Context: an optimization exercise on an open-source flow, tuned for small area, a short achievable clock period and few clock cycles. The choices shown serve that exercise and are no tape-out recipe.
Where RTL was checked, it was by simulation tests only, not by an equivalence proof against the original.
Not every run is shown, and edits may drop behaviour that the tests do not exercise.
For runs 2, 3, 8 and 9, only the layout was checked, not whether the RTL still works.

--- design/flow/run.sh ---
#!/bin/bash
# synth_recipe.tcl (not shown) runs the flow's synth.tcl, then flattens the netlist and writes it again
# the make line also repeats each setting of config.mk as NAME=value (left out here)
make -C /OpenROAD-flow-scripts/flow DESIGN_CONFIG=/design/flow/config.mk WORK_HOME=/design/flow/orfs CLKGATE_MAP_FILE= SYNTH_SCRIPT=/design/flow/synth_recipe.tcl finish
--- design/flow/design.v ---
module vendingMachine(
   clk,
   reset,
   coinInA,
   coinInB,
   coinInC,
   coinInD,
   itemTypeIn,
   itemNumberIn,
   forceIn,
   coinOutA,
   coinOutB,
   coinOutC,
   coinOutD,
   itemTypeOut,
   itemNumberOut,
   serviceTypeOut
);
input          clk;
input          reset;
input  [5:0]   coinInA;           
input  [5:0]   coinInB;           
input  [5:0]   coinInC;           
input  [5:0]   coinInD;           
input  [1:0]   itemTypeIn;        
input  [2:0]   itemNumberIn;      
input          forceIn;           
output [5:0]   coinOutA;          
output [5:0]   coinOutB;          
output [5:0]   coinOutC;          
output [5:0]   coinOutD;          
output [1:0]   itemTypeOut;       
output [2:0]   itemNumberOut;     
output [1:0]   serviceTypeOut;    
reg    [5:0]   coinOutA;          
reg    [5:0]   coinOutB;          
reg    [5:0]   coinOutC;          
reg    [5:0]   coinOutD;          
reg    [1:0]   itemTypeOut;       
reg    [2:0]   itemNumberOut;     
reg    [1:0]   serviceTypeOut;    
reg            forceService;      
reg    [5:0]   countA;            
reg    [5:0]   countB;            
reg    [5:0]   countC;            
reg    [5:0]   countD;            
reg    [12:0]  inputValue;        
reg    [12:0]  serviceValue;      
reg    [1:0]   serviceCoinType;   
reg            changeReady;       
reg            initialized;       
always @ (posedge clk) begin
   if (!reset) begin
      coinOutA          <= 6'd0;
      coinOutB          <= 6'd0;
      coinOutC          <= 6'd0;
      coinOutD          <= 6'd0;
      itemTypeOut       <= 2'b00;
      itemNumberOut     <= 3'd0;
      serviceTypeOut    <= 2'b01;
      forceService      <= 1'b0;
      countA            <= 6'd5;
      countB            <= 6'd30;
      countC            <= 6'd10;
      countD            <= 6'd20;
      inputValue        <= 13'd0;
      serviceValue      <= 13'd0;
      serviceCoinType   <= 2'd0;
      changeReady       <= 1'b0;
      initialized       <= 1'b1;
   end
   else if (initialized) begin
      case (serviceTypeOut)
         2'b01   : begin
            if (itemNumberIn != 3'd0) begin   
               coinOutA          <= 6'd0;
               coinOutB          <= 6'd0;
               coinOutC          <= 6'd0;
               coinOutD          <= 6'd0;
               itemTypeOut       <= itemTypeIn;
               itemNumberOut     <= itemNumberIn;
               serviceTypeOut    <= 2'b10;
               forceService      <= forceIn;
               countA            <= (({1'b0, countA} + {1'b0, coinInA}) >= {1'b0, 6'b111111}) ? 6'b111111 : 
                                    (countA + coinInA);
               countB            <= (({1'b0, countB} + {1'b0, coinInB}) >= {1'b0, 6'b111111}) ? 6'b111111 : 
                                    (countB + coinInB);
               countC            <= (({1'b0, countC} + {1'b0, coinInC}) >= {1'b0, 6'b111111}) ? 6'b111111 : 
                                    (countC + coinInC);
               countD            <= (({1'b0, countD} + {1'b0, coinInD}) >= {1'b0, 6'b111111}) ? 6'b111111 : 
                                    (countD + coinInD);
               inputValue        <= (13'd50 * {7'd0, coinInA}) + 
                                    (13'd10 * {7'd0, coinInB}) + 
                                    (13'd5 * {7'd0, coinInC}) + 
                                    (13'd1 * {7'd0, coinInD});
               serviceValue      <= (itemTypeIn == 2'b00) ? ({10'd0, itemNumberIn} * 13'd15) : 
                                    (itemTypeIn == 2'b01) ? ({10'd0, itemNumberIn} * 13'd25) : 
                                    (itemTypeIn == 2'b10) ? ({10'd0, itemNumberIn} * 13'd75) : 
                                    (itemTypeIn == 2'b11) ? ({10'd0, itemNumberIn} * 13'd100) : 13'd0;
               serviceCoinType   <= 2'b00;
               changeReady       <= 1'b0;
            end
         end
         2'b00  : begin
            serviceTypeOut <= 2'b01;
         end
         default       : begin
            if (!changeReady) begin
               if (inputValue < serviceValue) begin
                  if (forceService) begin
                     itemNumberOut <= itemNumberOut - 3'd1;
                     serviceValue  <= (itemTypeOut == 2'b00) ? (serviceValue - 13'd15) : 
                                      (itemTypeOut == 2'b01) ? (serviceValue - 13'd25) : 
                                      (itemTypeOut == 2'b10) ? (serviceValue - 13'd75) : 
                                      (itemTypeOut == 2'b11) ? (serviceValue - 13'd100) : 13'd0;
                  end
                  else begin
                     changeReady   <= 1'b1;
                     serviceValue  <= inputValue;
                     itemNumberOut <= 3'd0;
                  end
               end
               else begin
                  changeReady   <= 1'b1;
                  serviceValue  <= inputValue - serviceValue;
               end
            end
            else begin
               case (serviceCoinType)
                  2'b00 : begin
                     if (serviceValue >= 13'd50) begin
                        if (countA == 6'd0) begin
                           serviceCoinType <= 2'b01;
                        end
                        else begin
                           coinOutA <= coinOutA + 6'd1;
                           countA <= countA - 6'd1;
                           serviceValue <= serviceValue - 13'd50;
                        end
                     end
                     else begin
                        serviceCoinType <= 2'b01;
                     end
                  end
                  2'b01 : begin
                     if (serviceValue >= 13'd10) begin
                        if (countB == 6'd0) begin
                           serviceCoinType <= 2'b10;
                        end
                        else begin
                           coinOutB <= coinOutB + 6'd1;
                           countB <= countB - 6'd1;
                           serviceValue <= serviceValue - 13'd10;
                        end
                     end
                     else begin
                        serviceCoinType <= 2'b10;
                     end
                  end
                  2'b10  : begin
                     if (serviceValue >= 13'd5) begin
                        if (countC == 6'd0) begin
                           serviceCoinType <= 2'b11;
                        end
                        else begin
                           coinOutC <= coinOutC + 6'd1;
                           countC <= countC - 6'd1;
                           serviceValue <= serviceValue - 13'd5;
                        end
                     end
                     else begin
                        serviceCoinType <= 2'b11;
                     end
                  end
                  2'b11  : begin
                     if (serviceValue >= 13'd1) begin
                        if (countD == 6'd0) begin
                           coinOutA          <= 6'd0;
                           coinOutB          <= 6'd0;
                           coinOutC          <= 6'd0;
                           coinOutD          <= 6'd0;
                           countA            <= (countA + coinOutA);
                           countB            <= (countB + coinOutB);
                           countC            <= (countC + coinOutC);
                           countD            <= (countD + coinOutD);
                           serviceCoinType   <= 2'b00;
                           if (forceService) begin
                              itemNumberOut     <= itemNumberOut - 3'd1;
                              serviceValue      <= (13'd50 * {7'd0, coinOutA}) + 
                                                   (13'd10 * {7'd0, coinOutB}) + 
                                                   (13'd5 * {7'd0, coinOutC}) + 
                                                   (13'd1 * {7'd0, coinOutD}) + 
                                                   serviceValue + (
                                                   (itemTypeOut == 2'b00) ? 13'd15 : 
                                                   (itemTypeOut == 2'b01) ? 13'd25 : 
                                                   (itemTypeOut == 2'b10) ? 13'd75 : 
                                                   (itemTypeOut == 2'b11) ? 13'd100 : 13'd0);
                           end
                           else begin
                              serviceValue   <= inputValue;
                              itemNumberOut  <= 3'd0;
                           end
                        end
                        else begin
                           coinOutD <= coinOutD + 6'd1;
                           countD <= countD - 6'd1;
                           serviceValue <= serviceValue - 13'd1;
                        end
                     end
                     else begin
                        serviceTypeOut <= 2'b00;
                     end
                  end
               endcase
            end
         end
      endcase
   end
end
endmodule
--- design/flow/constraint.sdc ---
create_clock -name core_clock -period 6.0 [get_ports {clk}]
set_input_delay 1.2000 -clock core_clock [delete_from_list [all_inputs] [get_ports {clk}]]
set_output_delay 1.2000 -clock core_clock [all_outputs]
set_load 0.01 [all_outputs]
--- design/flow/config.mk ---
export PLATFORM = sky130hd
export DESIGN_NAME = vendingMachine
export DESIGN_NICKNAME = vendingMachine
export VERILOG_FILES = /design/flow/design.v
export SDC_FILE = /design/flow/constraint.sdc
export NUM_CORES = 4
export LEC_CHECK = 0
export CAP_MARGIN = 20
export CORE_MARGIN = 2
export CORE_UTILIZATION = 40
export SLEW_MARGIN = 20
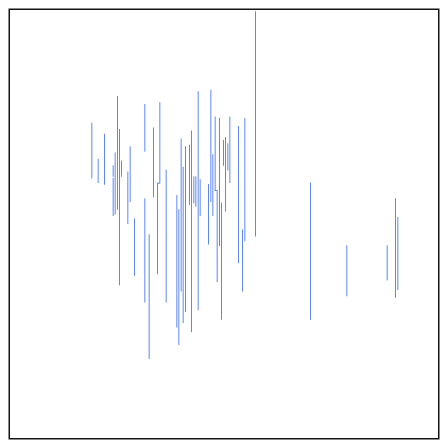
Figure 1: run 1, M4 wires.
- longest straight run: 97.2 microns
- main direction: vertical
- share of all routed wire: 4.3%
- nets with wire on the layer: 44
- wire length on this layer: 1910 microns
via count: 12758
Post-Route WL: 44.1 mm

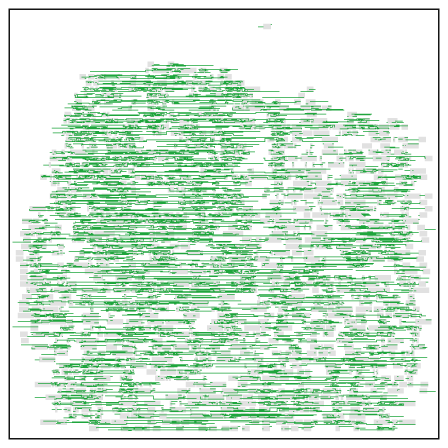
Figure 2: run 1, metal 1.
Cells faint in the background.
- longest straight run: 57.5 microns
- share of all routed wire: 44%
- nets with wire on the layer: 1888
GRT met1 Usage: 35.4%

==> flow_summary.json, run 1 <==
{
  "status": "timing/DRC/antenna clean",
  "muxShareOfSynthArea_pct": 1.21,
  "cts_tree": "yes",
  "layout-drive-gt1-share_pct": 5.21,
  "dp_hpwl_mm": 34.5,
  "clk_pin_slew_ps": 80,
  "yosysWarnings": 1,
  "cp_cell_sequence": "ha_1 -> ha_1 -> ha_1 -> inv_1 -> fa_1 -> fa_1 -> fa_1 -> inv_1 -> fa_1 -> inv_1 -> fa_1 -> inv_1 -> ha_4 -> nand3_2 -> o2111ai_2 -> a21oi_1 -> o22ai_2 -> mux2_4 -> a311oi_2 -> a31oi_1",
  "track_usage_pct": 26.4,
  "critPathMostFrequentCell": "fa_1",
  "synth_edf_count": 0,
  "ys_seq_area_share_pct": 12.9,
  "synth-compound-area-share_pct": 24.7,
  "insertion_delay_ps": 380,
  "grt_pass1_vias": 12347,
  "skew_ps": 18.0,
  "coreArea_sq_um": 32500,
  "grt_overflow": 0,
  "synth-seq-cells": 85,
  "async_reset_ff_share_pct": 0,
  "critPathBufInv": 4,
  "synth_top_family_by_area": "adder cells",
  "setup_tns_ps": 0,
  "max_freq_mhz": 174,
  "worstPathArrival_ps": 5980,
  "rows": 66,
  "worst_slew_pin_slew_ps": 1040,
  "dp_cells": 2133,
  "cts_buffers": 9,
  "crit_family": "adder cells",
  "hold_viol": 0,
  "critPathKind": "reg -> reg",
  "areaGrowthSynthToFinish_pct": 11.9,
  "synth_cell_types": 81,
  "via_per_inst": 5.94,
  "synthFlopType": "dfxtp_1",
  "avgSynthCellArea_sq_um": 7.92,
  "antenna_found_initial": 0,
  "grt_max_degree": 42,
  "dr.pass1.iters": 6,
  "num_antenna_cells": 0,
  "fin_util_pct": 45.3,
  "synthAdderAreaFrac_pct": 30.2,
  "pin_count": 63,
  "place_ws_ps": -44.5,
  "drt_iter0_drc": 1300
}
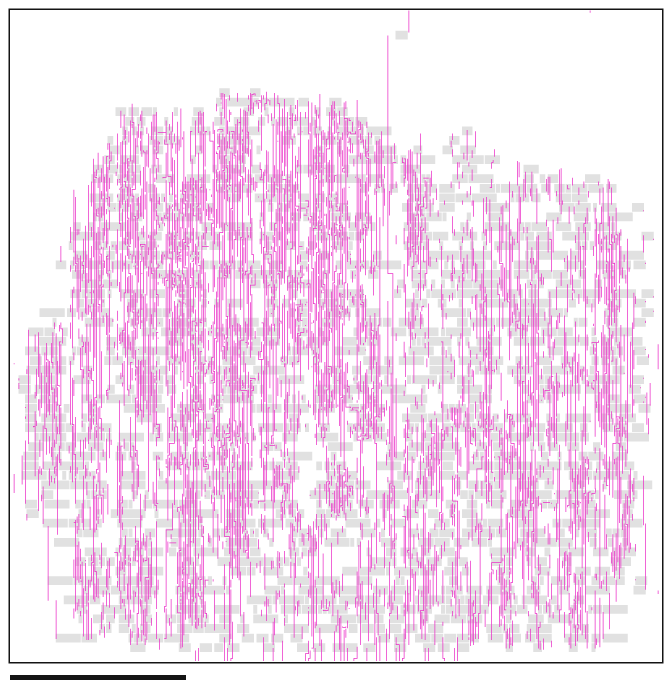
Figure 3: run 1, metal 2.
Bar = 50 microns. Cells faint in the background.
- share of all routed wire: 44%
- wire length on this layer: 19500 microns
M2 GR Usage: 41.9%

-- run 1: per-layer routing --
metal | routed length, microns | global-route usage [%]
met5 | 0 | 0
met4 | 1910 | 10.8
met3 | 3440 | 4.52
met2 | 19500 | 41.9
met1 | 19200 | 35.4
-- run 1: sequential cells by signal, summed over array words and instances, names as in the netlist --
signal           flops
coinOutC             6
changeReady          1
coinOutA             6
countC               6
forceService         1
countA               6
coinOutD             6
inputValue          13
serviceTypeOut       2
coinOutB             6
countB               6
itemTypeOut          2
itemNumberOut        3
serviceCoinType      2
serviceValue        13
countD               6
-- run 1: area by class of cell --
type                    count  area [sq um]
inverters                 159           597
clock buffers              11           253
well taps                 442           553
flip-flops and latches     85          1700
multi-input cells        1344         10600
fillers                  3274         17700
clock inverters             5          42.5
repair buffers            103           928
-- run 1: cells in the mapped netlist, types with 7 or more instances --
cell       number
fa_1           68
nand2b_1       26
and3_1         13
a221o_1         9
a311oi_1        9
o211ai_1       14
o21bai_1       14
a31oi_1        19
a21o_1         29
inv_1         154
xor2_1         21
clkbuf_1       62
o21ai_0        78
and2_1          7
a2111oi_0       7
mux2i_1         8
ha_1          209
buf_1           9
nor3_1         31
o22ai_1        14
nor2b_1        28
xnor2_1        92
o21a_1         13
o221ai_1       24
a211oi_1       13
nand3_1        50
nor2_1        102
nor4_1         10
o31ai_1         9
a221oi_1        8
nand2_1       147
or3_1          18
dfxtp_1        85
a21oi_1       143
-- run 1: timing repair --
| action | in CTS | in global routing |
|---|---|---|
| resized for setup | 0 | 8 |
| endpoints found under the setup margin | 0 | 4 |
| hold endpoints to repair | 0 | 0 |
| hold buffers | 0 | 0 |
-- run 1: final timing paths --
path,endpoint,from,slack [ps],cells past startpoint
worst max register to register,serviceValue[12],coinOutA[1],260,20
worst min register to register,inputValue[0],inputValue[0],470,2
worst min-delay path,inputValue[0],inputValue[0],470,2
worst max-delay path,serviceValue[12],coinOutA[1],260,20
Figure 4. The clock network (run 1).
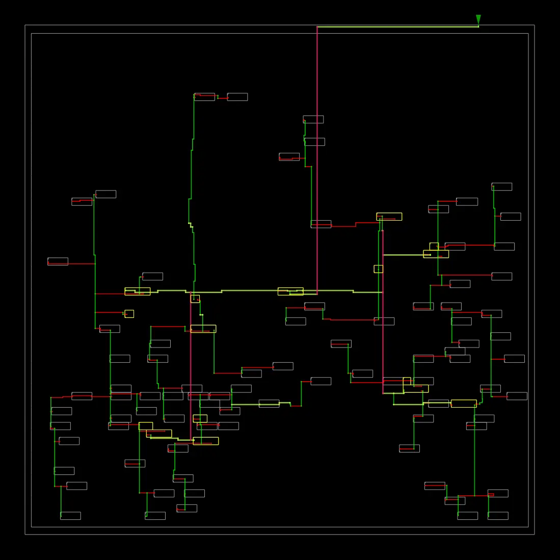

## Run 2: files that changed since run 1, shown whole
removed: design/flow/run.sh
==> design/flow/design.v <==
module vendingMachine(
   clk,
   reset,
   coinInA,
   coinInB,
   coinInC,
   coinInD,
   itemTypeIn,
   itemNumberIn,
   forceIn,
   coinOutA,
   coinOutB,
   coinOutC,
   coinOutD,
   itemTypeOut,
   itemNumberOut,
   serviceTypeOut
);
input          clk;
input          reset;
input  [5:0]   coinInA;
input  [5:0]   coinInB;
input  [5:0]   coinInC;
input  [5:0]   coinInD;
input  [1:0]   itemTypeIn;
input  [2:0]   itemNumberIn;
input          forceIn;
output [5:0]   coinOutA;
output [5:0]   coinOutB;
output [5:0]   coinOutC;
output [5:0]   coinOutD;
output [1:0]   itemTypeOut;
output [2:0]   itemNumberOut;
output [1:0]   serviceTypeOut;
reg            busy;              
reg            first;             
reg    [5:0]   countA, countB, countC, countD;   
reg    [9:0]   s5;                
reg    [2:0]   r;                 
reg    [2:0]   num;               
reg    [1:0]   typ;
reg            frc;
function [4:0] cost5;             
   input [1:0] t;
   case (t)
      2'd0: cost5 = 5'd3;
      2'd1: cost5 = 5'd5;
      2'd2: cost5 = 5'd15;
      default: cost5 = 5'd20;
   endcase
endfunction
wire [3:0]  dq;                   
wire [2:0]  r0;                   
assign dq[0] = (~coinInD[4] & ~coinInD[3] & coinInD[2] & coinInD[0]) | (~coinInD[4] & ~coinInD[3] & coinInD[2] & coinInD[1]) | (~coinInD[5] & ~coinInD[4] & coinInD[3] & ~coinInD[2] & ~coinInD[1]) | (~coinInD[4] & coinInD[2] & coinInD[1] & coinInD[0]) | (~coinInD[5] & coinInD[4] & coinInD[3] & coinInD[2] & ~coinInD[1]) | (coinInD[5] & ~coinInD[4] & ~coinInD[3] & coinInD[1] & coinInD[0]) | (coinInD[5] & ~coinInD[4] & ~coinInD[3] & coinInD[2]) | (coinInD[5] & ~coinInD[4] & coinInD[2] & coinInD[0]) | (coinInD[5] & ~coinInD[4] & coinInD[2] & coinInD[1]) | (coinInD[5] & ~coinInD[3] & coinInD[2] & coinInD[1] & coinInD[0]) | (coinInD[4] & coinInD[3] & ~coinInD[2] & coinInD[1]) | (~coinInD[5] & coinInD[4] & ~coinInD[3] & ~coinInD[2]) | (coinInD[5] & coinInD[4] & ~coinInD[2] & ~coinInD[1]) | (~coinInD[5] & coinInD[4] & ~coinInD[2] & coinInD[0]);
assign dq[1] = (~coinInD[5] & ~coinInD[4] & coinInD[3] & coinInD[1]) | (~coinInD[5] & ~coinInD[4] & coinInD[3] & coinInD[2]) | (~coinInD[5] & coinInD[4] & ~coinInD[3] & ~coinInD[2]) | (~coinInD[5] & coinInD[3] & coinInD[2] & coinInD[1]) | (coinInD[5] & ~coinInD[4] & ~coinInD[3]) | (coinInD[5] & ~coinInD[3] & coinInD[2]) | (coinInD[5] & coinInD[4] & coinInD[3] & ~coinInD[2]) | (coinInD[5] & ~coinInD[3] & coinInD[1]);
assign dq[2] = (~coinInD[5] & coinInD[4] & coinInD[2]) | (~coinInD[5] & coinInD[4] & coinInD[3]) | (coinInD[5] & ~coinInD[4] & ~coinInD[3]) | (coinInD[4] & coinInD[3] & coinInD[2]);
assign dq[3] = (coinInD[5] & coinInD[3]) | (coinInD[5] & coinInD[4]);
assign r0[0] = (~coinInD[4] & ~coinInD[3] & coinInD[2] & coinInD[1] & ~coinInD[0]) | (~coinInD[5] & ~coinInD[4] & coinInD[3] & ~coinInD[2] & ~coinInD[1] & ~coinInD[0]) | (~coinInD[5] & ~coinInD[4] & coinInD[3] & coinInD[2] & ~coinInD[1] & coinInD[0]) | (~coinInD[5] & coinInD[4] & coinInD[3] & coinInD[2] & ~coinInD[1] & ~coinInD[0]) | (coinInD[5] & ~coinInD[4] & ~coinInD[3] & coinInD[2] & ~coinInD[0]) | (coinInD[5] & ~coinInD[4] & coinInD[2] & coinInD[1] & ~coinInD[0]) | (coinInD[5] & coinInD[4] & ~coinInD[3] & ~coinInD[2] & coinInD[1] & coinInD[0]) | (~coinInD[5] & ~coinInD[4] & ~coinInD[3] & ~coinInD[2] & coinInD[0]) | (coinInD[4] & ~coinInD[3] & ~coinInD[2] & ~coinInD[1] & ~coinInD[0]) | (coinInD[5] & ~coinInD[4] & coinInD[3] & ~coinInD[2] & coinInD[0]) | (coinInD[4] & coinInD[3] & coinInD[2] & coinInD[1] & coinInD[0]) | (~coinInD[5] & coinInD[4] & ~coinInD[3] & coinInD[2] & coinInD[0]) | (coinInD[5] & coinInD[4] & coinInD[3] & ~coinInD[2] & ~coinInD[0]) | (~coinInD[5] & coinInD[4] & ~coinInD[2] & coinInD[1] & ~coinInD[0]) | (coinInD[5] & coinInD[4] & coinInD[2] & ~coinInD[1] & coinInD[0]) | (~coinInD[4] & ~coinInD[3] & ~coinInD[2] & ~coinInD[1] & coinInD[0]) | (~coinInD[5] & ~coinInD[4] & ~coinInD[2] & coinInD[1] & coinInD[0]);
assign r0[1] = (~coinInD[5] & ~coinInD[4] & coinInD[3] & ~coinInD[1] & ~coinInD[0]) | (~coinInD[5] & ~coinInD[4] & coinInD[3] & coinInD[2] & ~coinInD[1]) | (~coinInD[5] & coinInD[4] & ~coinInD[3] & ~coinInD[2] & ~coinInD[1] & coinInD[0]) | (~coinInD[5] & coinInD[4] & coinInD[3] & ~coinInD[2] & coinInD[1] & coinInD[0]) | (~coinInD[5] & coinInD[3] & coinInD[2] & ~coinInD[1] & ~coinInD[0]) | (coinInD[5] & ~coinInD[4] & ~coinInD[3] & coinInD[2] & coinInD[1] & ~coinInD[0]) | (coinInD[5] & coinInD[4] & coinInD[3] & ~coinInD[2] & ~coinInD[1] & coinInD[0]) | (coinInD[5] & coinInD[3] & ~coinInD[2] & coinInD[1] & ~coinInD[0]) | (~coinInD[5] & ~coinInD[4] & ~coinInD[3] & coinInD[1] & coinInD[0]) | (coinInD[5] & coinInD[4] & ~coinInD[3] & ~coinInD[1] & ~coinInD[0]) | (~coinInD[5] & ~coinInD[3] & ~coinInD[2] & coinInD[1] & ~coinInD[0]) | (coinInD[5] & coinInD[3] & coinInD[2] & coinInD[1] & coinInD[0]) | (coinInD[5] & ~coinInD[3] & coinInD[2] & ~coinInD[1] & coinInD[0]) | (coinInD[5] & ~coinInD[4] & ~coinInD[3] & ~coinInD[2] & ~coinInD[1]) | (~coinInD[5] & coinInD[4] & ~coinInD[3] & coinInD[2] & coinInD[1]) | (coinInD[5] & coinInD[4] & coinInD[3] & coinInD[1] & ~coinInD[0]) | (coinInD[5] & ~coinInD[4] & coinInD[3] & coinInD[1] & coinInD[0]);
assign r0[2] = (coinInD[5] & ~coinInD[4] & ~coinInD[3] & ~coinInD[2] & coinInD[1] & ~coinInD[0]) | (~coinInD[5] & ~coinInD[4] & ~coinInD[3] & coinInD[2] & ~coinInD[1] & ~coinInD[0]) | (coinInD[5] & ~coinInD[4] & ~coinInD[3] & coinInD[2] & coinInD[1] & coinInD[0]) | (~coinInD[5] & ~coinInD[4] & coinInD[3] & ~coinInD[2] & ~coinInD[1] & coinInD[0]) | (coinInD[5] & ~coinInD[4] & coinInD[3] & coinInD[2] & ~coinInD[1] & ~coinInD[0]) | (~coinInD[5] & ~coinInD[4] & coinInD[3] & coinInD[2] & coinInD[1] & ~coinInD[0]) | (coinInD[5] & coinInD[4] & ~coinInD[3] & ~coinInD[2] & ~coinInD[1] & coinInD[0]) | (~coinInD[5] & coinInD[4] & ~coinInD[3] & ~coinInD[2] & coinInD[1] & coinInD[0]) | (coinInD[5] & coinInD[4] & ~coinInD[3] & coinInD[2] & coinInD[1] & ~coinInD[0]) | (~coinInD[5] & coinInD[4] & coinInD[3] & ~coinInD[2] & ~coinInD[1] & ~coinInD[0]) | (coinInD[5] & coinInD[4] & coinInD[3] & ~coinInD[2] & coinInD[1] & coinInD[0]) | (~coinInD[5] & coinInD[4] & coinInD[3] & coinInD[2] & ~coinInD[1] & coinInD[0]);
wire [7:0]  kn;                   
assign kn[0] = (~itemTypeIn[1] & itemNumberIn[0]) | (~itemTypeIn[0] & itemNumberIn[0]);
assign kn[1] = (~itemTypeIn[0] & ~itemNumberIn[1] & itemNumberIn[0]) | (~itemTypeIn[1] & itemTypeIn[0] & itemNumberIn[1]) | (~itemTypeIn[0] & itemNumberIn[1] & ~itemNumberIn[0]);
assign kn[2] = (~itemTypeIn[0] & ~itemNumberIn[2] & itemNumberIn[1] & ~itemNumberIn[0]) | (~itemTypeIn[1] & ~itemTypeIn[0] & itemNumberIn[2] & itemNumberIn[0]) | (itemTypeIn[0] & ~itemNumberIn[2] & itemNumberIn[0]) | (~itemTypeIn[1] & itemTypeIn[0] & itemNumberIn[2] & ~itemNumberIn[0]) | (itemTypeIn[1] & ~itemNumberIn[2] & itemNumberIn[0]) | (~itemTypeIn[0] & itemNumberIn[2] & ~itemNumberIn[1] & ~itemNumberIn[0]) | (itemTypeIn[1] & itemTypeIn[0] & itemNumberIn[0]);
assign kn[3] = (~itemNumberIn[2] & itemNumberIn[1] & itemNumberIn[0]) | (~itemTypeIn[0] & itemNumberIn[2] & ~itemNumberIn[1]) | (~itemTypeIn[1] & itemNumberIn[2] & ~itemNumberIn[1] & itemNumberIn[0]) | (itemTypeIn[0] & itemNumberIn[1] & ~itemNumberIn[0]) | (itemTypeIn[1] & ~itemTypeIn[0] & itemNumberIn[0]) | (itemTypeIn[1] & itemNumberIn[1]);
assign kn[4] = (~itemTypeIn[1] & ~itemTypeIn[0] & itemNumberIn[2] & itemNumberIn[1]) | (~itemTypeIn[1] & itemTypeIn[0] & itemNumberIn[2] & ~itemNumberIn[1]) | (itemTypeIn[1] & ~itemTypeIn[0] & itemNumberIn[1] & ~itemNumberIn[0]) | (itemTypeIn[1] & itemNumberIn[2] & ~itemNumberIn[0]) | (itemTypeIn[1] & itemTypeIn[0] & ~itemNumberIn[2] & itemNumberIn[0]) | (itemNumberIn[2] & itemNumberIn[1] & ~itemNumberIn[0]);
assign kn[5] = (~itemTypeIn[1] & itemTypeIn[0] & itemNumberIn[2] & itemNumberIn[1] & itemNumberIn[0]) | (itemTypeIn[1] & ~itemTypeIn[0] & itemNumberIn[2] & ~itemNumberIn[1] & ~itemNumberIn[0]) | (itemTypeIn[1] & ~itemTypeIn[0] & itemNumberIn[1] & itemNumberIn[0]) | (itemTypeIn[1] & itemTypeIn[0] & itemNumberIn[2] & ~itemNumberIn[1] & itemNumberIn[0]) | (itemTypeIn[1] & itemTypeIn[0] & itemNumberIn[1] & ~itemNumberIn[0]) | (itemTypeIn[1] & ~itemNumberIn[2] & itemNumberIn[1] & itemNumberIn[0]);
assign kn[6] = (itemTypeIn[1] & ~itemTypeIn[0] & itemNumberIn[2] & itemNumberIn[0]) | (itemTypeIn[1] & itemTypeIn[0] & itemNumberIn[2] & ~itemNumberIn[1]) | (itemTypeIn[1] & itemNumberIn[2] & itemNumberIn[1] & ~itemNumberIn[0]);
assign kn[7] = (itemTypeIn[1] & itemTypeIn[0] & itemNumberIn[2] & itemNumberIn[1] & itemNumberIn[0]);
wire [9:0]  v5   = {coinInA, 3'b0} + {3'b0, coinInA, 1'b0} + {3'b0, coinInB, 1'b0}
                 + {4'b0, coinInC} + {6'b0, dq};
wire [10:0] ev   = {1'b0, busy ? s5 : v5} + (busy ? {6'b0, cost5(typ)} : ~{3'b0, kn})
                 + {10'b0, ~busy};
wire        enough = ~ev[10];
reg  [5:0]  ge;
reg  [7:0]  th [1:6];
integer j;
always @* begin
   for (j = 1; j < 7; j = j + 1) begin
      case (itemTypeIn)
         2'd0: th[j] = j * 3;
         2'd1: th[j] = j * 5;
         2'd2: th[j] = j * 15;
         default: th[j] = j * 20;
      endcase
      ge[j-1] = (v5[9:8] != 2'b0) | (v5[7:0] >= th[j]);
   end
end
wire [2:0]  nf   = ge[5] ? 3'd6 : ge[4] ? 3'd5 : ge[3] ? 3'd4 : ge[2] ? 3'd3 :
                   ge[1] ? 3'd2 : ge[0] ? 3'd1 : 3'd0;
reg  [4:0]  thf;
always @* begin
   case (nf)
      3'd1: thf = th[1][4:0];
      3'd2: thf = th[2][4:0];
      3'd3: thf = th[3][4:0];
      3'd4: thf = th[4][4:0];
      3'd5: thf = th[5][4:0];
      3'd6: thf = th[6][4:0];
      default: thf = 5'd0;
   endcase
end
wire [4:0]  sF   = v5[4:0] - thf;
wire [9:0]  s50  = enough ? ev[9:0] : forceIn ? {5'b0, sF} : v5;
wire [2:0]  num0 = enough ? itemNumberIn : forceIn ? nf : 3'd0;
wire [5:0]  fs   = {2'b0, s5[3:0]} + {2'b0, s5[7:4]} + {4'b0, s5[9:8]};
wire [2:0]  sm5;
assign sm5[0] = (~fs[4] & ~fs[3] & ~fs[2] & fs[0]) | (~fs[4] & ~fs[3] & fs[2] & fs[1] & ~fs[0]) | (~fs[4] & fs[3] & ~fs[2] & ~fs[1] & ~fs[0]) | (~fs[4] & ~fs[2] & fs[1] & fs[0]) | (~fs[4] & fs[3] & fs[2] & ~fs[1] & fs[0]) | (fs[4] & ~fs[3] & ~fs[2] & ~fs[0]) | (fs[4] & ~fs[3] & fs[2] & fs[0]) | (fs[4] & ~fs[2] & fs[1] & ~fs[0]) | (fs[4] & fs[3] & fs[2] & ~fs[1] & ~fs[0]) | (fs[4] & fs[2] & fs[1] & fs[0]);
assign sm5[1] = (fs[5]) | (~fs[4] & fs[3] & ~fs[1] & ~fs[0]) | (~fs[4] & fs[3] & fs[2] & ~fs[1]) | (fs[4] & ~fs[3] & ~fs[2] & ~fs[1] & fs[0]) | (fs[4] & fs[3] & ~fs[2] & fs[1] & fs[0]) | (fs[3] & fs[2] & ~fs[1] & ~fs[0]) | (~fs[4] & ~fs[3] & ~fs[2] & fs[1]) | (fs[4] & ~fs[3] & fs[1] & ~fs[0]) | (~fs[3] & fs[2] & fs[1] & fs[0]);
assign sm5[2] = (~fs[4] & ~fs[3] & fs[2] & ~fs[1] & ~fs[0]) | (~fs[4] & fs[3] & ~fs[2] & ~fs[1] & fs[0]) | (~fs[4] & fs[3] & fs[2] & fs[1] & ~fs[0]) | (fs[4] & ~fs[3] & ~fs[2] & fs[1] & fs[0]) | (fs[4] & fs[3] & ~fs[2] & ~fs[1] & ~fs[0]) | (fs[4] & fs[3] & fs[2] & ~fs[1] & fs[0]);
wire        b    = s5[0];
wire [3:0]  y    = {1'b0, sm5} + ((sm5[0] ^ b) ? 4'd5 : 4'd0);
wire [2:0]  m    = y[3:1];
wire [7:0]  p77  = s5[7:0] + {s5[5:0], 2'b0} + {s5[4:0], 3'b0} + {s5[1:0], 6'b0};
wire [7:0]  y77;
assign y77[0] = (y[0]);
assign y77[1] = (y[1]);
assign y77[2] = (~y[2] & y[0]) | (y[2] & ~y[0]);
assign y77[3] = (~y[3] & ~y[2] & ~y[1] & y[0]) | (y[1] & ~y[0]) | (y[2] & y[1]) | (y[3] & ~y[0]);
assign y77[4] = (y[3] & y[0]) | (~y[2] & y[1] & ~y[0]) | (y[2] & ~y[1] & ~y[0]) | (y[2] & y[1] & y[0]);
assign y77[5] = (y[3]) | (~y[2] & y[1] & y[0]) | (y[2] & ~y[1] & ~y[0]);
assign y77[6] = (y[3] & ~y[0]) | (~y[3] & ~y[2] & y[0]) | (y[2] & y[1] & ~y[0]);
assign y77[7] = (~y[2] & y[1]) | (y[2] & ~y[1] & y[0]) | (y[1] & ~y[0]) | (y[3] & y[0]);
wire [7:0]  a2   = p77 - y77;
wire [6:0]  a    = a2[7:1];
wire [10:0] r1x  = {1'b0, s5} - {2'b0, countA, 3'b0} - {4'b0, countA, 1'b0};
wire        exA  = ~r1x[10] & (r1x[9:0] >= 10'd10);
wire        rbig = r1x[9:8] != 2'b0;                          
wire [7:0]  rr   = exA ? r1x[7:0] : {4'b0, y};
wire [7:0]  u0   = {1'b0, countB, 1'b0} + {2'b0, countC};
wire [5:0]  dmr  = countD - {3'b0, r};
wire        rok  = countD >= {3'b0, r};
wire [3:0]  dq5;
assign dq5[0] = (~dmr[4] & ~dmr[3] & dmr[2] & dmr[0]) | (~dmr[4] & ~dmr[3] & dmr[2] & dmr[1]) | (~dmr[5] & ~dmr[4] & dmr[3] & ~dmr[2] & ~dmr[1]) | (~dmr[4] & dmr[2] & dmr[1] & dmr[0]) | (~dmr[5] & dmr[4] & dmr[3] & dmr[2] & ~dmr[1]) | (dmr[5] & ~dmr[4] & ~dmr[3] & dmr[1] & dmr[0]) | (dmr[5] & ~dmr[4] & ~dmr[3] & dmr[2]) | (dmr[5] & ~dmr[4] & dmr[2] & dmr[0]) | (dmr[5] & ~dmr[4] & dmr[2] & dmr[1]) | (dmr[5] & ~dmr[3] & dmr[2] & dmr[1] & dmr[0]) | (dmr[4] & dmr[3] & ~dmr[2] & dmr[1]) | (~dmr[5] & dmr[4] & ~dmr[3] & ~dmr[2]) | (dmr[5] & dmr[4] & ~dmr[2] & ~dmr[1]) | (~dmr[5] & dmr[4] & ~dmr[2] & dmr[0]);
assign dq5[1] = (~dmr[5] & ~dmr[4] & dmr[3] & dmr[1]) | (~dmr[5] & ~dmr[4] & dmr[3] & dmr[2]) | (~dmr[5] & dmr[4] & ~dmr[3] & ~dmr[2]) | (~dmr[5] & dmr[3] & dmr[2] & dmr[1]) | (dmr[5] & ~dmr[4] & ~dmr[3]) | (dmr[5] & ~dmr[3] & dmr[2]) | (dmr[5] & dmr[4] & dmr[3] & ~dmr[2]) | (dmr[5] & ~dmr[3] & dmr[1]);
assign dq5[2] = (~dmr[5] & dmr[4] & dmr[2]) | (~dmr[5] & dmr[4] & dmr[3]) | (dmr[5] & ~dmr[4] & ~dmr[3]) | (dmr[4] & dmr[3] & dmr[2]);
assign dq5[3] = (dmr[5] & dmr[3]) | (dmr[5] & dmr[4]);
wire [7:0]  uq   = u0 + {4'b0, dq5};
wire        bA   = r1x[7:0] >= {1'b0, countB, 1'b0} + 8'd2;
wire        bN   = {4'b0, y} >= {1'b0, countB, 1'b0} + 8'd2;
wire        cA_  = r1x[7:0] > u0;
wire        cN   = {4'b0, y} > u0;
wire        qA   = r1x[7:0] <= uq;
wire        qN   = {4'b0, y} <= uq;
wire        exB  = exA ? bA : bN;
wire        c0   = b & (countC == 6'd0);                      
wire        exC  = exB ? (exA ? cA_ : cN) : c0;
wire        okq  = exB ? (exA ? qA & ~rbig : qN) : ~(c0 & (dq5 == 4'd0));
wire        ok   = rok & okq & (first | frc | (num == 3'd0));
wire [7:0]  e2   = rr - {1'b0, countB, 1'b0};                 
wire [3:0]  qlo  = rr[3:0] - u0[3:0];                         
wire [5:0]  kq   = {qlo, 2'b0} + {2'b0, qlo} + {3'b0, r};
wire [5:0]  kD   = ~exC ? {3'b0, r} : exB ? kq : {3'b0, r} + 6'd5;
wire [5:0]  kA   = exA ? countA : a[5:0];
wire [5:0]  kB   = exB ? countB : rr[6:1];
wire [5:0]  kC   = exC ? countC : exB ? e2[5:0] : {5'b0, b};
wire [6:0]  tA   = {1'b0, countA} + (busy ? {1'b1, ~kA} : {1'b0, coinInA}) + {6'b0, busy};
wire [6:0]  tB   = {1'b0, countB} + (busy ? {1'b1, ~kB} : {1'b0, coinInB}) + {6'b0, busy};
wire [6:0]  tC   = {1'b0, countC} + (busy ? {1'b1, ~kC} : {1'b0, coinInC}) + {6'b0, busy};
wire [6:0]  tD   = {1'b0, countD} + (busy ? {1'b1, ~kD} : {1'b0, coinInD}) + {6'b0, busy};
wire [5:0]  nA   = (tA[6] & ~busy) ? 6'd63 : tA[5:0];
wire [5:0]  nB   = (tB[6] & ~busy) ? 6'd63 : tB[5:0];
wire [5:0]  nC   = (tC[6] & ~busy) ? 6'd63 : tC[5:0];
wire [5:0]  nD   = (tD[6] & ~busy) ? 6'd63 : tD[5:0];
always @(posedge clk) begin
   if (!reset) begin
      busy   <= 1'b0;
      countA <= 6'd5;
      countB <= 6'd30;
      countC <= 6'd10;
      countD <= 6'd20;
   end
   else if (!busy) begin
      if (itemNumberIn != 3'd0) begin
         busy   <= 1'b1;
         first  <= 1'b1;
         countA <= nA;
         countB <= nB;
         countC <= nC;
         countD <= nD;
         s5     <= s50;
         r      <= r0;
         num    <= num0;
         typ    <= itemTypeIn;
         frc    <= forceIn;
      end
   end
   else if (ok) begin
      busy   <= 1'b0;
      countA <= nA;
      countB <= nB;
      countC <= nC;
      countD <= nD;
   end
   else begin
      first  <= 1'b0;
      num    <= num - 3'd1;
      s5     <= ev[9:0];
   end
end
assign coinOutA       = kA;
assign coinOutB       = kB;
assign coinOutC       = kC;
assign coinOutD       = kD;
assign itemTypeOut    = typ;
assign itemNumberOut  = num;
assign serviceTypeOut = !busy ? 2'b01 : ok ? 2'b00 : 2'b10;
endmodule
==> design/flow/flow/run.sh <==
#!/bin/bash
# The standard layout, except that synthesis leaves adders to ABC as plain
# gates instead of mapping them to the library's full/half-adder cells.
set -euo pipefail
bash standard.sh ADDER_MAP_FILE= finish > flow_make.log 2>&1
==> design/flow/standard.sh <==
#!/bin/bash
# synth_recipe.tcl (not shown) runs the flow's synth.tcl, then flattens the netlist and writes it again
# the make line also repeats each setting of config.mk as NAME=value (left out here)
make -C /OpenROAD-flow-scripts/flow DESIGN_CONFIG=/design/flow/config.mk WORK_HOME=/design/flow/orfs CLKGATE_MAP_FILE= SYNTH_SCRIPT=/design/flow/synth_recipe.tcl "${@:-finish}"
==> design/flow/config.mk <==
export PLATFORM = sky130hd
export DESIGN_NAME = vendingMachine
export DESIGN_NICKNAME = vendingMachine
export VERILOG_FILES = /design/flow/design.v
export SDC_FILE = /design/flow/constraint.sdc
export NUM_CORES = 4
export LEC_CHECK = 0
export ABC_AREA = 1
export CAP_MARGIN = 20
export CORE_MARGIN = 2
export CORE_UTILIZATION = 40
export SLEW_MARGIN = 20
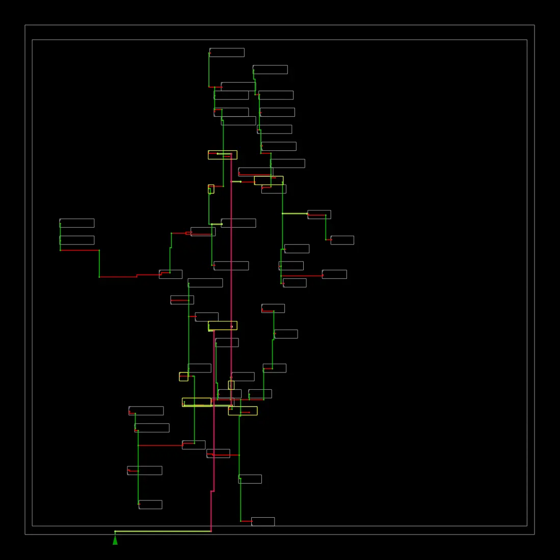
Figure 5: run 2, the clock network.
Clock Sinks: 45
clkbuf count: 5

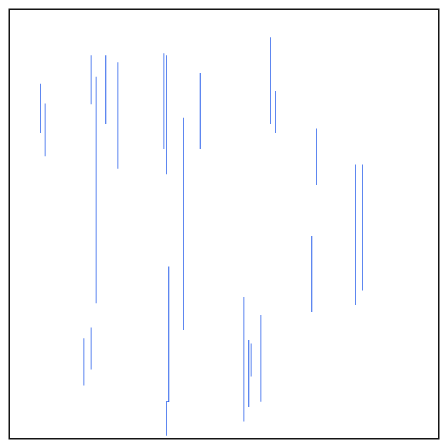
Figure 6: run 2, M4 wires.
- wire length on this layer: 812 microns
- nets with wire on the layer: 23

==> flow_summary.json, run 2 <==
{
  "ys_seq_area_share_pct": 11.0,
  "track_usage_pct": 24.9,
  "areaGrowthSynthToFinish_pct": 20.9,
  "drt_iter0_drc": 924,
  "fp.dieH_microns": 162,
  "coreArea_sq_um": 24500,
  "via_count": 12268,
  "cts_buffers": 5,
  "fin_util_pct": 49.6,
  "hold_viol": 0,
  "async_reset_ff_share_pct": 0,
  "critPathKind": "reg -> out",
  "worst_slew_pin_slew_ps": 714,
  "layout-drive-gt1-share_pct": 18.6,
  "synthTopCellsByCount": "nand2_1, inv_1, nor2_1",
  "grt_overflow": 0,
  "final.period_utilization_pct": 96.0,
  "setup_tns_ps": 0,
  "avgSynthCellArea_sq_um": 5.31,
  "place_ws_ps": -105,
  "critPathBufInv": 6,
  "pin_count": 63,
  "dp_cells": 2302,
  "top_register": "s5",
  "worstPathArrival_ps": 4560,
  "critPathMaxFanout": 15,
  "status": "timing/DRC/antenna clean",
  "yosysWarnings": 2,
  "num_antenna_cells": 0,
  "wl_per_cell_microns": 14.5,
  "synthFlopType": "dfxtp_1",
  "dp_hpwl_mm": 27.5,
  "via_per_inst": 5.24,
  "place.gp.congestion": 0.933,
  "largest_reg_flops": 10,
  "synth_cell_types": 73,
  "crit_family": "simple AND/OR/NAND/NOR gates",
  "insertion_delay_ps": 300,
  "startpoint_type": "flip-flop",
  "max_freq_mhz": 174,
  "skew_ps": 7.81,
  "cts_tree": "yes",
  "mostFrequentLayoutCell": "nand2_1",
  "grt_max_degree": 38,
  "clk_pin_slew_ps": 70,
  "dr.pass1.iters": 7,
  "synth-seq-cells": 45,
  "antenna_found_initial": 0,
  "grt_pass1_vias": 10770,
  "wirelength_mm": 34.0,
  "synth_most_common_cell": "nand2_1",
  "rows": 57,
  "synth_edf_count": 20
}
## run 2: tightest hold or removal path, cell delays in order (launching register included)
cell and delay [ps]:
dfxtp_1 350, nand2_1 80, a21oi_1 60
## run 2: what timing repair did
action / 4_1_cts / 5_1_grt
buffers inserted: 5 / 28
hold buffers: 0 / 0
pin swaps: 5 / 32
endpoints found under the hold margin: 0 / 0
resized for setup: 13 / 115
setup endpoints to repair: 5 / 23
## run 2: kinds of logic after synthesis
family | count (synthesis) | synth area share [%]
xor gates and xnor gates | 61 | 5.39
DFF | 45 | 11.0
adders and majority gates | 4 | 0.399
and+or+nand+nor | 1196 | 54.2
buffers and inverters | 298 | 12.3
AOI/OAI and AO/OA | 286 | 16.7
## run 2: final cells by class
| cell class | count | area (sq um) |
|---|---|---|
| Clock inverter | 3 | 17.5 |
| Inverter | 257 | 976 |
| Clock buffer | 5 | 125 |
| Sequential cell | 45 | 1110 |
| Tap cell | 324 | 405 |
| Fill cell | 2610 | 12300 |
| Timing Repair Buffer | 162 | 1440 |
| Multi-Input combinational cell | 1547 | 8070 |
## run 2: final timing paths
kind                                 from  slack (ps)  cells after the start     endpoint
worst max-delay path                s5[5]         240                     32  coinOutC[3]
worst min-delay path            countD[0]         530                      2    countD[0]
worst max register to register       r[0]         830                     36    countA[0]
worst min register to register  countD[0]         530                      2    countD[0]
## run 2: routing by layer
layer	up-vias	routed length [microns]	track usage (%)
met3	49	2260	2.22
li1	6361	-	-
met2	402	14900	39.9
met1	5456	16000	35.9
met5	-	0	0
met4	0	811	6.36
Figure 7. Met3 routing (run 2).
Cells faint in the background.
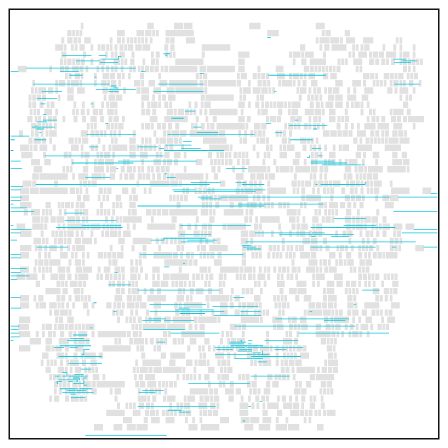

==> run 3: changes to the inputs <==
==> design/flow/flow/run.sh (replaced) <==
#!/bin/bash
# The standard layout, except in synthesis: adders are left to ABC as plain
# gates (not mapped to full/half-adder cells), and ABC maps for area with
# its area-oriented mapper (amap).  The ORFS scripts are used through links,
# with only abc_area.script replaced.
set -euo pipefail
here=$(pwd)
mkdir -p scripts
for f in "$FLOW_HOME"/scripts/*; do ln -sf "$f" scripts/; done
rm -f scripts/abc_area.script
cp flow/abc_area.script scripts/abc_area.script
bash standard.sh ADDER_MAP_FILE= SCRIPTS_DIR="$here/scripts" finish > flow_make.log 2>&1
==> design/flow/flow/abc_area.script (new file) <==
strash
dch
amap
topo
stime -c
buffer -c
upsize -c
dnsize -c
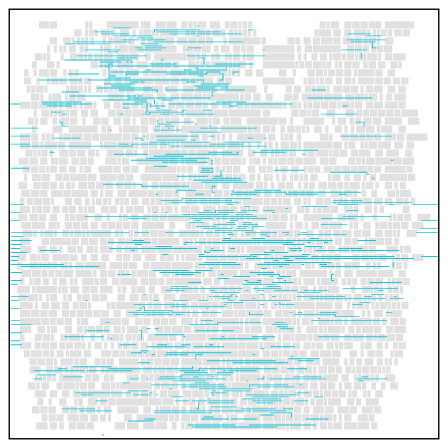
Figure 8: run 3, met3 routing.
Cells faint in the background.
- share of all routed wire: 10%
- main direction: horizontal
- nets with wire on the layer: 334
- wire length on this layer: 4220 microns
- longest straight run: 58.0 microns

==> flow_summary.json, run 3 <==
{
  "synthTopCellsByCount": "nor2_1, nand2_1, o21ai_0",
  "grt_pass1_vias": 11768,
  "pin_count": 63,
  "synth_cell_types": 81,
  "status": "failed layout checks",
  "worstPathArrival_ps": 7160,
  "so_faults": "setup timing",
  "met3WireLength_mm": 4.22,
  "critPathMostFrequentCell": "buf_4",
  "drt_iter0_drc": 1554,
  "place.gp.congestion": 0.983,
  "synthFlopType": "dfxtp_1",
  "via_per_inst": 5.97,
  "critPathMaxFanout": 5,
  "ys_seq_area_share_pct": 13.8,
  "synth-seq-cells": 45,
  "setup_viol": 50,
  "avgSynthCellArea_sq_um": 5.92,
  "max_freq_mhz": 144,
  "fin_ws_ps": -926,
  "num_antenna_cells": 0,
  "mostFrequentLayoutCell": "buf_4",
  "top_layer": "met4"
}
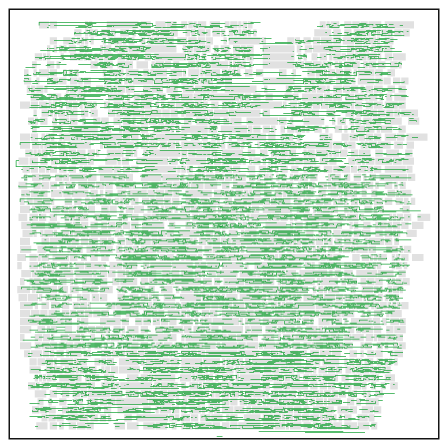
Figure 9: run 3, metal 1.
Cells faint in the background.
- longest straight run: 36.3 microns
- main direction: horizontal
- nets with wire on the layer: 1912
- wire length on this layer: 15700 microns
- share of all routed wire: 38%

[run 3: cell count changes in the layout (fill, tap and decap cells not counted), sizes merged, moves of 19 or more]
cell   delta
buf     +529
inv     -102
xor2     -43
nand3   -180
o21a     +19
nand2   -537
or2      -29
nor2     +76
o22ai    +83
a21oi    +54
nand4    -24
o21ai    +67
[run 3: metrics by stage]
| stage | setup TNS, ps | cell area, sq um | utilization [%] | instances |
|---|---|---|---|---|
| finish | -28880 | 15500 | 79.3 | 2243 |
| global route | -46590 | 15500 | 79.3 | 2243 |
| CTS | -18300 | 14400 | 73.7 | 2200 |
| detailed placement | -26130 | 12100 | 61.9 | 2062 |
| global placement | -22090 | 12100 | 61.9 | 2062 |
| floorplan | -905 | 8110 | - | 1346 |
[run 3: cells by family (layout without fill, tap and decap cells)]
| group | Yosys count | in the layout | synth area share [%] |
|---|---|---|---|
| AOI/OAI and AO/OA | 591 | 591 | 48.5 |
| DFF | 45 | 45 | 13.8 |
| and+or+nand+nor | 512 | 512 | 27.7 |
| xor gates and xnor gates | 3 | 3 | 0.330 |
| buffers and inverters | 195 | 827 | 9.61 |
[run 3: routing by layer]
metal | GRT usage, % | vias up
met3 | 2.92 | 213
met5 | 0 | -
li1 | - | 6152
met2 | 55.3 | 856
met1 | 44.0 | 6163
met4 | 10.3 | 0
[run 3: cell type report]
| cell class | count | area, sq um | share of cell area [%] |
|---|---|---|---|
| Multi-Input combinational cell | 1106 | 7860 | 50.8 |
| Timing Repair Buffer | 664 | 5400 | 34.9 |
| Sequential cell | 45 | 1100 | 7.13 |
| Inverter | 155 | 606 | 3.91 |
| Tap cell | 265 | 332 | 2.14 |
| Clock buffer | 6 | 139 | 0.897 |
| Clock inverter | 2 | 36.3 | 0.234 |
[run 3: critical path: cells and delay by family (launching register included)]
kind | cells | cell delay [ps]
buf+inv | 15 | 1650
flops | 1 | 460
compound gates | 20 | 3500
simple gates | 14 | 1250
[run 3: final timing paths]
| check | end | slack (ps) | cells past startpoint |
|---|---|---|---|
| setup / recovery | countC[0] | -930 | 49 |
| hold / removal | countA[3] | 650 | 3 |
| setup reg to reg | countC[0] | -930 | 49 |
| hold reg to reg | countA[3] | 650 | 3 |
Figure 10. The clock network (run 3).
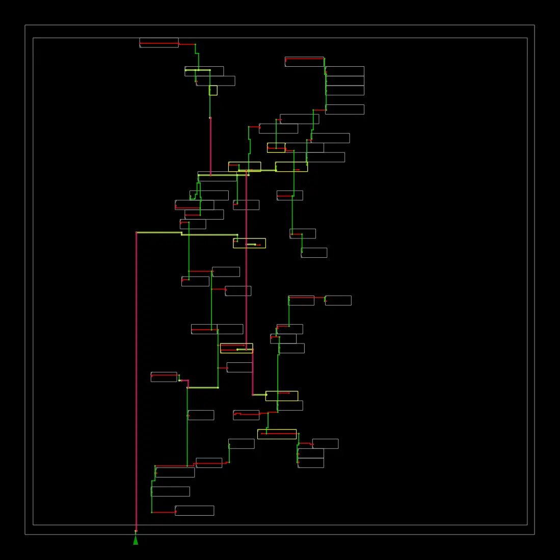

==> run 4: changes to the inputs <==
--- a/design/flow/design.v
+++ b/design/flow/design.v
@@ -50,4 +50,12 @@
    endcase
 endfunction
+function [5:0] satadd;
+   input [5:0] x, y;
+   reg   [6:0] t;
+   begin
+      t = {1'b0, x} + {1'b0, y};
+      satadd = t[6] ? 6'd63 : t[5:0];
+   end
+endfunction
 wire [3:0]  dq;                   
 wire [2:0]  r0;                   
@@ -70,12 +78,10 @@
 wire [9:0]  v5   = {coinInA, 3'b0} + {3'b0, coinInA, 1'b0} + {3'b0, coinInB, 1'b0}
                  + {4'b0, coinInC} + {6'b0, dq};
-wire [10:0] ev   = {1'b0, busy ? s5 : v5} + (busy ? {6'b0, cost5(typ)} : ~{3'b0, kn})
-                 + {10'b0, ~busy};
-wire        enough = ~ev[10];
-reg  [5:0]  ge;
-reg  [7:0]  th [1:6];
+wire [10:0] ev   = {1'b0, v5} - {3'b0, kn};
+reg  [6:0]  ge;
+reg  [7:0]  th [1:7];
 integer j;
 always @* begin
-   for (j = 1; j < 7; j = j + 1) begin
+   for (j = 1; j < 8; j = j + 1) begin
       case (itemTypeIn)
          2'd0: th[j] = j * 3;
@@ -87,4 +93,5 @@
    end
 end
+wire        enough = ge[itemNumberIn - 3'd1];
 wire [2:0]  nf   = ge[5] ? 3'd6 : ge[4] ? 3'd5 : ge[3] ? 3'd4 : ge[2] ? 3'd3 :
                    ge[1] ? 3'd2 : ge[0] ? 3'd1 : 3'd0;
@@ -155,12 +162,4 @@
 wire [5:0]  kB   = exB ? countB : rr[6:1];
 wire [5:0]  kC   = exC ? countC : exB ? e2[5:0] : {5'b0, b};
-wire [6:0]  tA   = {1'b0, countA} + (busy ? {1'b1, ~kA} : {1'b0, coinInA}) + {6'b0, busy};
-wire [6:0]  tB   = {1'b0, countB} + (busy ? {1'b1, ~kB} : {1'b0, coinInB}) + {6'b0, busy};
-wire [6:0]  tC   = {1'b0, countC} + (busy ? {1'b1, ~kC} : {1'b0, coinInC}) + {6'b0, busy};
-wire [6:0]  tD   = {1'b0, countD} + (busy ? {1'b1, ~kD} : {1'b0, coinInD}) + {6'b0, busy};
-wire [5:0]  nA   = (tA[6] & ~busy) ? 6'd63 : tA[5:0];
-wire [5:0]  nB   = (tB[6] & ~busy) ? 6'd63 : tB[5:0];
-wire [5:0]  nC   = (tC[6] & ~busy) ? 6'd63 : tC[5:0];
-wire [5:0]  nD   = (tD[6] & ~busy) ? 6'd63 : tD[5:0];
 always @(posedge clk) begin
    if (!reset) begin
@@ -175,8 +174,8 @@
          busy   <= 1'b1;
          first  <= 1'b1;
-         countA <= nA;
-         countB <= nB;
-         countC <= nC;
-         countD <= nD;
+         countA <= satadd(countA, coinInA);
+         countB <= satadd(countB, coinInB);
+         countC <= satadd(countC, coinInC);
+         countD <= satadd(countD, coinInD);
          s5     <= s50;
          r      <= r0;
@@ -188,13 +187,13 @@
    else if (ok) begin
       busy   <= 1'b0;
-      countA <= nA;
-      countB <= nB;
-      countC <= nC;
-      countD <= nD;
+      countA <= countA - kA;
+      countB <= countB - kB;
+      countC <= countC - kC;
+      countD <= countD - kD;
    end
    else begin
       first  <= 1'b0;
       num    <= num - 3'd1;
-      s5     <= ev[9:0];
+      s5     <= s5 + {5'b0, cost5(typ)};
    end
 end
==> design/flow/flow/run.sh (replaced) <==
#!/bin/bash
# The standard layout, except that synthesis leaves adders to ABC as plain
# gates instead of mapping them to the library's full/half-adder cells.
set -euo pipefail
bash standard.sh ADDER_MAP_FILE= finish > flow_make.log 2>&1
--- a/design/flow/config.mk
+++ b/design/flow/config.mk
@@ -10,3 +10,4 @@
 export CORE_MARGIN = 2
 export CORE_UTILIZATION = 40
+export SETUP_SLACK_MARGIN = 0.8
 export SLEW_MARGIN = 20
removed: design/flow/flow/abc_area.script
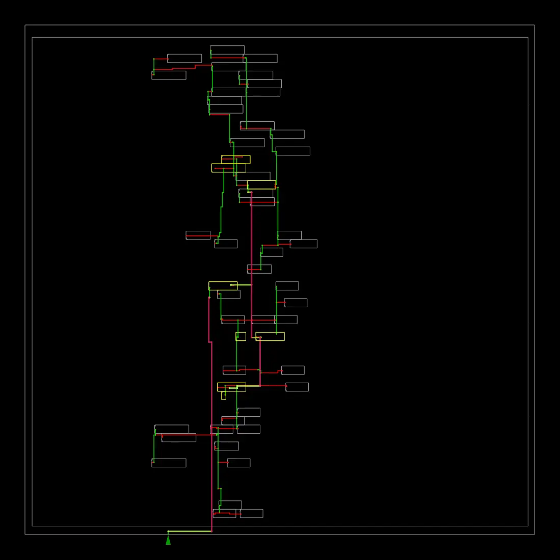
Figure 11: run 4, the clock network.
Num CTS Buffers: 5
clkbuf count: 6
worst-skew pair later-pin latency: 290 ps

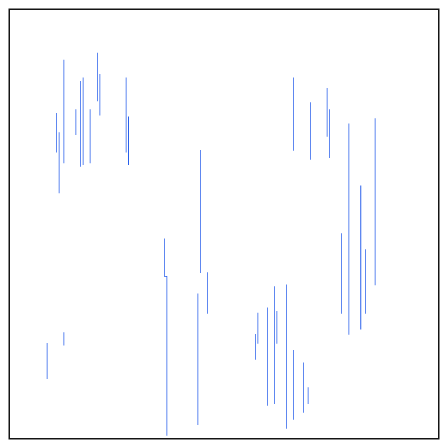
Figure 12: run 4, M4 wires.
- nets with wire on the layer: 33
- share of all routed wire: 2.8%
via count: 13196
Post-Route WL: 37.3 mm

==> flow_summary.json, run 4 <==
{
  "top_register": "s5",
  "holdPathEnd": "countD[1]",
  "synth-seq-cells": 45,
  "multi_input_area_sq_um": 9240,
  "avgSynthCellArea_sq_um": 5.35,
  "final_cell_area_sq_um": 14100,
  "filler_cell_count": 2495,
  "final.period_utilization_pct": 91.2,
  "antenna_found_initial": 1,
  "wl_met1_mm": 17.3,
  "worstPathArrival_ps": 4270,
  "critPathKind": "reg -> out",
  "top_layer": "met4",
  "dr.pass1.iters": 5,
  "rows": 58,
  "grt_use_met2_pct": 40.1,
  "worst_r2r_endpoint": "countD[5]",
  "reg2reg_from": "s5[1]",
  "coreArea_sq_um": 25300,
  "status": "timing/DRC/antenna clean",
  "synth_cell_types": 66,
  "critPathMaxFanout": 5,
  "fin_ws_ps": 530,
  "dp_cells": 2323,
  "grtUsageMet1_pct": 36.8,
  "use_met3_pct": 1.16,
  "skew_ps": 8.27,
  "setup_viol": 0,
  "synthTopCellsByCount": "nand2_1, inv_1, nor2_1",
  "largest_reg_flops": 10,
  "startpoint_type": "flip-flop",
  "areaGrowthSynthToFinish_pct": 37.1,
  "seqCellArea_sq_um": 1110,
  "grt_overflow": 0,
  "mostFrequentLayoutCell": "nand2_1",
  "worst_slew_pin_slew_ps": 811,
  "track_usage_pct": 25.4,
  "synth_most_common_cell": "nand2_1",
  "clkSinkCount": 45,
  "place_ws_ps": 79.5,
  "layout-drive-gt1-share_pct": 31.9,
  "layout.cells.non_filler": 2468,
  "place.gp.congestion": 0.984,
  "synth_edf_count": 20,
  "fp.dieH_microns": 164,
  "hp-start": "countD[1]",
  "via_per_inst": 5.35,
  "grt_max_degree": 41,
  "async_reset_ff_share_pct": 0
}
Testbench counts for the RTL of run 4, summed over its fixed seeds: cycles 15,992.
-- run 4: changes by cell type after synthesis, moves of 53 or more --
cell	previous run	this run
inv_1	127	235
nand2_1	169	605
nand3_1	9	163
nor2_1	247	194
o22ai_1	82	6
-- run 4: worst max path at each step --
stage	from	to	depth (start not counted)
floorplan	s5[5]	coinOutA[5]	27
global placement	coinInA[2]	s5[2]	34
detailed placement	coinInD[4]	s5[2]	37
CTS	r[1]	serviceTypeOut[1]	33
global route	s5[1]	coinOutD[5]	36
finish	s5[1]	coinOutA[5]	36
-- run 4: area by class of cell --
class                           count  area share (%)
Multi-Input combinational cell   1549            65.4
Clock buffer                        6           0.913
Inverter                          287            7.91
Tap cell                          330            2.92
Timing Repair inverter              1          0.0620
Timing Repair Buffer              247            14.6
Sequential cell                    45            7.87
Antenna cell                        1          0.0177
Clock inverter                      2           0.275
-- run 4: per-stage QoR --
| step | utilization [%] | hold WS, ps |
|---|---|---|
| 2_1_floorplan | - | 497 |
| 3_3_place_gp | 45.5 | 549 |
| 3_5_place_dp | 45.5 | 558 |
| 4_1_cts | 49.4 | 568 |
| 5_1_grt | 55.9 | 595 |
| 6_report | 55.9 | 561 |
-- run 4: logic make-up (layout without fill, tap and decap cells) --
kind of cell | after synthesis | in the layout | synth area share (%)
AO/OA/AOI/OAI | 312 | 312 | 18.1
XOR/XNOR | 72 | 72 | 6.41
adder cells (fa/ha/maj) | 8 | 8 | 0.777
buffers and inverters | 332 | 543 | 12.6
flip-flops | 45 | 45 | 10.7
other | 0 | 1 | 0
AND/OR/NAND/NOR | 1157 | 1157 | 51.3
-- run 4: critical path: cells and delay by family (launching register included) --
family,cells,cell delay (ps)
compound gates,3,510
simple gates,29,2550
buf+inv,4,430
flops,1,500
-- run 4: what timing repair did --
action                     CTS  global route
pin swaps                   50           154
hold endpoints to repair     0             0
gates cloned                 0             2
hold buffers                 0             0
gates resized for setup    176           370
setup endpoints to repair   36            40
setup buffers               60            74
Figure 13. Metal 2 (run 4).
Bar = 50 microns. Cells faint in the background.
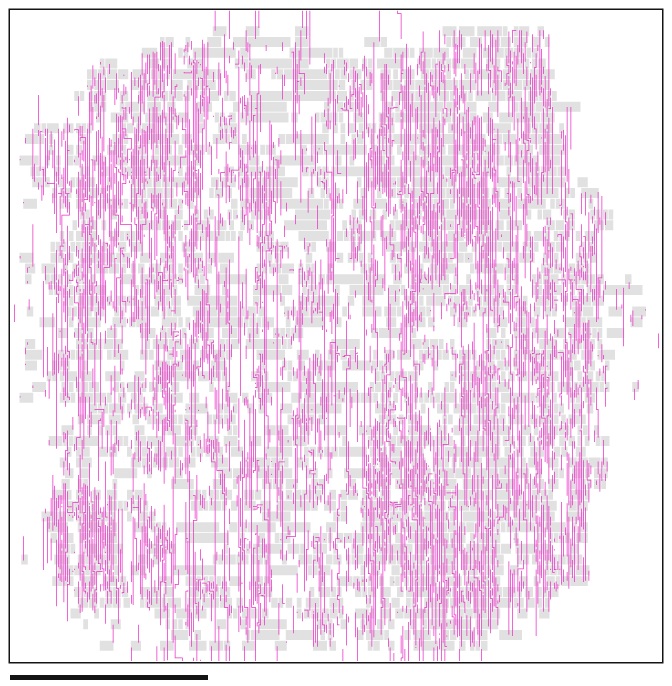

==> run 5: changes to the inputs <==
--- a/design/flow/config.mk
+++ b/design/flow/config.mk
@@ -10,4 +10,4 @@
 export CORE_MARGIN = 2
 export CORE_UTILIZATION = 40
-export SETUP_SLACK_MARGIN = 0.8
+export SETUP_SLACK_MARGIN = 0.4
 export SLEW_MARGIN = 20
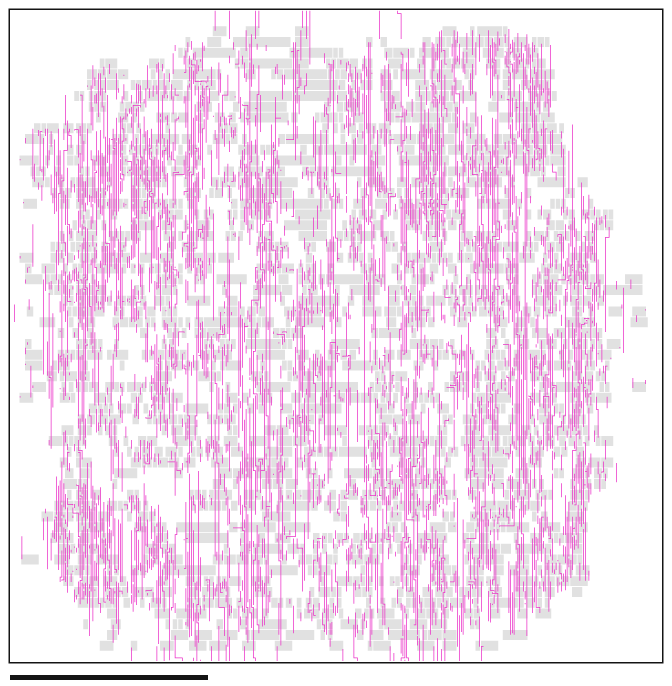
Figure 14: run 5, metal 2.
Bar = 50 microns. Cells faint in the background.
- nets with wire on the layer: 1651
- longest straight run: 107 microns
- share of all routed wire: 44%

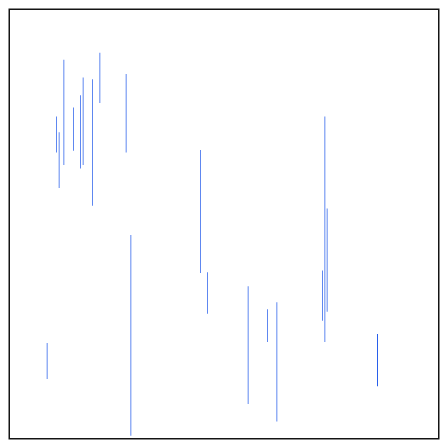
Figure 15: run 5, M4 wires.
- nets with wire on the layer: 19
- longest straight run: 86.4 microns
- share of all routed wire: 1.9%
- wire length on this layer: 670 microns
- main direction: vertical

==> flow_summary.json, run 5 <==
{
  "insertion_delay_ps": 290,
  "clk_pin_slew_ps": 70,
  "grt_max_degree": 41,
  "pin_count": 63,
  "clkSinkCount": 45,
  "areaGrowthSynthToFinish_pct": 23.3,
  "mostFrequentLayoutCell": "nand2_1",
  "async_reset_ff_share_pct": 0,
  "synth-seq-cells": 45,
  "via_per_inst": 5.23,
  "avgSynthCellArea_sq_um": 5.35,
  "fp.dieH_microns": 164,
  "hold_viol": 0,
  "place_area_sq_um": 11500,
  "antenna_found_initial": 1,
  "wirelength_mm": 34.6,
  "dp_hpwl_mm": 27.7,
  "dr.pass1.iters": 6,
  "postCtsHoldBufs": 0,
  "synth_cell_types": 66,
  "worstPathArrival_ps": 4410,
  "dp_cells": 2323,
  "final_cell_area_sq_um": 12700,
  "drt_iter0_drc": 966,
  "setup_tns_ps": 0,
  "synthTopCellsByCount": "nand2_1, inv_1, nor2_1",
  "ys_seq_area_share_pct": 10.7,
  "skew_ps": 7.79,
  "cts_buffers": 5,
  "yosysWarnings": 2,
  "synth_edf_count": 20,
  "track_usage_pct": 24.8,
  "layout-drive-gt1-share_pct": 21.1,
  "layout.cells.non_filler": 2394,
  "place.gp.congestion": 0.984,
  "final.period_utilization_pct": 93.5,
  "status": "timing/DRC/antenna clean",
  "max_freq_mhz": 178,
  "synth_most_common_cell": "nand2_1",
  "cts_tree": "yes",
  "worst_slew_pin_slew_ps": 841,
  "setup_viol": 0,
  "via_count": 12514,
  "synthFlopType": "dfxtp_1",
  "grt_overflow": 0
}
==> run 5: logic make-up (layout without fill, tap and decap cells) <==
kind of cell,Yosys count,in the layout,synth area share [%]
XOR/XNOR,72,72,6.41
AO/OA/AOI/OAI,312,312,18.1
adder cells (fa/ha/maj),8,8,0.777
other,0,1,0
AND/OR/NAND/NOR,1157,1158,51.3
flip-flops,45,45,10.7
buffers and inverters,332,468,12.6
==> run 5: worst paths after layout <==
| kind | to | start | depth (start not counted) | slack, ps |
|---|---|---|---|---|
| max | coinOutB[3] | s5[2] | 26 | 390 |
| min | countD[1] | countD[1] | 2 | 560 |
| max reg2reg | countD[4] | s5[2] | 35 | 1380 |
| min reg2reg | countD[1] | countD[1] | 2 | 560 |
==> run 5: layout make-up <==
class                      instances  area (sq um)
tap                              330           413
clock buffer                       6           129
clock inverter                     2          38.8
fill                            2630         12600
timing repair buffer             173          1510
antenna                            1          2.50
multi-input combinational       1550          8410
inverter                         287          1100
sequential                        45          1110
==> run 5: what timing repair did <==
| item | CTS | global route |
|---|---|---|
| endpoints found under the setup margin | 19 | 35 |
| cloned | 0 | 2 |
| pin swaps | 11 | 52 |
| gates resized for setup | 38 | 173 |
| setup buffers | 22 | 38 |
==> run 5: per-layer routing <==
metal  vias up  routed length [microns]  share of wire, %  global-route usage, %
met4         0                      669               1.9                   7.11
li1       6531                        -                 -                      -
met3        43                     1560               4.5                  0.779
met5         -                        0                 0                      0
met2       328                    15400                44                   39.0
met1      5612                    17000                49                   36.7
==> run 5: metrics by stage <==
| step | utilization, % | hold WS (ps) | setup slack (ps) |
|---|---|---|---|
| after detailed placement | 45.5 | 558 | 79.5 |
| final | 50.3 | 561 | 393 |
| after floorplan | - | 497 | 1310 |
| after CTS | 47.3 | 568 | 282 |
| after global routing | 50.3 | 595 | 176 |
| after global placement | 45.5 | 549 | 94.1 |
==> run 5: worst max-delay path, delay by kind of cell, from the launching register on <==
family / cells / cell delay [ps]
buf+inv: 9 / 1630
flops: 1 / 480
compound gates: 2 / 580
simple gates: 15 / 1410
Figure 16. The clock network (run 5).
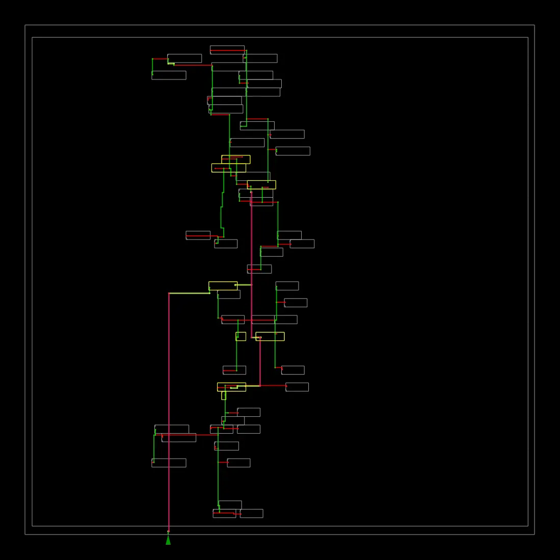

==> run 6: changes to the inputs <==
--- a/design/flow/config.mk
+++ b/design/flow/config.mk
@@ -10,4 +10,3 @@
 export CORE_MARGIN = 2
 export CORE_UTILIZATION = 40
-export SETUP_SLACK_MARGIN = 0.4
 export SLEW_MARGIN = 20
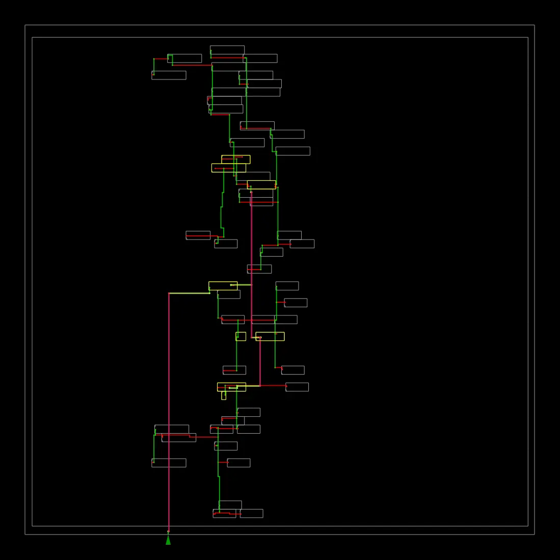
Figure 17: run 6, the clock network.
layout sequential cell count: 45

==> flow_summary.json, run 6 <==
{
  "postCtsHoldBufs": 0,
  "critPathKind": "reg -> out",
  "setup_viol": 0,
  "hold_viol": 0,
  "ys_seq_area_share_pct": 10.7,
  "layout.cells.non_filler": 2353,
  "wl_per_cell_microns": 14.2,
  "dp_hpwl_mm": 27.7,
  "dr.pass1.iters": 6,
  "use_met3_pct": 0.653,
  "track_usage_pct": 24.5,
  "grt_pass1_vias": 11019,
  "setup_tns_ps": 0,
  "startpoint_type": "flip-flop",
  "clk_pin_slew_ps": 60,
  "wirelength_mm": 33.4,
  "startpoint": "s5[2]",
  "largest_reg_flops": 10,
  "coreArea_sq_um": 25300,
  "hold_ws_ps": 568,
  "dp_cells": 2323,
  "rows": 58,
  "synthFlopType": "dfxtp_1",
  "areaGrowthSynthToFinish_pct": 16.7,
  "grtUsageMet1_pct": 36.6,
  "worstPathArrival_ps": 4500,
  "insertion_delay_ps": 290,
  "async_reset_ff_share_pct": 0,
  "synth_most_common_cell": "nand2_1",
  "status": "timing/DRC/antenna clean",
  "clkSinkCount": 45,
  "reg2reg_from": "r[1]",
  "synth_cell_types": 66,
  "critPathMostFrequentCell": "nand2_1",
  "pin_count": 63,
  "busiest_layer": "met2",
  "grt_overflow": 0,
  "mostFrequentLayoutCell": "nand2_1",
  "place.gp.congestion": 0.984,
  "yosysWarnings": 2,
  "drt_iter0_drc": 883,
  "cts_tree": "yes",
  "synthTopCellsByCount": "nand2_1, inv_1, nor2_1",
  "cts_buffers": 5,
  "hp-start": "countD[2]",
  "worst_slew_pin_slew_ps": 837,
  "fin_util_pct": 47.6,
  "antenna_found_initial": 1,
  "avgSynthCellArea_sq_um": 5.35
}
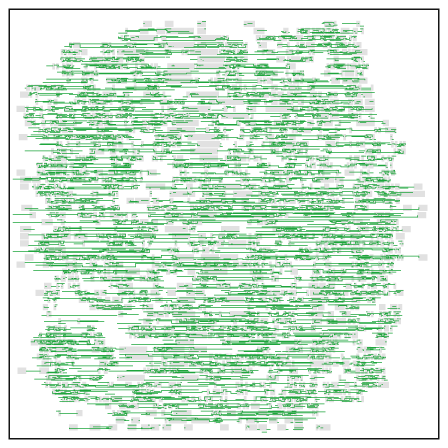
Figure 18: run 6, metal 1.
Cells faint in the background.
- nets with wire on the layer: 1958
- share of all routed wire: 51%

-- run 6: kinds of logic (layout without fill, tap and decap cells) --
kind of cell,after synthesis,after routing,share of synthesized area [%]
compound gates,312,312,18.1
other cells,0,1,0
buf+inv,332,427,12.6
fa+ha+maj,8,8,0.777
flops,45,45,10.7
simple gates,1157,1158,51.3
xor+xnor,72,72,6.41
-- run 6: area by class of cell --
class	instances	share of cell area, %
Sequential cell	45	9.20
Inverter	287	9.00
Clock inverter	2	0.323
Timing Repair Buffer	132	9.80
Antenna cell	1	0.0208
Multi-Input combinational cell	1550	67.1
Tap cell	330	3.43
Clock buffer	6	1.07
-- run 6: critical path, delay by kind of cell (launching register included) --
family | cells | cell delay (ps)
AOI/OAI and AO/OA | 4 | 670
xor gates and xnor gates | 1 | 140
buffers and inverters | 6 | 1120
DFF | 1 | 480
and+or+nand+nor | 18 | 1770
-- run 6: path summary, 6_finish.rpt --
kind / to / slack [ps] / cells after the start
max reg2reg: countA[3] / 1320 / 34
max: coinOutC[5] / 300 / 29
min: countD[2] / 570 / 2
min reg2reg: countD[2] / 570 / 2
-- run 6: layer usage --
metal / routed length (microns) / vias to the layer above
met4: 623 / 0
met2: 14500 / 322
met5: 0 / -
met3: 1440 / 39
li1: - / 6449
met1: 16900 / 5451
-- run 6: metrics by stage --
stage	setup slack (ps)	area, sq um
floorplan	1310	10300
global placement	94.1	11500
detailed placement	79.5	11500
CTS	6.54	11700
global route	-1.12	12000
finish	302	12000
-- run 6: repair_timing --
action / in CTS / in global routing
gates cloned: 0 / 1
gates resized for setup: 2 / 61
pin swaps: 0 / 12
setup endpoints to repair: 2 / 23
setup buffers: 1 / 19
Figure 19. Metal 2 (run 6).
Bar = 50 microns. Cells faint in the background.
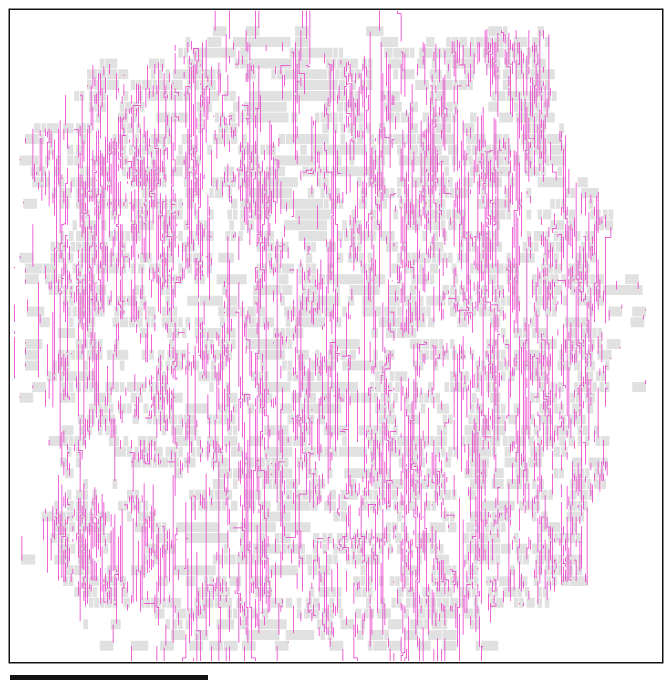

==> run 7: changes to the inputs <==
==> design/flow/flow/run.sh (replaced) <==
#!/bin/bash
# The standard layout, with these changes:
# - synthesis leaves adders to ABC as plain gates instead of mapping them
#   to the full/half-adder cells;
# - each port gets a buf_2 as its buffer.
set -euo pipefail
bash standard.sh ADDER_MAP_FILE= "BUFFER_PORTS_ARGS=-buffer_cell sky130_fd_sc_hd__buf_2" finish > flow_make.log 2>&1
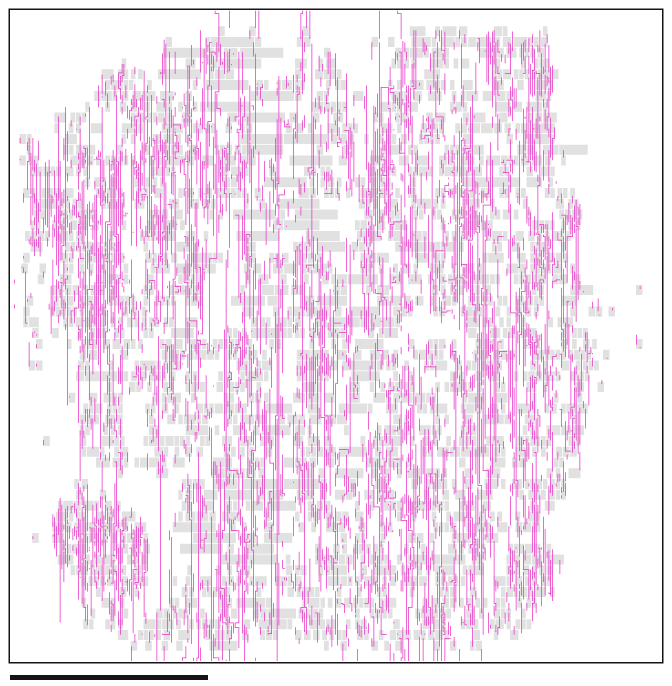
Figure 20: run 7, metal 2.
Bar = 50 microns. Cells faint in the background.
- share of all routed wire: 43%
- main direction: vertical
- nets with wire on the layer: 1568
M2 GR Usage: 38.7%
Post-Route WL: 32.7 mm
via count: 12120

==> flow_summary.json, run 7 <==
{
  "clkSinkCount": 45,
  "ys_seq_area_share_pct": 10.7,
  "max_freq_mhz": 177,
  "r2r_slack_ps": 1220,
  "clk_pin_slew_ps": 60,
  "place_area_sq_um": 10900,
  "dp_hpwl_mm": 26.9,
  "grt_overflow": 0,
  "grt_pass1_vias": 10833,
  "synthFlopType": "dfxtp_1",
  "wl_per_cell_microns": 14.2,
  "synth_cell_types": 66,
  "postCtsHoldBufs": 0,
  "holdPathEnd": "countD[2]",
  "status": "timing/DRC/antenna clean",
  "pin_count": 63,
  "cts_buffers": 5,
  "via_per_inst": 5.26,
  "avgSynthCellArea_sq_um": 5.35,
  "synthTopCellsByCount": "nand2_1, inv_1, nor2_1",
  "areaGrowthSynthToFinish_pct": 8.50,
  "grt_max_degree": 41,
  "top_register": "s5",
  "drt_iter0_drc": 814,
  "coreArea_sq_um": 25300
}
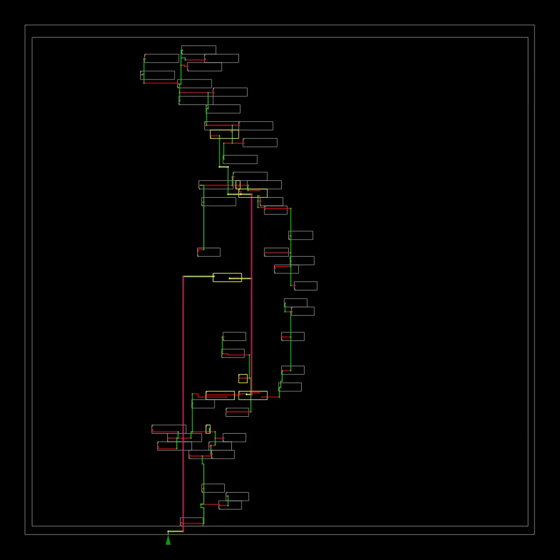
Figure 21: run 7, the clock network.
clock skew: 7.93 ps
clkbuf count: 7

[run 7: per-stage QoR]
step / hold WS, ps / cells / utilization [%]
finish: 568 / 2306 / 44.3
global route: 625 / 2305 / 44.2
CTS: 561 / 2291 / 43.6
detailed placement: 552 / 2283 / 43.1
global placement: 553 / 2283 / 43.1
floorplan: 497 / 1926 / -
[run 7: worst max-delay path by stage]
stage	slack, ps	start	endpoint
after floorplan	1310	s5[5]	coinOutA[5]
after global placement	410	coinInD[4]	s5[2]
after detailed placement	420	s5[1]	coinOutA[5]
after CTS	100	s5[0]	coinOutA[5]
after global routing	1	s5[6]	coinOutA[5]
final	360	s5[4]	coinOutA[5]
[run 7: timing repair]
| item | in CTS | in global routing |
|---|---|---|
| hold endpoints to repair | 0 | 0 |
| buffers inserted | 0 | 13 |
| resized for setup | 0 | 16 |
| setup endpoints to repair | 0 | 8 |
[run 7: routing by layer]
| metal | vias to the layer above | global-route usage [%] | wire length, microns | part of all wire [%] |
|---|---|---|---|---|
| li1 | 6347 | - | - | - |
| met1 | 5377 | 34.7 | 16100 | 49 |
| met2 | 351 | 38.7 | 14100 | 43 |
| met3 | 45 | 1.46 | 1900 | 5.8 |
| met4 | 0 | 6.36 | 629 | 1.9 |
| met5 | - | 0 | 0 | 0 |
[run 7: worst max-delay path: cells and delay by family, from the launching register on]
kind	cells	cell delay [ps]
and+or+nand+nor	21	2400
AOI/OAI and AO/OA	4	720
DFF	1	590
buffers and inverters	4	410
[run 7: final cells by class]
type	instances	area, sq um	area share (%)
Multi-Input combinational cell	1549	7930	70.9
Sequential cell	45	1110	9.90
Inverter	287	1080	9.71
Timing Repair Buffer	85	499	4.47
Tap cell	330	413	3.69
Clock buffer	7	133	1.19
Clock inverter	1	7.51	0.0672
Antenna cell	2	5.00	0.0448
[run 7: logic make-up after synthesis]
| group | share of synthesized area [%] |
|---|---|
| xor+xnor | 6.41 |
| buf+inv | 12.6 |
| fa+ha+maj | 0.777 |
| flops | 10.7 |
| compound gates | 18.1 |
| simple gates | 51.3 |
Figure 22. Metal 1 (run 7).
Cells faint in the background.
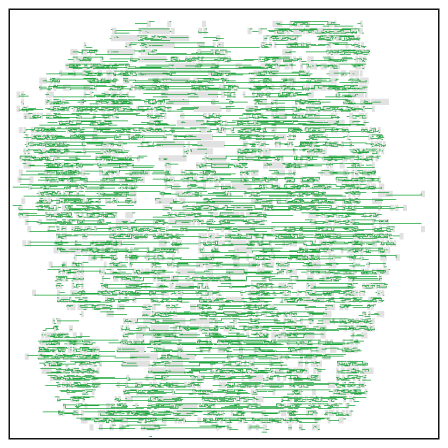

==> run 8: changes to the inputs <==
--- a/design/flow/design.v
+++ b/design/flow/design.v
@@ -35,4 +35,5 @@
 reg            busy;              
 reg            first;             
+reg            paid;              
 reg    [5:0]   countA, countB, countC, countD;   
 reg    [9:0]   s5;                
@@ -49,12 +50,4 @@
       default: cost5 = 5'd20;
    endcase
-endfunction
-function [5:0] satadd;
-   input [5:0] x, y;
-   reg   [6:0] t;
-   begin
-      t = {1'b0, x} + {1'b0, y};
-      satadd = t[6] ? 6'd63 : t[5:0];
-   end
 endfunction
 wire [3:0]  dq;                   
@@ -78,10 +71,12 @@
 wire [9:0]  v5   = {coinInA, 3'b0} + {3'b0, coinInA, 1'b0} + {3'b0, coinInB, 1'b0}
                  + {4'b0, coinInC} + {6'b0, dq};
-wire [10:0] ev   = {1'b0, v5} - {3'b0, kn};
-reg  [6:0]  ge;
-reg  [7:0]  th [1:7];
+wire [10:0] ev   = {1'b0, busy ? s5 : v5} + (busy ? {6'b0, cost5(typ)} : ~{3'b0, kn})
+                 + {10'b0, ~busy};
+wire        enough = ~ev[10];
+reg  [5:0]  ge;
+reg  [7:0]  th [1:6];
 integer j;
 always @* begin
-   for (j = 1; j < 8; j = j + 1) begin
+   for (j = 1; j < 7; j = j + 1) begin
       case (itemTypeIn)
          2'd0: th[j] = j * 3;
@@ -93,20 +88,13 @@
    end
 end
-wire        enough = ge[itemNumberIn - 3'd1];
-wire [2:0]  nf   = ge[5] ? 3'd6 : ge[4] ? 3'd5 : ge[3] ? 3'd4 : ge[2] ? 3'd3 :
-                   ge[1] ? 3'd2 : ge[0] ? 3'd1 : 3'd0;
-reg  [4:0]  thf;
+wire [6:0]  e    = {ge[5], ge[5:1] ^ ge[4:0], ~ge[0]};
+wire [2:0]  nf   = {e[4] | e[5] | e[6], e[2] | e[3] | e[6], e[1] | e[3] | e[5]};
+reg  [4:0]  sF;
+integer k;
 always @* begin
-   case (nf)
-      3'd1: thf = th[1][4:0];
-      3'd2: thf = th[2][4:0];
-      3'd3: thf = th[3][4:0];
-      3'd4: thf = th[4][4:0];
-      3'd5: thf = th[5][4:0];
-      3'd6: thf = th[6][4:0];
-      default: thf = 5'd0;
-   endcase
+   sF = e[0] ? v5[4:0] : 5'd0;
+   for (k = 1; k < 7; k = k + 1)
+      sF = sF | ({5{e[k]}} & (v5[4:0] - th[k][4:0]));
 end
-wire [4:0]  sF   = v5[4:0] - thf;
 wire [9:0]  s50  = enough ? ev[9:0] : forceIn ? {5'b0, sF} : v5;
 wire [2:0]  num0 = enough ? itemNumberIn : forceIn ? nf : 3'd0;
@@ -162,7 +150,16 @@
 wire [5:0]  kB   = exB ? countB : rr[6:1];
 wire [5:0]  kC   = exC ? countC : exB ? e2[5:0] : {5'b0, b};
+wire [5:0]  oA   = paid ? kA : 6'd0;
+wire [5:0]  oB   = paid ? kB : 6'd0;
+wire [5:0]  oC   = paid ? kC : 6'd0;
+wire [5:0]  oD   = paid ? kD : 6'd0;
+wire [6:0]  tA   = {1'b0, countA} - {1'b0, oA} + {1'b0, coinInA};
+wire [6:0]  tB   = {1'b0, countB} - {1'b0, oB} + {1'b0, coinInB};
+wire [6:0]  tC   = {1'b0, countC} - {1'b0, oC} + {1'b0, coinInC};
+wire [6:0]  tD   = {1'b0, countD} - {1'b0, oD} + {1'b0, coinInD};
 always @(posedge clk) begin
    if (!reset) begin
       busy   <= 1'b0;
+      paid   <= 1'b0;
       countA <= 6'd5;
       countB <= 6'd30;
@@ -173,9 +170,10 @@
       if (itemNumberIn != 3'd0) begin
          busy   <= 1'b1;
+         paid   <= 1'b0;
          first  <= 1'b1;
-         countA <= satadd(countA, coinInA);
-         countB <= satadd(countB, coinInB);
-         countC <= satadd(countC, coinInC);
-         countD <= satadd(countD, coinInD);
+         countA <= tA[6] ? 6'd63 : tA[5:0];
+         countB <= tB[6] ? 6'd63 : tB[5:0];
+         countC <= tC[6] ? 6'd63 : tC[5:0];
+         countD <= tD[6] ? 6'd63 : tD[5:0];
          s5     <= s50;
          r      <= r0;
@@ -187,13 +185,10 @@
    else if (ok) begin
       busy   <= 1'b0;
-      countA <= countA - kA;
-      countB <= countB - kB;
-      countC <= countC - kC;
-      countD <= countD - kD;
+      paid   <= 1'b1;
    end
    else begin
       first  <= 1'b0;
       num    <= num - 3'd1;
-      s5     <= s5 + {5'b0, cost5(typ)};
+      s5     <= ev[9:0];
    end
 end
==> design/flow/flow/run.sh (replaced) <==
#!/bin/bash
set -euo pipefail
here=$(pwd)
mkdir -p scripts
for f in "$FLOW_HOME"/scripts/*; do ln -sf "$f" scripts/; done
rm -f scripts/abc_area.script
cp flow/abc_area.script scripts/abc_area.script
bash standard.sh ADDER_MAP_FILE= SCRIPTS_DIR="$here/scripts" finish > flow_make.log 2>&1
==> design/flow/flow/abc_area.script (new file) <==
strash
balance -l
resub -K 6 -l
rewrite -l
resub -K 6 -N 2 -l
refactor -l
resub -K 8 -l
balance -l
resub -K 8 -N 2 -l
rewrite -l
resub -K 10 -l
rewrite -z -l
resub -K 10 -N 2 -l
balance -l
resub -K 12 -l
refactor -z -l
resub -K 12 -N 2 -l
rewrite -z -l
balance -l
balance -l
resub -K 6 -l
rewrite -l
resub -K 6 -N 2 -l
refactor -l
resub -K 8 -l
balance -l
resub -K 8 -N 2 -l
rewrite -l
resub -K 10 -l
rewrite -z -l
resub -K 10 -N 2 -l
balance -l
resub -K 12 -l
refactor -z -l
resub -K 12 -N 2 -l
rewrite -z -l
balance -l
dch
map -B 0.9
topo
stime -c
buffer -c
upsize -c
dnsize -c
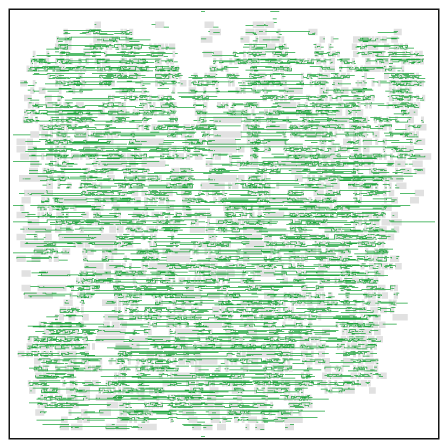
Figure 23: run 8, metal 1.
Cells faint in the background.
- main direction: horizontal
- nets with wire on the layer: 1979
- wire length on this layer: 16500 microns
- longest straight run: 51.1 microns
- share of all routed wire: 46%

==> flow_summary.json, run 8 <==
{
  "top_register": "s5",
  "place_ws_ps": -175,
  "grt_max_degree": 49,
  "crit_family": "simple AND/OR/NAND/NOR gates",
  "fp.dieH_microns": 159,
  "cts_tree": "yes",
  "final.period_utilization_pct": 95.8,
  "grt_overflow": 0,
  "synthTopCellsByCount": "nand2_1, inv_1, nand3_1",
  "avgSynthCellArea_sq_um": 5.21,
  "inverters": 272,
  "synth_cell_types": 61,
  "dp_hpwl_mm": 29.5,
  "filler_cell_count": 2578,
  "multi_input_area_share_pct": 62.6,
  "via_count": 12488,
  "n_all_buffers": 226,
  "cts_buffers": 5,
  "fin_util_pct": 52.0,
  "dp_cells": 2338,
  "fin_ws_ps": 255,
  "multi_input_area_sq_um": 7670,
  "hp-start": "countA[2]",
  "synth-seq-cells": 46,
  "rows": 56,
  "status": "timing/DRC/antenna clean",
  "worst_r2r_endpoint": "countD[2]",
  "startpoint_type": "flip-flop",
  "critPathMostFrequentCell": "nand2_1",
  "r2r_slack_ps": 560,
  "hold_viol": 0,
  "layout-drive-gt1-share_pct": 18.0,
  "worstPathArrival_ps": 4550,
  "antenna_found_initial": 1,
  "largest_reg_flops": 10,
  "seqCellArea_sq_um": 1120,
  "place.gp.congestion": 0.982,
  "worst_slew_pin_slew_ps": 1120,
  "setup_viol": 0,
  "critPathBufInv": 8,
  "num_antenna_cells": 1,
  "coreArea_sq_um": 23500,
  "rr_worst_depth": 43,
  "clk_pin_slew_ps": 80
}
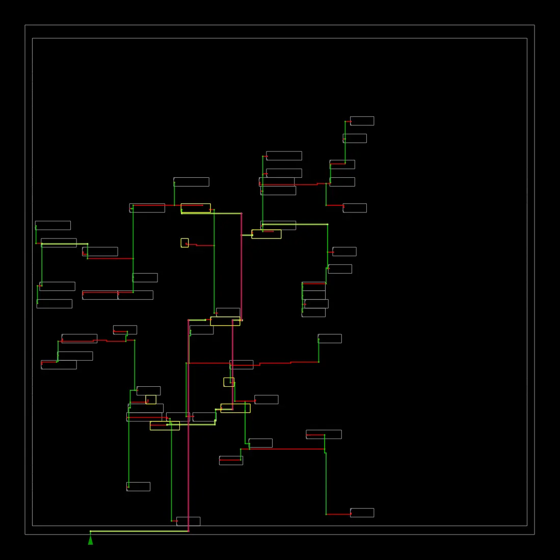
Figure 24: run 8, the clock network.
clkbuf count: 5
Clock Sinks: 46
worst-skew pair later-pin latency: 310 ps

-- run 8: per-stage QoR --
| stage | TNS, ps | hold slack (ps) | instance area [sq um] |
|---|---|---|---|
| 2_1_floorplan | 0 | 539 | 9630 |
| 6_report | 0 | 623 | 12300 |
| 3_5_place_dp | -522 | 586 | 11600 |
| 3_3_place_gp | -154 | 585 | 11600 |
| 4_1_cts | 0 | 607 | 11800 |
| 5_1_grt | -203 | 663 | 12300 |
-- run 8: routing by layer --
metal | global-route usage [%] | part of all wire (%) | vias to the layer above
met2 | 46.4 | 46 | 399
met4 | 7.07 | 2.0 | 0
li1 | - | - | 6372
met5 | 0 | 0 | -
met1 | 37.6 | 46 | 5661
met3 | 2.71 | 6.7 | 56
-- run 8: how the worst max path moves through the flow --
| stage | slack (ps) | depth (start not counted) | end | from |
|---|---|---|---|---|
| final | 250 | 28 | coinOutC[2] | s5[1] |
| after global routing | -170 | 35 | serviceTypeOut[1] | r[1] |
| after CTS | 0.4 | 35 | coinOutA[5] | s5[1] |
| after detailed placement | -180 | 29 | s5[2] | coinInA[0] |
| after global placement | -100 | 29 | s5[2] | coinInA[0] |
| after floorplan | 790 | 36 | s5[3] | coinInD[4] |
-- run 8: timing repair --
| action | 4_1_cts | 5_1_grt |
|---|---|---|
| gates resized for setup | 20 | 102 |
| setup buffers | 5 | 14 |
| setup endpoints to repair | 8 | 53 |
| pin swaps | 7 | 17 |
-- run 8: logic make-up (layout without fill, tap and decap cells) --
| logic type | Yosys count | after routing | share of synthesized area, % |
|---|---|---|---|
| and+or+nand+nor | 1133 | 1133 | 51.1 |
| buffers and inverters | 308 | 506 | 12.5 |
| AOI/OAI and AO/OA | 291 | 291 | 18.3 |
| xor gates and xnor gates | 68 | 68 | 6.26 |
| DFF | 46 | 46 | 11.6 |
| adders and majority gates | 2 | 2 | 0.208 |
| other | 0 | 1 | 0 |
Figure 25. M4 wires (run 8).
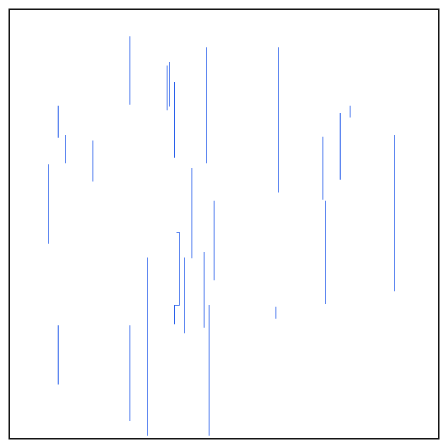

==> run 9: changes to the inputs <==
==> design/flow/flow/run.sh (replaced) <==
#!/bin/bash
# The standard layout, with these changes:
# - synthesis leaves adders to ABC as plain gates instead of mapping them
#   to the full/half-adder cells;
# - each port gets a buf_2 as its buffer.
set -euo pipefail
here=$(pwd)
mkdir -p scripts
for f in "$FLOW_HOME"/scripts/*; do ln -sf "$f" scripts/; done
rm -f scripts/abc_area.script
cp flow/abc_area.script scripts/abc_area.script
bash standard.sh ADDER_MAP_FILE= SCRIPTS_DIR="$here/scripts" "BUFFER_PORTS_ARGS=-buffer_cell sky130_fd_sc_hd__buf_2" finish > flow_make.log 2>&1
==> design/flow/flow/abc_area.script (replaced) <==
strash
&get -n
&deepsyn -J 5 -S 1
&put
balance
balance -l
resub -K 6 -l
rewrite -l
resub -K 6 -N 2 -l
refactor -l
resub -K 8 -l
balance -l
resub -K 8 -N 2 -l
rewrite -l
resub -K 10 -l
rewrite -z -l
resub -K 10 -N 2 -l
balance -l
resub -K 12 -l
refactor -z -l
resub -K 12 -N 2 -l
rewrite -z -l
balance -l
dch
map -B 0.9
topo
stime -c
buffer -c
upsize -c
dnsize -c
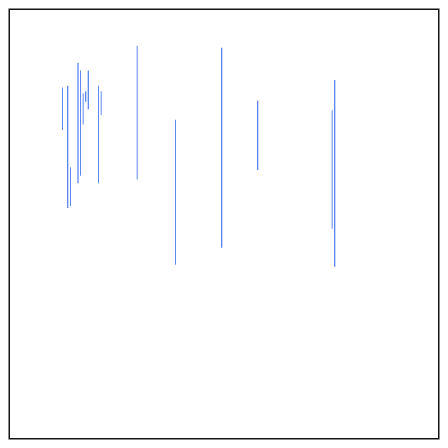
Figure 26: run 9, M4 wires.
- nets with wire on the layer: 16
- longest straight run: 71.4 microns
- wire length on this layer: 527 microns
- share of all routed wire: 1.7%
- main direction: vertical

==> flow_summary.json, run 9 <==
{
  "wirelength_mm": 30.7,
  "setup_viol": 0,
  "track_usage_pct": 25.1,
  "rows": 54,
  "worst_r2r_endpoint": "countD[1]",
  "grt_max_degree": 24,
  "clk_pin_slew_ps": 70,
  "synth_edf_count": 20,
  "r2r_slack_ps": 510,
  "grt_overflow": 0,
  "cts_tree": "yes",
  "max_freq_mhz": 173,
  "status": "timing/DRC/antenna clean",
  "critPathMaxFanout": 8,
  "synth_top_family_by_area": "simple AND/OR/NAND/NOR gates",
  "cts_buffers": 5,
  "synth-compound-area-share_pct": 18.2,
  "fp.dieH_microns": 153,
  "fin_util_pct": 48.4,
  "wl_per_cell_microns": 15.2,
  "synth_cell_types": 61,
  "async_reset_ff_share_pct": 0,
  "yosysWarnings": 2,
  "grt_use_met2_pct": 42.3,
  "top_register": "s5",
  "num_antenna_cells": 0
}
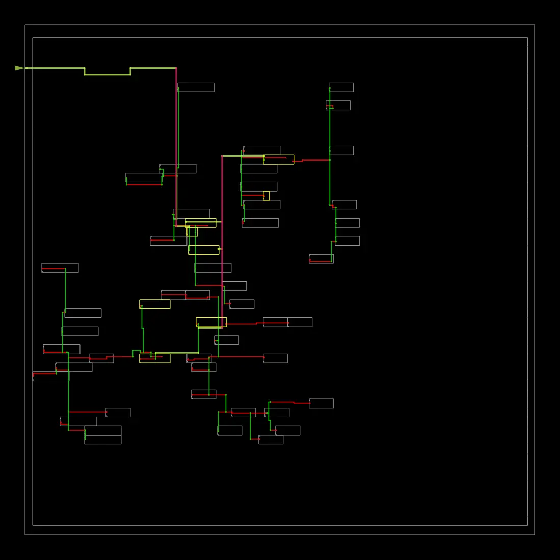
Figure 27: run 9, the clock network.
layout sequential cell count: 46
clkbuf count: 6
clock skew: 8.84 ps

## run 9: cell types whose count changed in the layout (fill, tap and decap cells not counted), sizes merged, moves of 10 or more
| cell | delta |
|---|---|
| buf | -42 |
| clkdlybuf4s50 | -42 |
| dlymetal6s2s | -16 |
| nand2 | -172 |
| nand3 | -65 |
| nand4 | +10 |
| nor2 | +17 |
| xnor2 | +19 |
| xor2 | +14 |
## run 9: metal layers
metal / share of wire (%) / vias up
li1: - / 5466
met1: 45 / 4871
met2: 47 / 309
met3: 6.2 / 37
met4: 1.7 / 0
met5: 0 / -
## run 9: timing repair
action                                  CTS  global route
cloned                                    0             0
pin swaps                                 2            40
endpoints found under the setup margin    1            33
gates resized for setup                   7           115
buffers inserted                          1            42
## run 9: worst min-delay path by stage
stage / to / depth (start not counted) / start
detailed placement: countB[4] / 2 / countB[4]
global placement: countB[4] / 2 / countB[4]
global route: countB[4] / 2 / countB[4]
finish: countB[4] / 2 / countB[4]
CTS: countB[4] / 2 / countB[4]
floorplan: countD[2] / 4 / countD[2]
## run 9: cell type report
class / count / area (sq um)
Clock buffer: 6 / 150
Clock inverter: 2 / 13.8
Timing Repair Buffer: 122 / 777
Fill cell: 2389 / 11300
Sequential cell: 46 / 1120
Tap cell: 280 / 350
Multi-Input combinational cell: 1292 / 7180
Inverter: 267 / 1000
## run 9: stage by stage
step / std cells / instance area (sq um) / setup WS (ps)
finish: 2015 / 10600 / 214
global route: 2015 / 10600 / -108
CTS: 1973 / 9810 / 16.2
detailed placement: 1964 / 9610 / 45.6
global placement: 1964 / 9610 / 196
floorplan: 1629 / 8930 / 786
## run 9: critical path, delay by kind of cell (launching register included)
family / cells / cell delay, ps
compound gates: 2 / 220
simple gates: 29 / 2880
flops: 1 / 520
buf+inv: 7 / 680
## run 9: cell families (layout without fill, tap and decap cells)
logic type,count (synthesis),count (layout)
and+or+nand+nor,921,921
buffers and inverters,291,397
AOI/OAI and AO/OA,265,265
xor gates and xnor gates,101,101
DFF,46,46
adders and majority gates,5,5
Figure 28. Metal 2 (run 9).
Bar = 50 microns. Cells faint in the background.
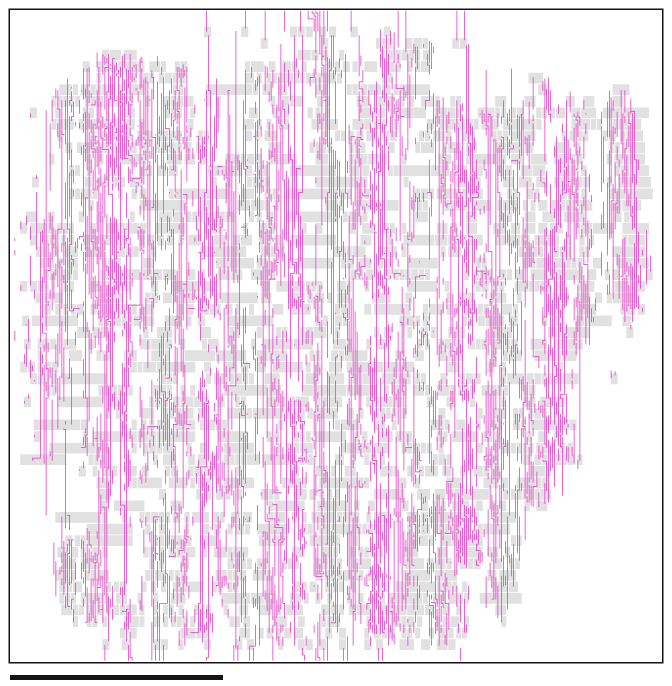

==> run 10: changes to the inputs <==
--- a/design/flow/design.v
+++ b/design/flow/design.v
@@ -35,5 +35,4 @@
 reg            busy;              
 reg            first;             
-reg            paid;              
 reg    [5:0]   countA, countB, countC, countD;   
 reg    [9:0]   s5;                
@@ -150,16 +149,19 @@
 wire [5:0]  kB   = exB ? countB : rr[6:1];
 wire [5:0]  kC   = exC ? countC : exB ? e2[5:0] : {5'b0, b};
-wire [5:0]  oA   = paid ? kA : 6'd0;
-wire [5:0]  oB   = paid ? kB : 6'd0;
-wire [5:0]  oC   = paid ? kC : 6'd0;
-wire [5:0]  oD   = paid ? kD : 6'd0;
-wire [6:0]  tA   = {1'b0, countA} - {1'b0, oA} + {1'b0, coinInA};
-wire [6:0]  tB   = {1'b0, countB} - {1'b0, oB} + {1'b0, coinInB};
-wire [6:0]  tC   = {1'b0, countC} - {1'b0, oC} + {1'b0, coinInC};
-wire [6:0]  tD   = {1'b0, countD} - {1'b0, oD} + {1'b0, coinInD};
+wire [6:0]  tA   = {1'b0, countA} + {1'b0, coinInA};
+wire [6:0]  tB   = {1'b0, countB} + {1'b0, coinInB};
+wire [6:0]  tC   = {1'b0, countC} + {1'b0, coinInC};
+wire [6:0]  tD   = {1'b0, countD} + {1'b0, coinInD};
+wire [5:0]  pA   = exA ? 6'd0 : countA - a[5:0];
+wire [5:0]  pB   = exB ? 6'd0 : countB - rr[6:1];
+wire [5:0]  pC   = exC ? 6'd0 : countC - (exB ? e2[5:0] : {5'b0, b});
+wire [5:0]  pD   = countD - kD;
+wire [5:0]  nA   = busy ? pA : tA[6] ? 6'd63 : tA[5:0];
+wire [5:0]  nB   = busy ? pB : tB[6] ? 6'd63 : tB[5:0];
+wire [5:0]  nC   = busy ? pC : tC[6] ? 6'd63 : tC[5:0];
+wire [5:0]  nD   = busy ? pD : tD[6] ? 6'd63 : tD[5:0];
 always @(posedge clk) begin
    if (!reset) begin
       busy   <= 1'b0;
-      paid   <= 1'b0;
       countA <= 6'd5;
       countB <= 6'd30;
@@ -170,10 +172,9 @@
       if (itemNumberIn != 3'd0) begin
          busy   <= 1'b1;
-         paid   <= 1'b0;
          first  <= 1'b1;
-         countA <= tA[6] ? 6'd63 : tA[5:0];
-         countB <= tB[6] ? 6'd63 : tB[5:0];
-         countC <= tC[6] ? 6'd63 : tC[5:0];
-         countD <= tD[6] ? 6'd63 : tD[5:0];
+         countA <= nA;
+         countB <= nB;
+         countC <= nC;
+         countD <= nD;
          s5     <= s50;
          r      <= r0;
@@ -185,5 +186,8 @@
    else if (ok) begin
       busy   <= 1'b0;
-      paid   <= 1'b1;
+      countA <= nA;
+      countB <= nB;
+      countC <= nC;
+      countD <= nD;
    end
    else begin
--- a/design/flow/flow/abc_area.script
+++ b/design/flow/flow/abc_area.script
@@ -1,7 +1,21 @@
 strash
-&get -n
-&deepsyn -J 5 -S 1
-&put
-balance
+balance -l
+resub -K 6 -l
+rewrite -l
+resub -K 6 -N 2 -l
+refactor -l
+resub -K 8 -l
+balance -l
+resub -K 8 -N 2 -l
+rewrite -l
+resub -K 10 -l
+rewrite -z -l
+resub -K 10 -N 2 -l
+balance -l
+resub -K 12 -l
+refactor -z -l
+resub -K 12 -N 2 -l
+rewrite -z -l
+balance -l
 balance -l
 resub -K 6 -l
--- a/design/flow/config.mk
+++ b/design/flow/config.mk
@@ -9,4 +9,4 @@
 export CAP_MARGIN = 20
 export CORE_MARGIN = 2
-export CORE_UTILIZATION = 40
+export CORE_UTILIZATION = 55
 export SLEW_MARGIN = 20
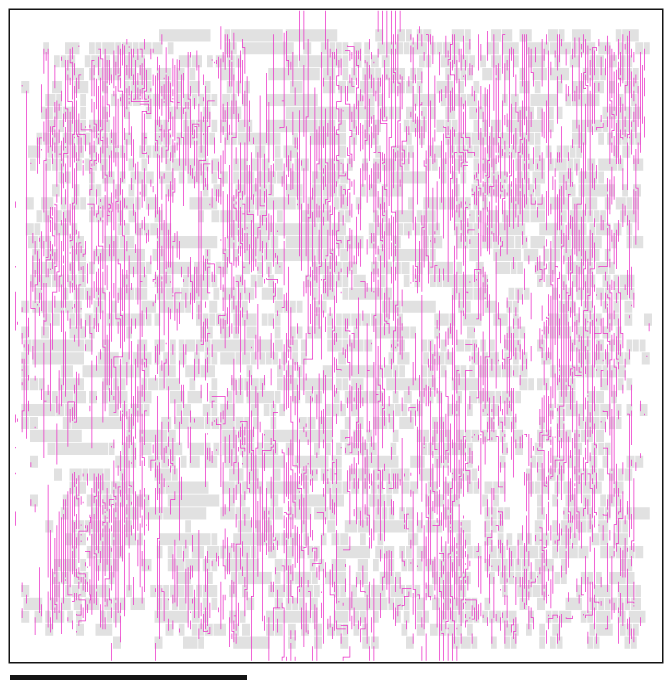
Figure 29: run 10, metal 2.
Bar = 50 microns. Cells faint in the background.
- wire length on this layer: 14000 microns
- share of all routed wire: 44%
- longest straight run: 73.1 microns
via count: 11835
M2 GR Usage: 52.2%
Post-Route WL: 31.7 mm

==> flow_summary.json, run 10 <==
{
  "multi_input_area_sq_um": 7530,
  "met3WireLength_mm": 2.46,
  "drt_iter0_drc": 1055,
  "dp_hpwl_mm": 25.6,
  "critPathMostFrequentCell": "nand2_1",
  "status": "timing/DRC/antenna clean",
  "pin_count": 63,
  "synth_most_common_cell": "nand2_1",
  "largest_reg_flops": 10,
  "place_area_sq_um": 10200,
  "top_layer": "met4",
  "areaGrowthSynthToFinish_pct": 8.88,
  "fin_util_pct": 61.3,
  "synth_edf_count": 20,
  "mostFrequentLayoutCell": "nand2_1",
  "yosysWarnings": 2,
  "insertion_delay_ps": 300,
  "critPathMaxFanout": 11,
  "final_cell_area_sq_um": 10600,
  "crit_family": "simple AND/OR/NAND/NOR gates",
  "dr.pass1.iters": 6,
  "hold_viol": 0,
  "max_freq_mhz": 176,
  "synthFlopType": "dfxtp_1",
  "setup_viol": 0,
  "synth_cell_types": 67,
  "cts_buffers": 5
}
Testbench counts for the RTL of run 10, summed over its fixed seeds: cycles 15,992.
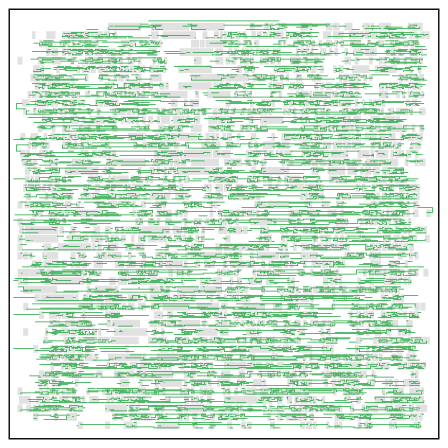
Figure 30: run 10, metal 1.
Cells faint in the background.
- wire length on this layer: 14300 microns
- longest straight run: 48.3 microns

==> run 10: cell count changes in the layout (fill, tap and decap cells not counted), moves of 14 or more <==
cell     before  now
nand2_1     447  588
a21oi_1      69   83
o21ai_0      73  114
xor2_1       65   48
nand2_4      24   10
inv_2        25   43
nor2_1      169  142
buf_4        58   30
inv_1       236  207
nand3_1      97  153
==> run 10: per-stage QoR <==
stage          hold WS, ps  worst slack (ps)  instances
3_5_place_dp           598               339       2068
6_report               563               332       2099
2_1_floorplan          529              1260       1818
4_1_cts                612              12.3       2076
3_3_place_gp           593               375       2068
5_1_grt                594             -44.1       2099
==> run 10: area by class of cell <==
| class | count | area share, % |
|---|---|---|
| antenna | 2 | 0.0471 |
| clock buffer | 7 | 1.65 |
| clock inverter | 1 | 0.0824 |
| inverter | 258 | 9.21 |
| multi-input combinational | 1468 | 70.8 |
| sequential | 45 | 10.4 |
| tap | 225 | 2.65 |
| timing repair buffer | 93 | 5.14 |
==> run 10: path summary, 6_finish.rpt <==
check	depth (start not counted)	endpoint	from	slack [ps]
setup / recovery	32	coinOutA[5]	s5[0]	330
hold / removal	2	countA[1]	countA[1]	560
setup reg to reg	40	countC[5]	r[0]	1200
hold reg to reg	2	countA[1]	countA[1]	560
==> run 10: timing repair <==
action,4_1_cts,5_1_grt
endpoints found under the setup margin,0,8
resized for setup,0,39
setup buffers,0,21
hold buffers,0,0
==> run 10: worst register-to-register path: cells and delay by family (launching register included) <==
kind | cells | cell delay, ps
compound gates | 4 | 520
buf+inv | 7 | 780
flops | 1 | 540
simple gates | 29 | 2900
==> run 10: cell families (layout without fill, tap and decap cells) <==
group	after synthesis	after routing	synth area share (%)
AOI/OAI and AO/OA	325	325	19.7
xor gates and xnor gates	77	77	7.29
adders and majority gates	1	1	0.102
buffers and inverters	305	359	12.9
DFF	45	45	11.3
muxes	1	1	0.115
other	0	2	0
and+or+nand+nor	1064	1064	48.7
==> run 10: per-layer routing <==
| metal | vias to the layer above | track usage [%] |
|---|---|---|
| li1 | 6009 | - |
| met1 | 5226 | 46.0 |
| met2 | 528 | 52.2 |
| met3 | 72 | 3.53 |
| met4 | 0 | 10.2 |
| met5 | - | 0 |
Figure 31. M4 wires (run 10).
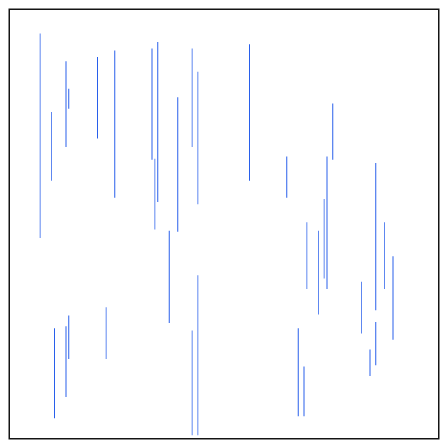

==> run 11: changes to the inputs <==
==> design/flow/flow/abc_area.script (replaced) <==
strash
&get -n
&deepsyn -T 20
&put
balance -l
resub -K 6 -l
rewrite -l
resub -K 6 -N 2 -l
refactor -l
resub -K 8 -l
balance -l
resub -K 8 -N 2 -l
rewrite -l
resub -K 10 -l
rewrite -z -l
resub -K 10 -N 2 -l
balance -l
resub -K 12 -l
refactor -z -l
resub -K 12 -N 2 -l
rewrite -z -l
balance -l
dch
map -B 0.9
topo
stime -c
buffer -c
upsize -c
dnsize -c
--- a/design/flow/config.mk
+++ b/design/flow/config.mk
@@ -9,4 +9,4 @@
 export CAP_MARGIN = 20
 export CORE_MARGIN = 2
-export CORE_UTILIZATION = 55
+export CORE_UTILIZATION = 40
 export SLEW_MARGIN = 20
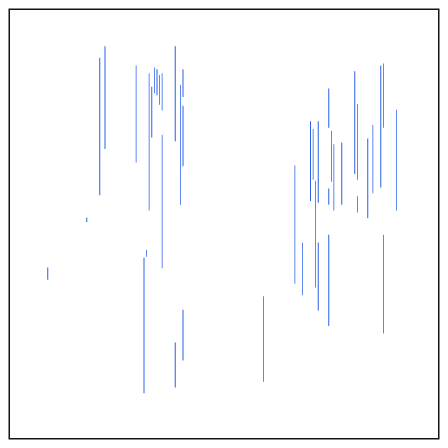
Figure 32: run 11, M4 wires.
- share of all routed wire: 3.3%
- nets with wire on the layer: 41
- longest straight run: 48.3 microns
- main direction: vertical

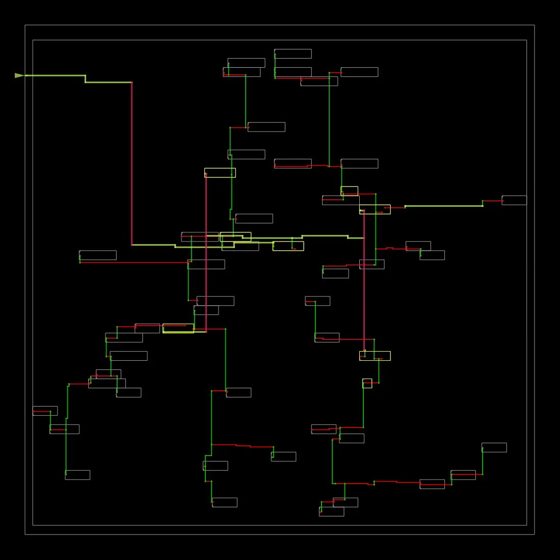
Figure 33: run 11, the clock network.
layout sequential cell count: 45
clock skew: 9.91 ps
clkbuf count: 7

==> flow_summary.json, run 11 <==
{
  "worstPathArrival_ps": 5050,
  "dr.pass1.iters": 6,
  "final.period_utilization_pct": 104,
  "synth_cell_types": 66,
  "synthFlopType": "dfxtp_1",
  "yosysWarnings": 2,
  "mostFrequentLayoutCell": "nand2_1",
  "pin_count": 63,
  "status": "failed layout checks",
  "track_usage_pct": 27.7,
  "place_area_sq_um": 9640,
  "fin_ws_ps": -246,
  "fp.dieH_microns": 151,
  "dp_hpwl_mm": 24.9,
  "grt_overflow": 0,
  "drt_iter0_drc": 806,
  "clkSinkCount": 45,
  "reg2reg_from": "s5[4]",
  "cts_tree": "yes",
  "coreArea_sq_um": 21200,
  "setup_tns_ps": -396,
  "startpoint_type": "flip-flop",
  "areaGrowthSynthToFinish_pct": 26.8,
  "place.gp.congestion": 0.940,
  "synthTopCellsByCount": "nand2_1, inv_1, nor2_1",
  "crit_family": "buffers and inverters",
  "wl_per_cell_microns": 16.0,
  "fin_util_pct": 52.0,
  "clk_pin_slew_ps": 80,
  "insertion_delay_ps": 310,
  "synth_most_common_cell": "nand2_1",
  "hold_ws_ps": 584,
  "max_freq_mhz": 160,
  "so_faults": "setup timing",
  "avgSynthCellArea_sq_um": 5.56,
  "async_reset_ff_share_pct": 0,
  "rows": 53,
  "wirelength_mm": 32.5,
  "place_ws_ps": -44.4,
  "grt_max_degree": 19,
  "grt_pass1_vias": 9735,
  "critPathBufInv": 22,
  "setup_viol": 3,
  "largest_reg_flops": 10,
  "antenna_found_initial": 3,
  "layout-drive-gt1-share_pct": 23.2,
  "synth-seq-cells": 45,
  "final_cell_area_sq_um": 11000,
  "critPathMaxFanout": 5,
  "critPathKind": "reg -> out",
  "critPathMostFrequentCell": "buf_4"
}
## run 11: cell count changes in the layout (fill, tap and decap cells not counted), moves of 8 or more
cell,change
a31oi_1,+9
buf_4,+120
inv_2,-22
maj3_1,+8
nand2_1,-195
nand2_4,+10
nand3_1,-57
nand3_2,-15
o21ai_1,-15
xor2_1,+28
## run 11: cells by family after synthesis
logic type / count (synthesis) / synth area share (%)
AND/OR/NAND/NOR: 809 / 41.4
AO/OA/AOI/OAI: 321 / 21.6
XOR/XNOR: 102 / 10.5
adder cells (fa/ha/maj): 9 / 1.04
flip-flops: 45 / 12.7
buffers and inverters: 275 / 12.7
## run 11: worst paths after layout
| check | cells past startpoint | to |
|---|---|---|
| setup / recovery | 33 | coinOutA[5] |
| hold / removal | 2 | countD[5] |
| hold reg to reg | 2 | countD[5] |
| setup reg to reg | 41 | countA[5] |
## run 11: routing by layer
layer | track usage (%) | share of wire [%] | up-vias
met5 | 0 | 0.065 | -
met1 | 36.8 | 43 | 4966
met2 | 46.5 | 46 | 424
met4 | 7.94 | 3.3 | 4
li1 | - | - | 5494
met3 | 4.19 | 7.8 | 92
## run 11: worst reg2reg max path: cells and delay by family (launching register included)
family / cells / cell delay [ps]
AO/OA/AOI/OAI: 1 / 90
XOR/XNOR: 4 / 640
buffers and inverters: 30 / 3760
flip-flops: 1 / 530
AND/OR/NAND/NOR: 6 / 790
## run 11: layout make-up
| type | instances | area [sq um] | area share, % |
|---|---|---|---|
| multi-input combinational | 1242 | 6930 | 63.0 |
| clock inverter | 1 | 7.51 | 0.0682 |
| inverter | 243 | 932 | 8.47 |
| sequential | 45 | 1110 | 10.0 |
| timing repair buffer | 218 | 1520 | 13.8 |
| tap | 275 | 344 | 3.13 |
| antenna | 1 | 2.50 | 0.0227 |
| clock buffer | 7 | 164 | 1.49 |
## run 11: what timing repair did
item                                    CTS  global route
resized for setup                        45            88
endpoints found under the setup margin   11            37
buffers inserted                         59            37
endpoints found under the hold margin     0             0
gates cloned                              0             1
pin swaps                                26            57
hold buffers                              0             0

## Gallery

Metal 1.
Cells faint in the background.
panel A
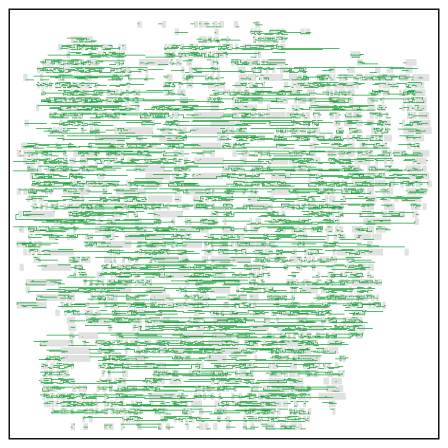
panel B
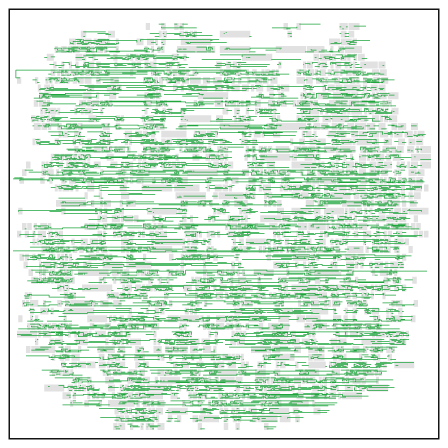
panel C
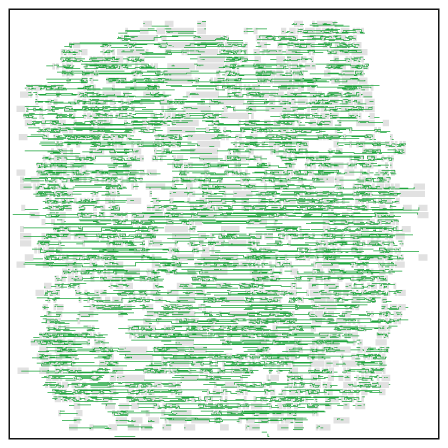
For run 5, see panel C.
For run 9, see panel A.
For run 11, see panel B.


## Gallery

Met3 routing.
Cells faint in the background.
(a)
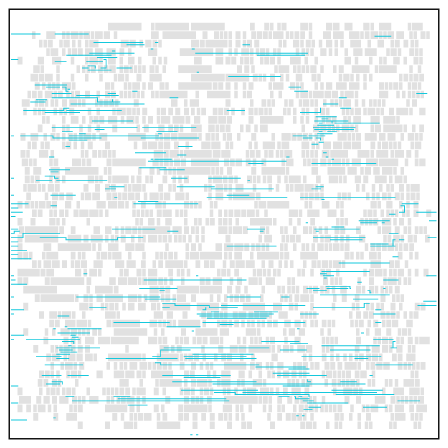
(b)
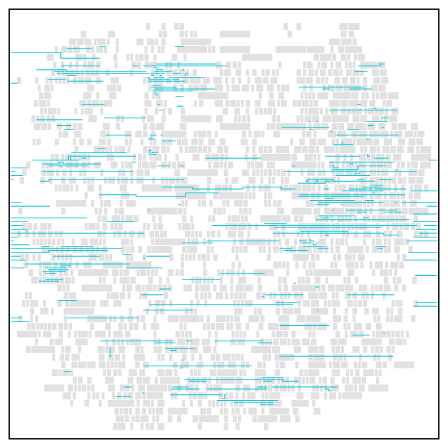
(c)
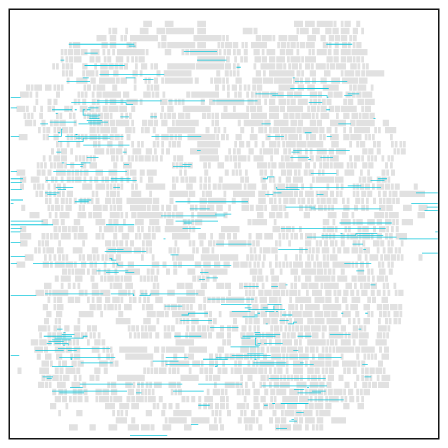
(d)
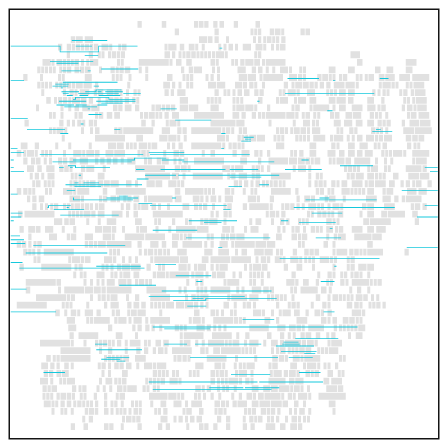
(e)
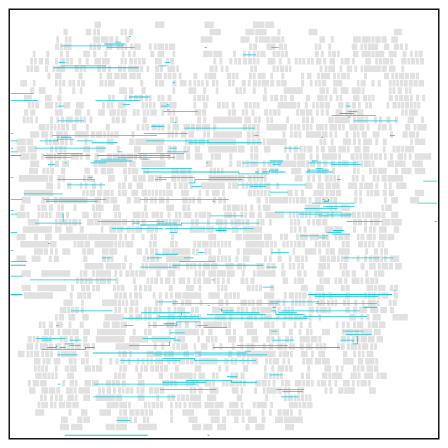
(f)
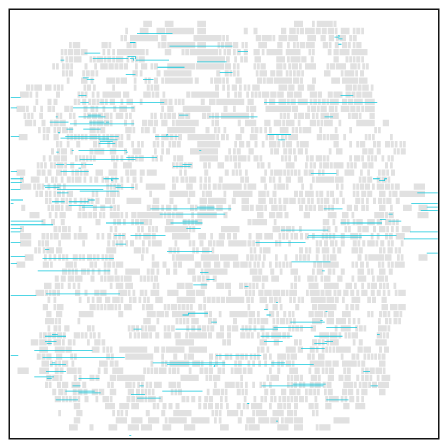
Run 8 is (e).
Run 4 is (c).
Run 5 is (f).
Run 9 is (d).
Run 10 is (a).
Run 11 is (b).

Key to (a):
- nets with wire on the layer: 229
- main direction: horizontal
- wire length on this layer: 2460 microns
- share of all routed wire: 7.8%

## what the ideal ports hide
No port has a modelled driver above. Below, the same layouts with a new extraction and two added sets of constraints.
Step 1: set_driving_cell puts a clkbuf_16 on clk and a buf_2 on each other input, an assumption about the parent block.
Step 2 also shifts input and output timing later by t, the mid clock arrival at the registers, as if the neighbouring blocks saw the same clock.
Three values: no drivers, after step 1, after step 2; two values: the first two.
run | shift t [ns] | setup slack, ns | latest minus earliest clock arrival (ns)
run 1 | 0.414 | 0.264 / 0.264 / -0.050 | 0.018 / 0.018
run 2 | 0.332 | 0.243 / 0.204 / 0.116 | 0.009 / 0.008
run 3 | 0.341 | -0.926 / -0.926 / -0.926 | 0.014 / 0.013
run 4 | 0.326 | 0.530 / 0.491 / 0.668 | 0.009 / 0.008
run 5 | 0.327 | 0.393 / 0.353 / 0.599 | 0.008 / 0.008
run 6 | 0.326 | 0.302 / 0.263 / 0.180 | 0.007 / 0.007
run 7 | 0.329 | 0.358 / 0.319 / 0.411 | 0.007 / 0.008
run 8 | 0.341 | 0.255 / 0.215 / 0.053 | 0.010 / 0.010
run 9 | 0.339 | 0.214 / 0.172 / 0.113 | 0.009 / 0.009
run 10 | 0.336 | 0.332 / 0.288 / 0.468 | 0.007 / 0.008
run 11 | 0.350 | -0.246 / -0.292 / 0.058 | 0.010 / 0.010
Met with ideal ports but missed after step 2: setup timing in run 1. The setup slack of run 1, which loses most, moves by 0.000 ns with the drivers and by -0.314 ns with both steps.
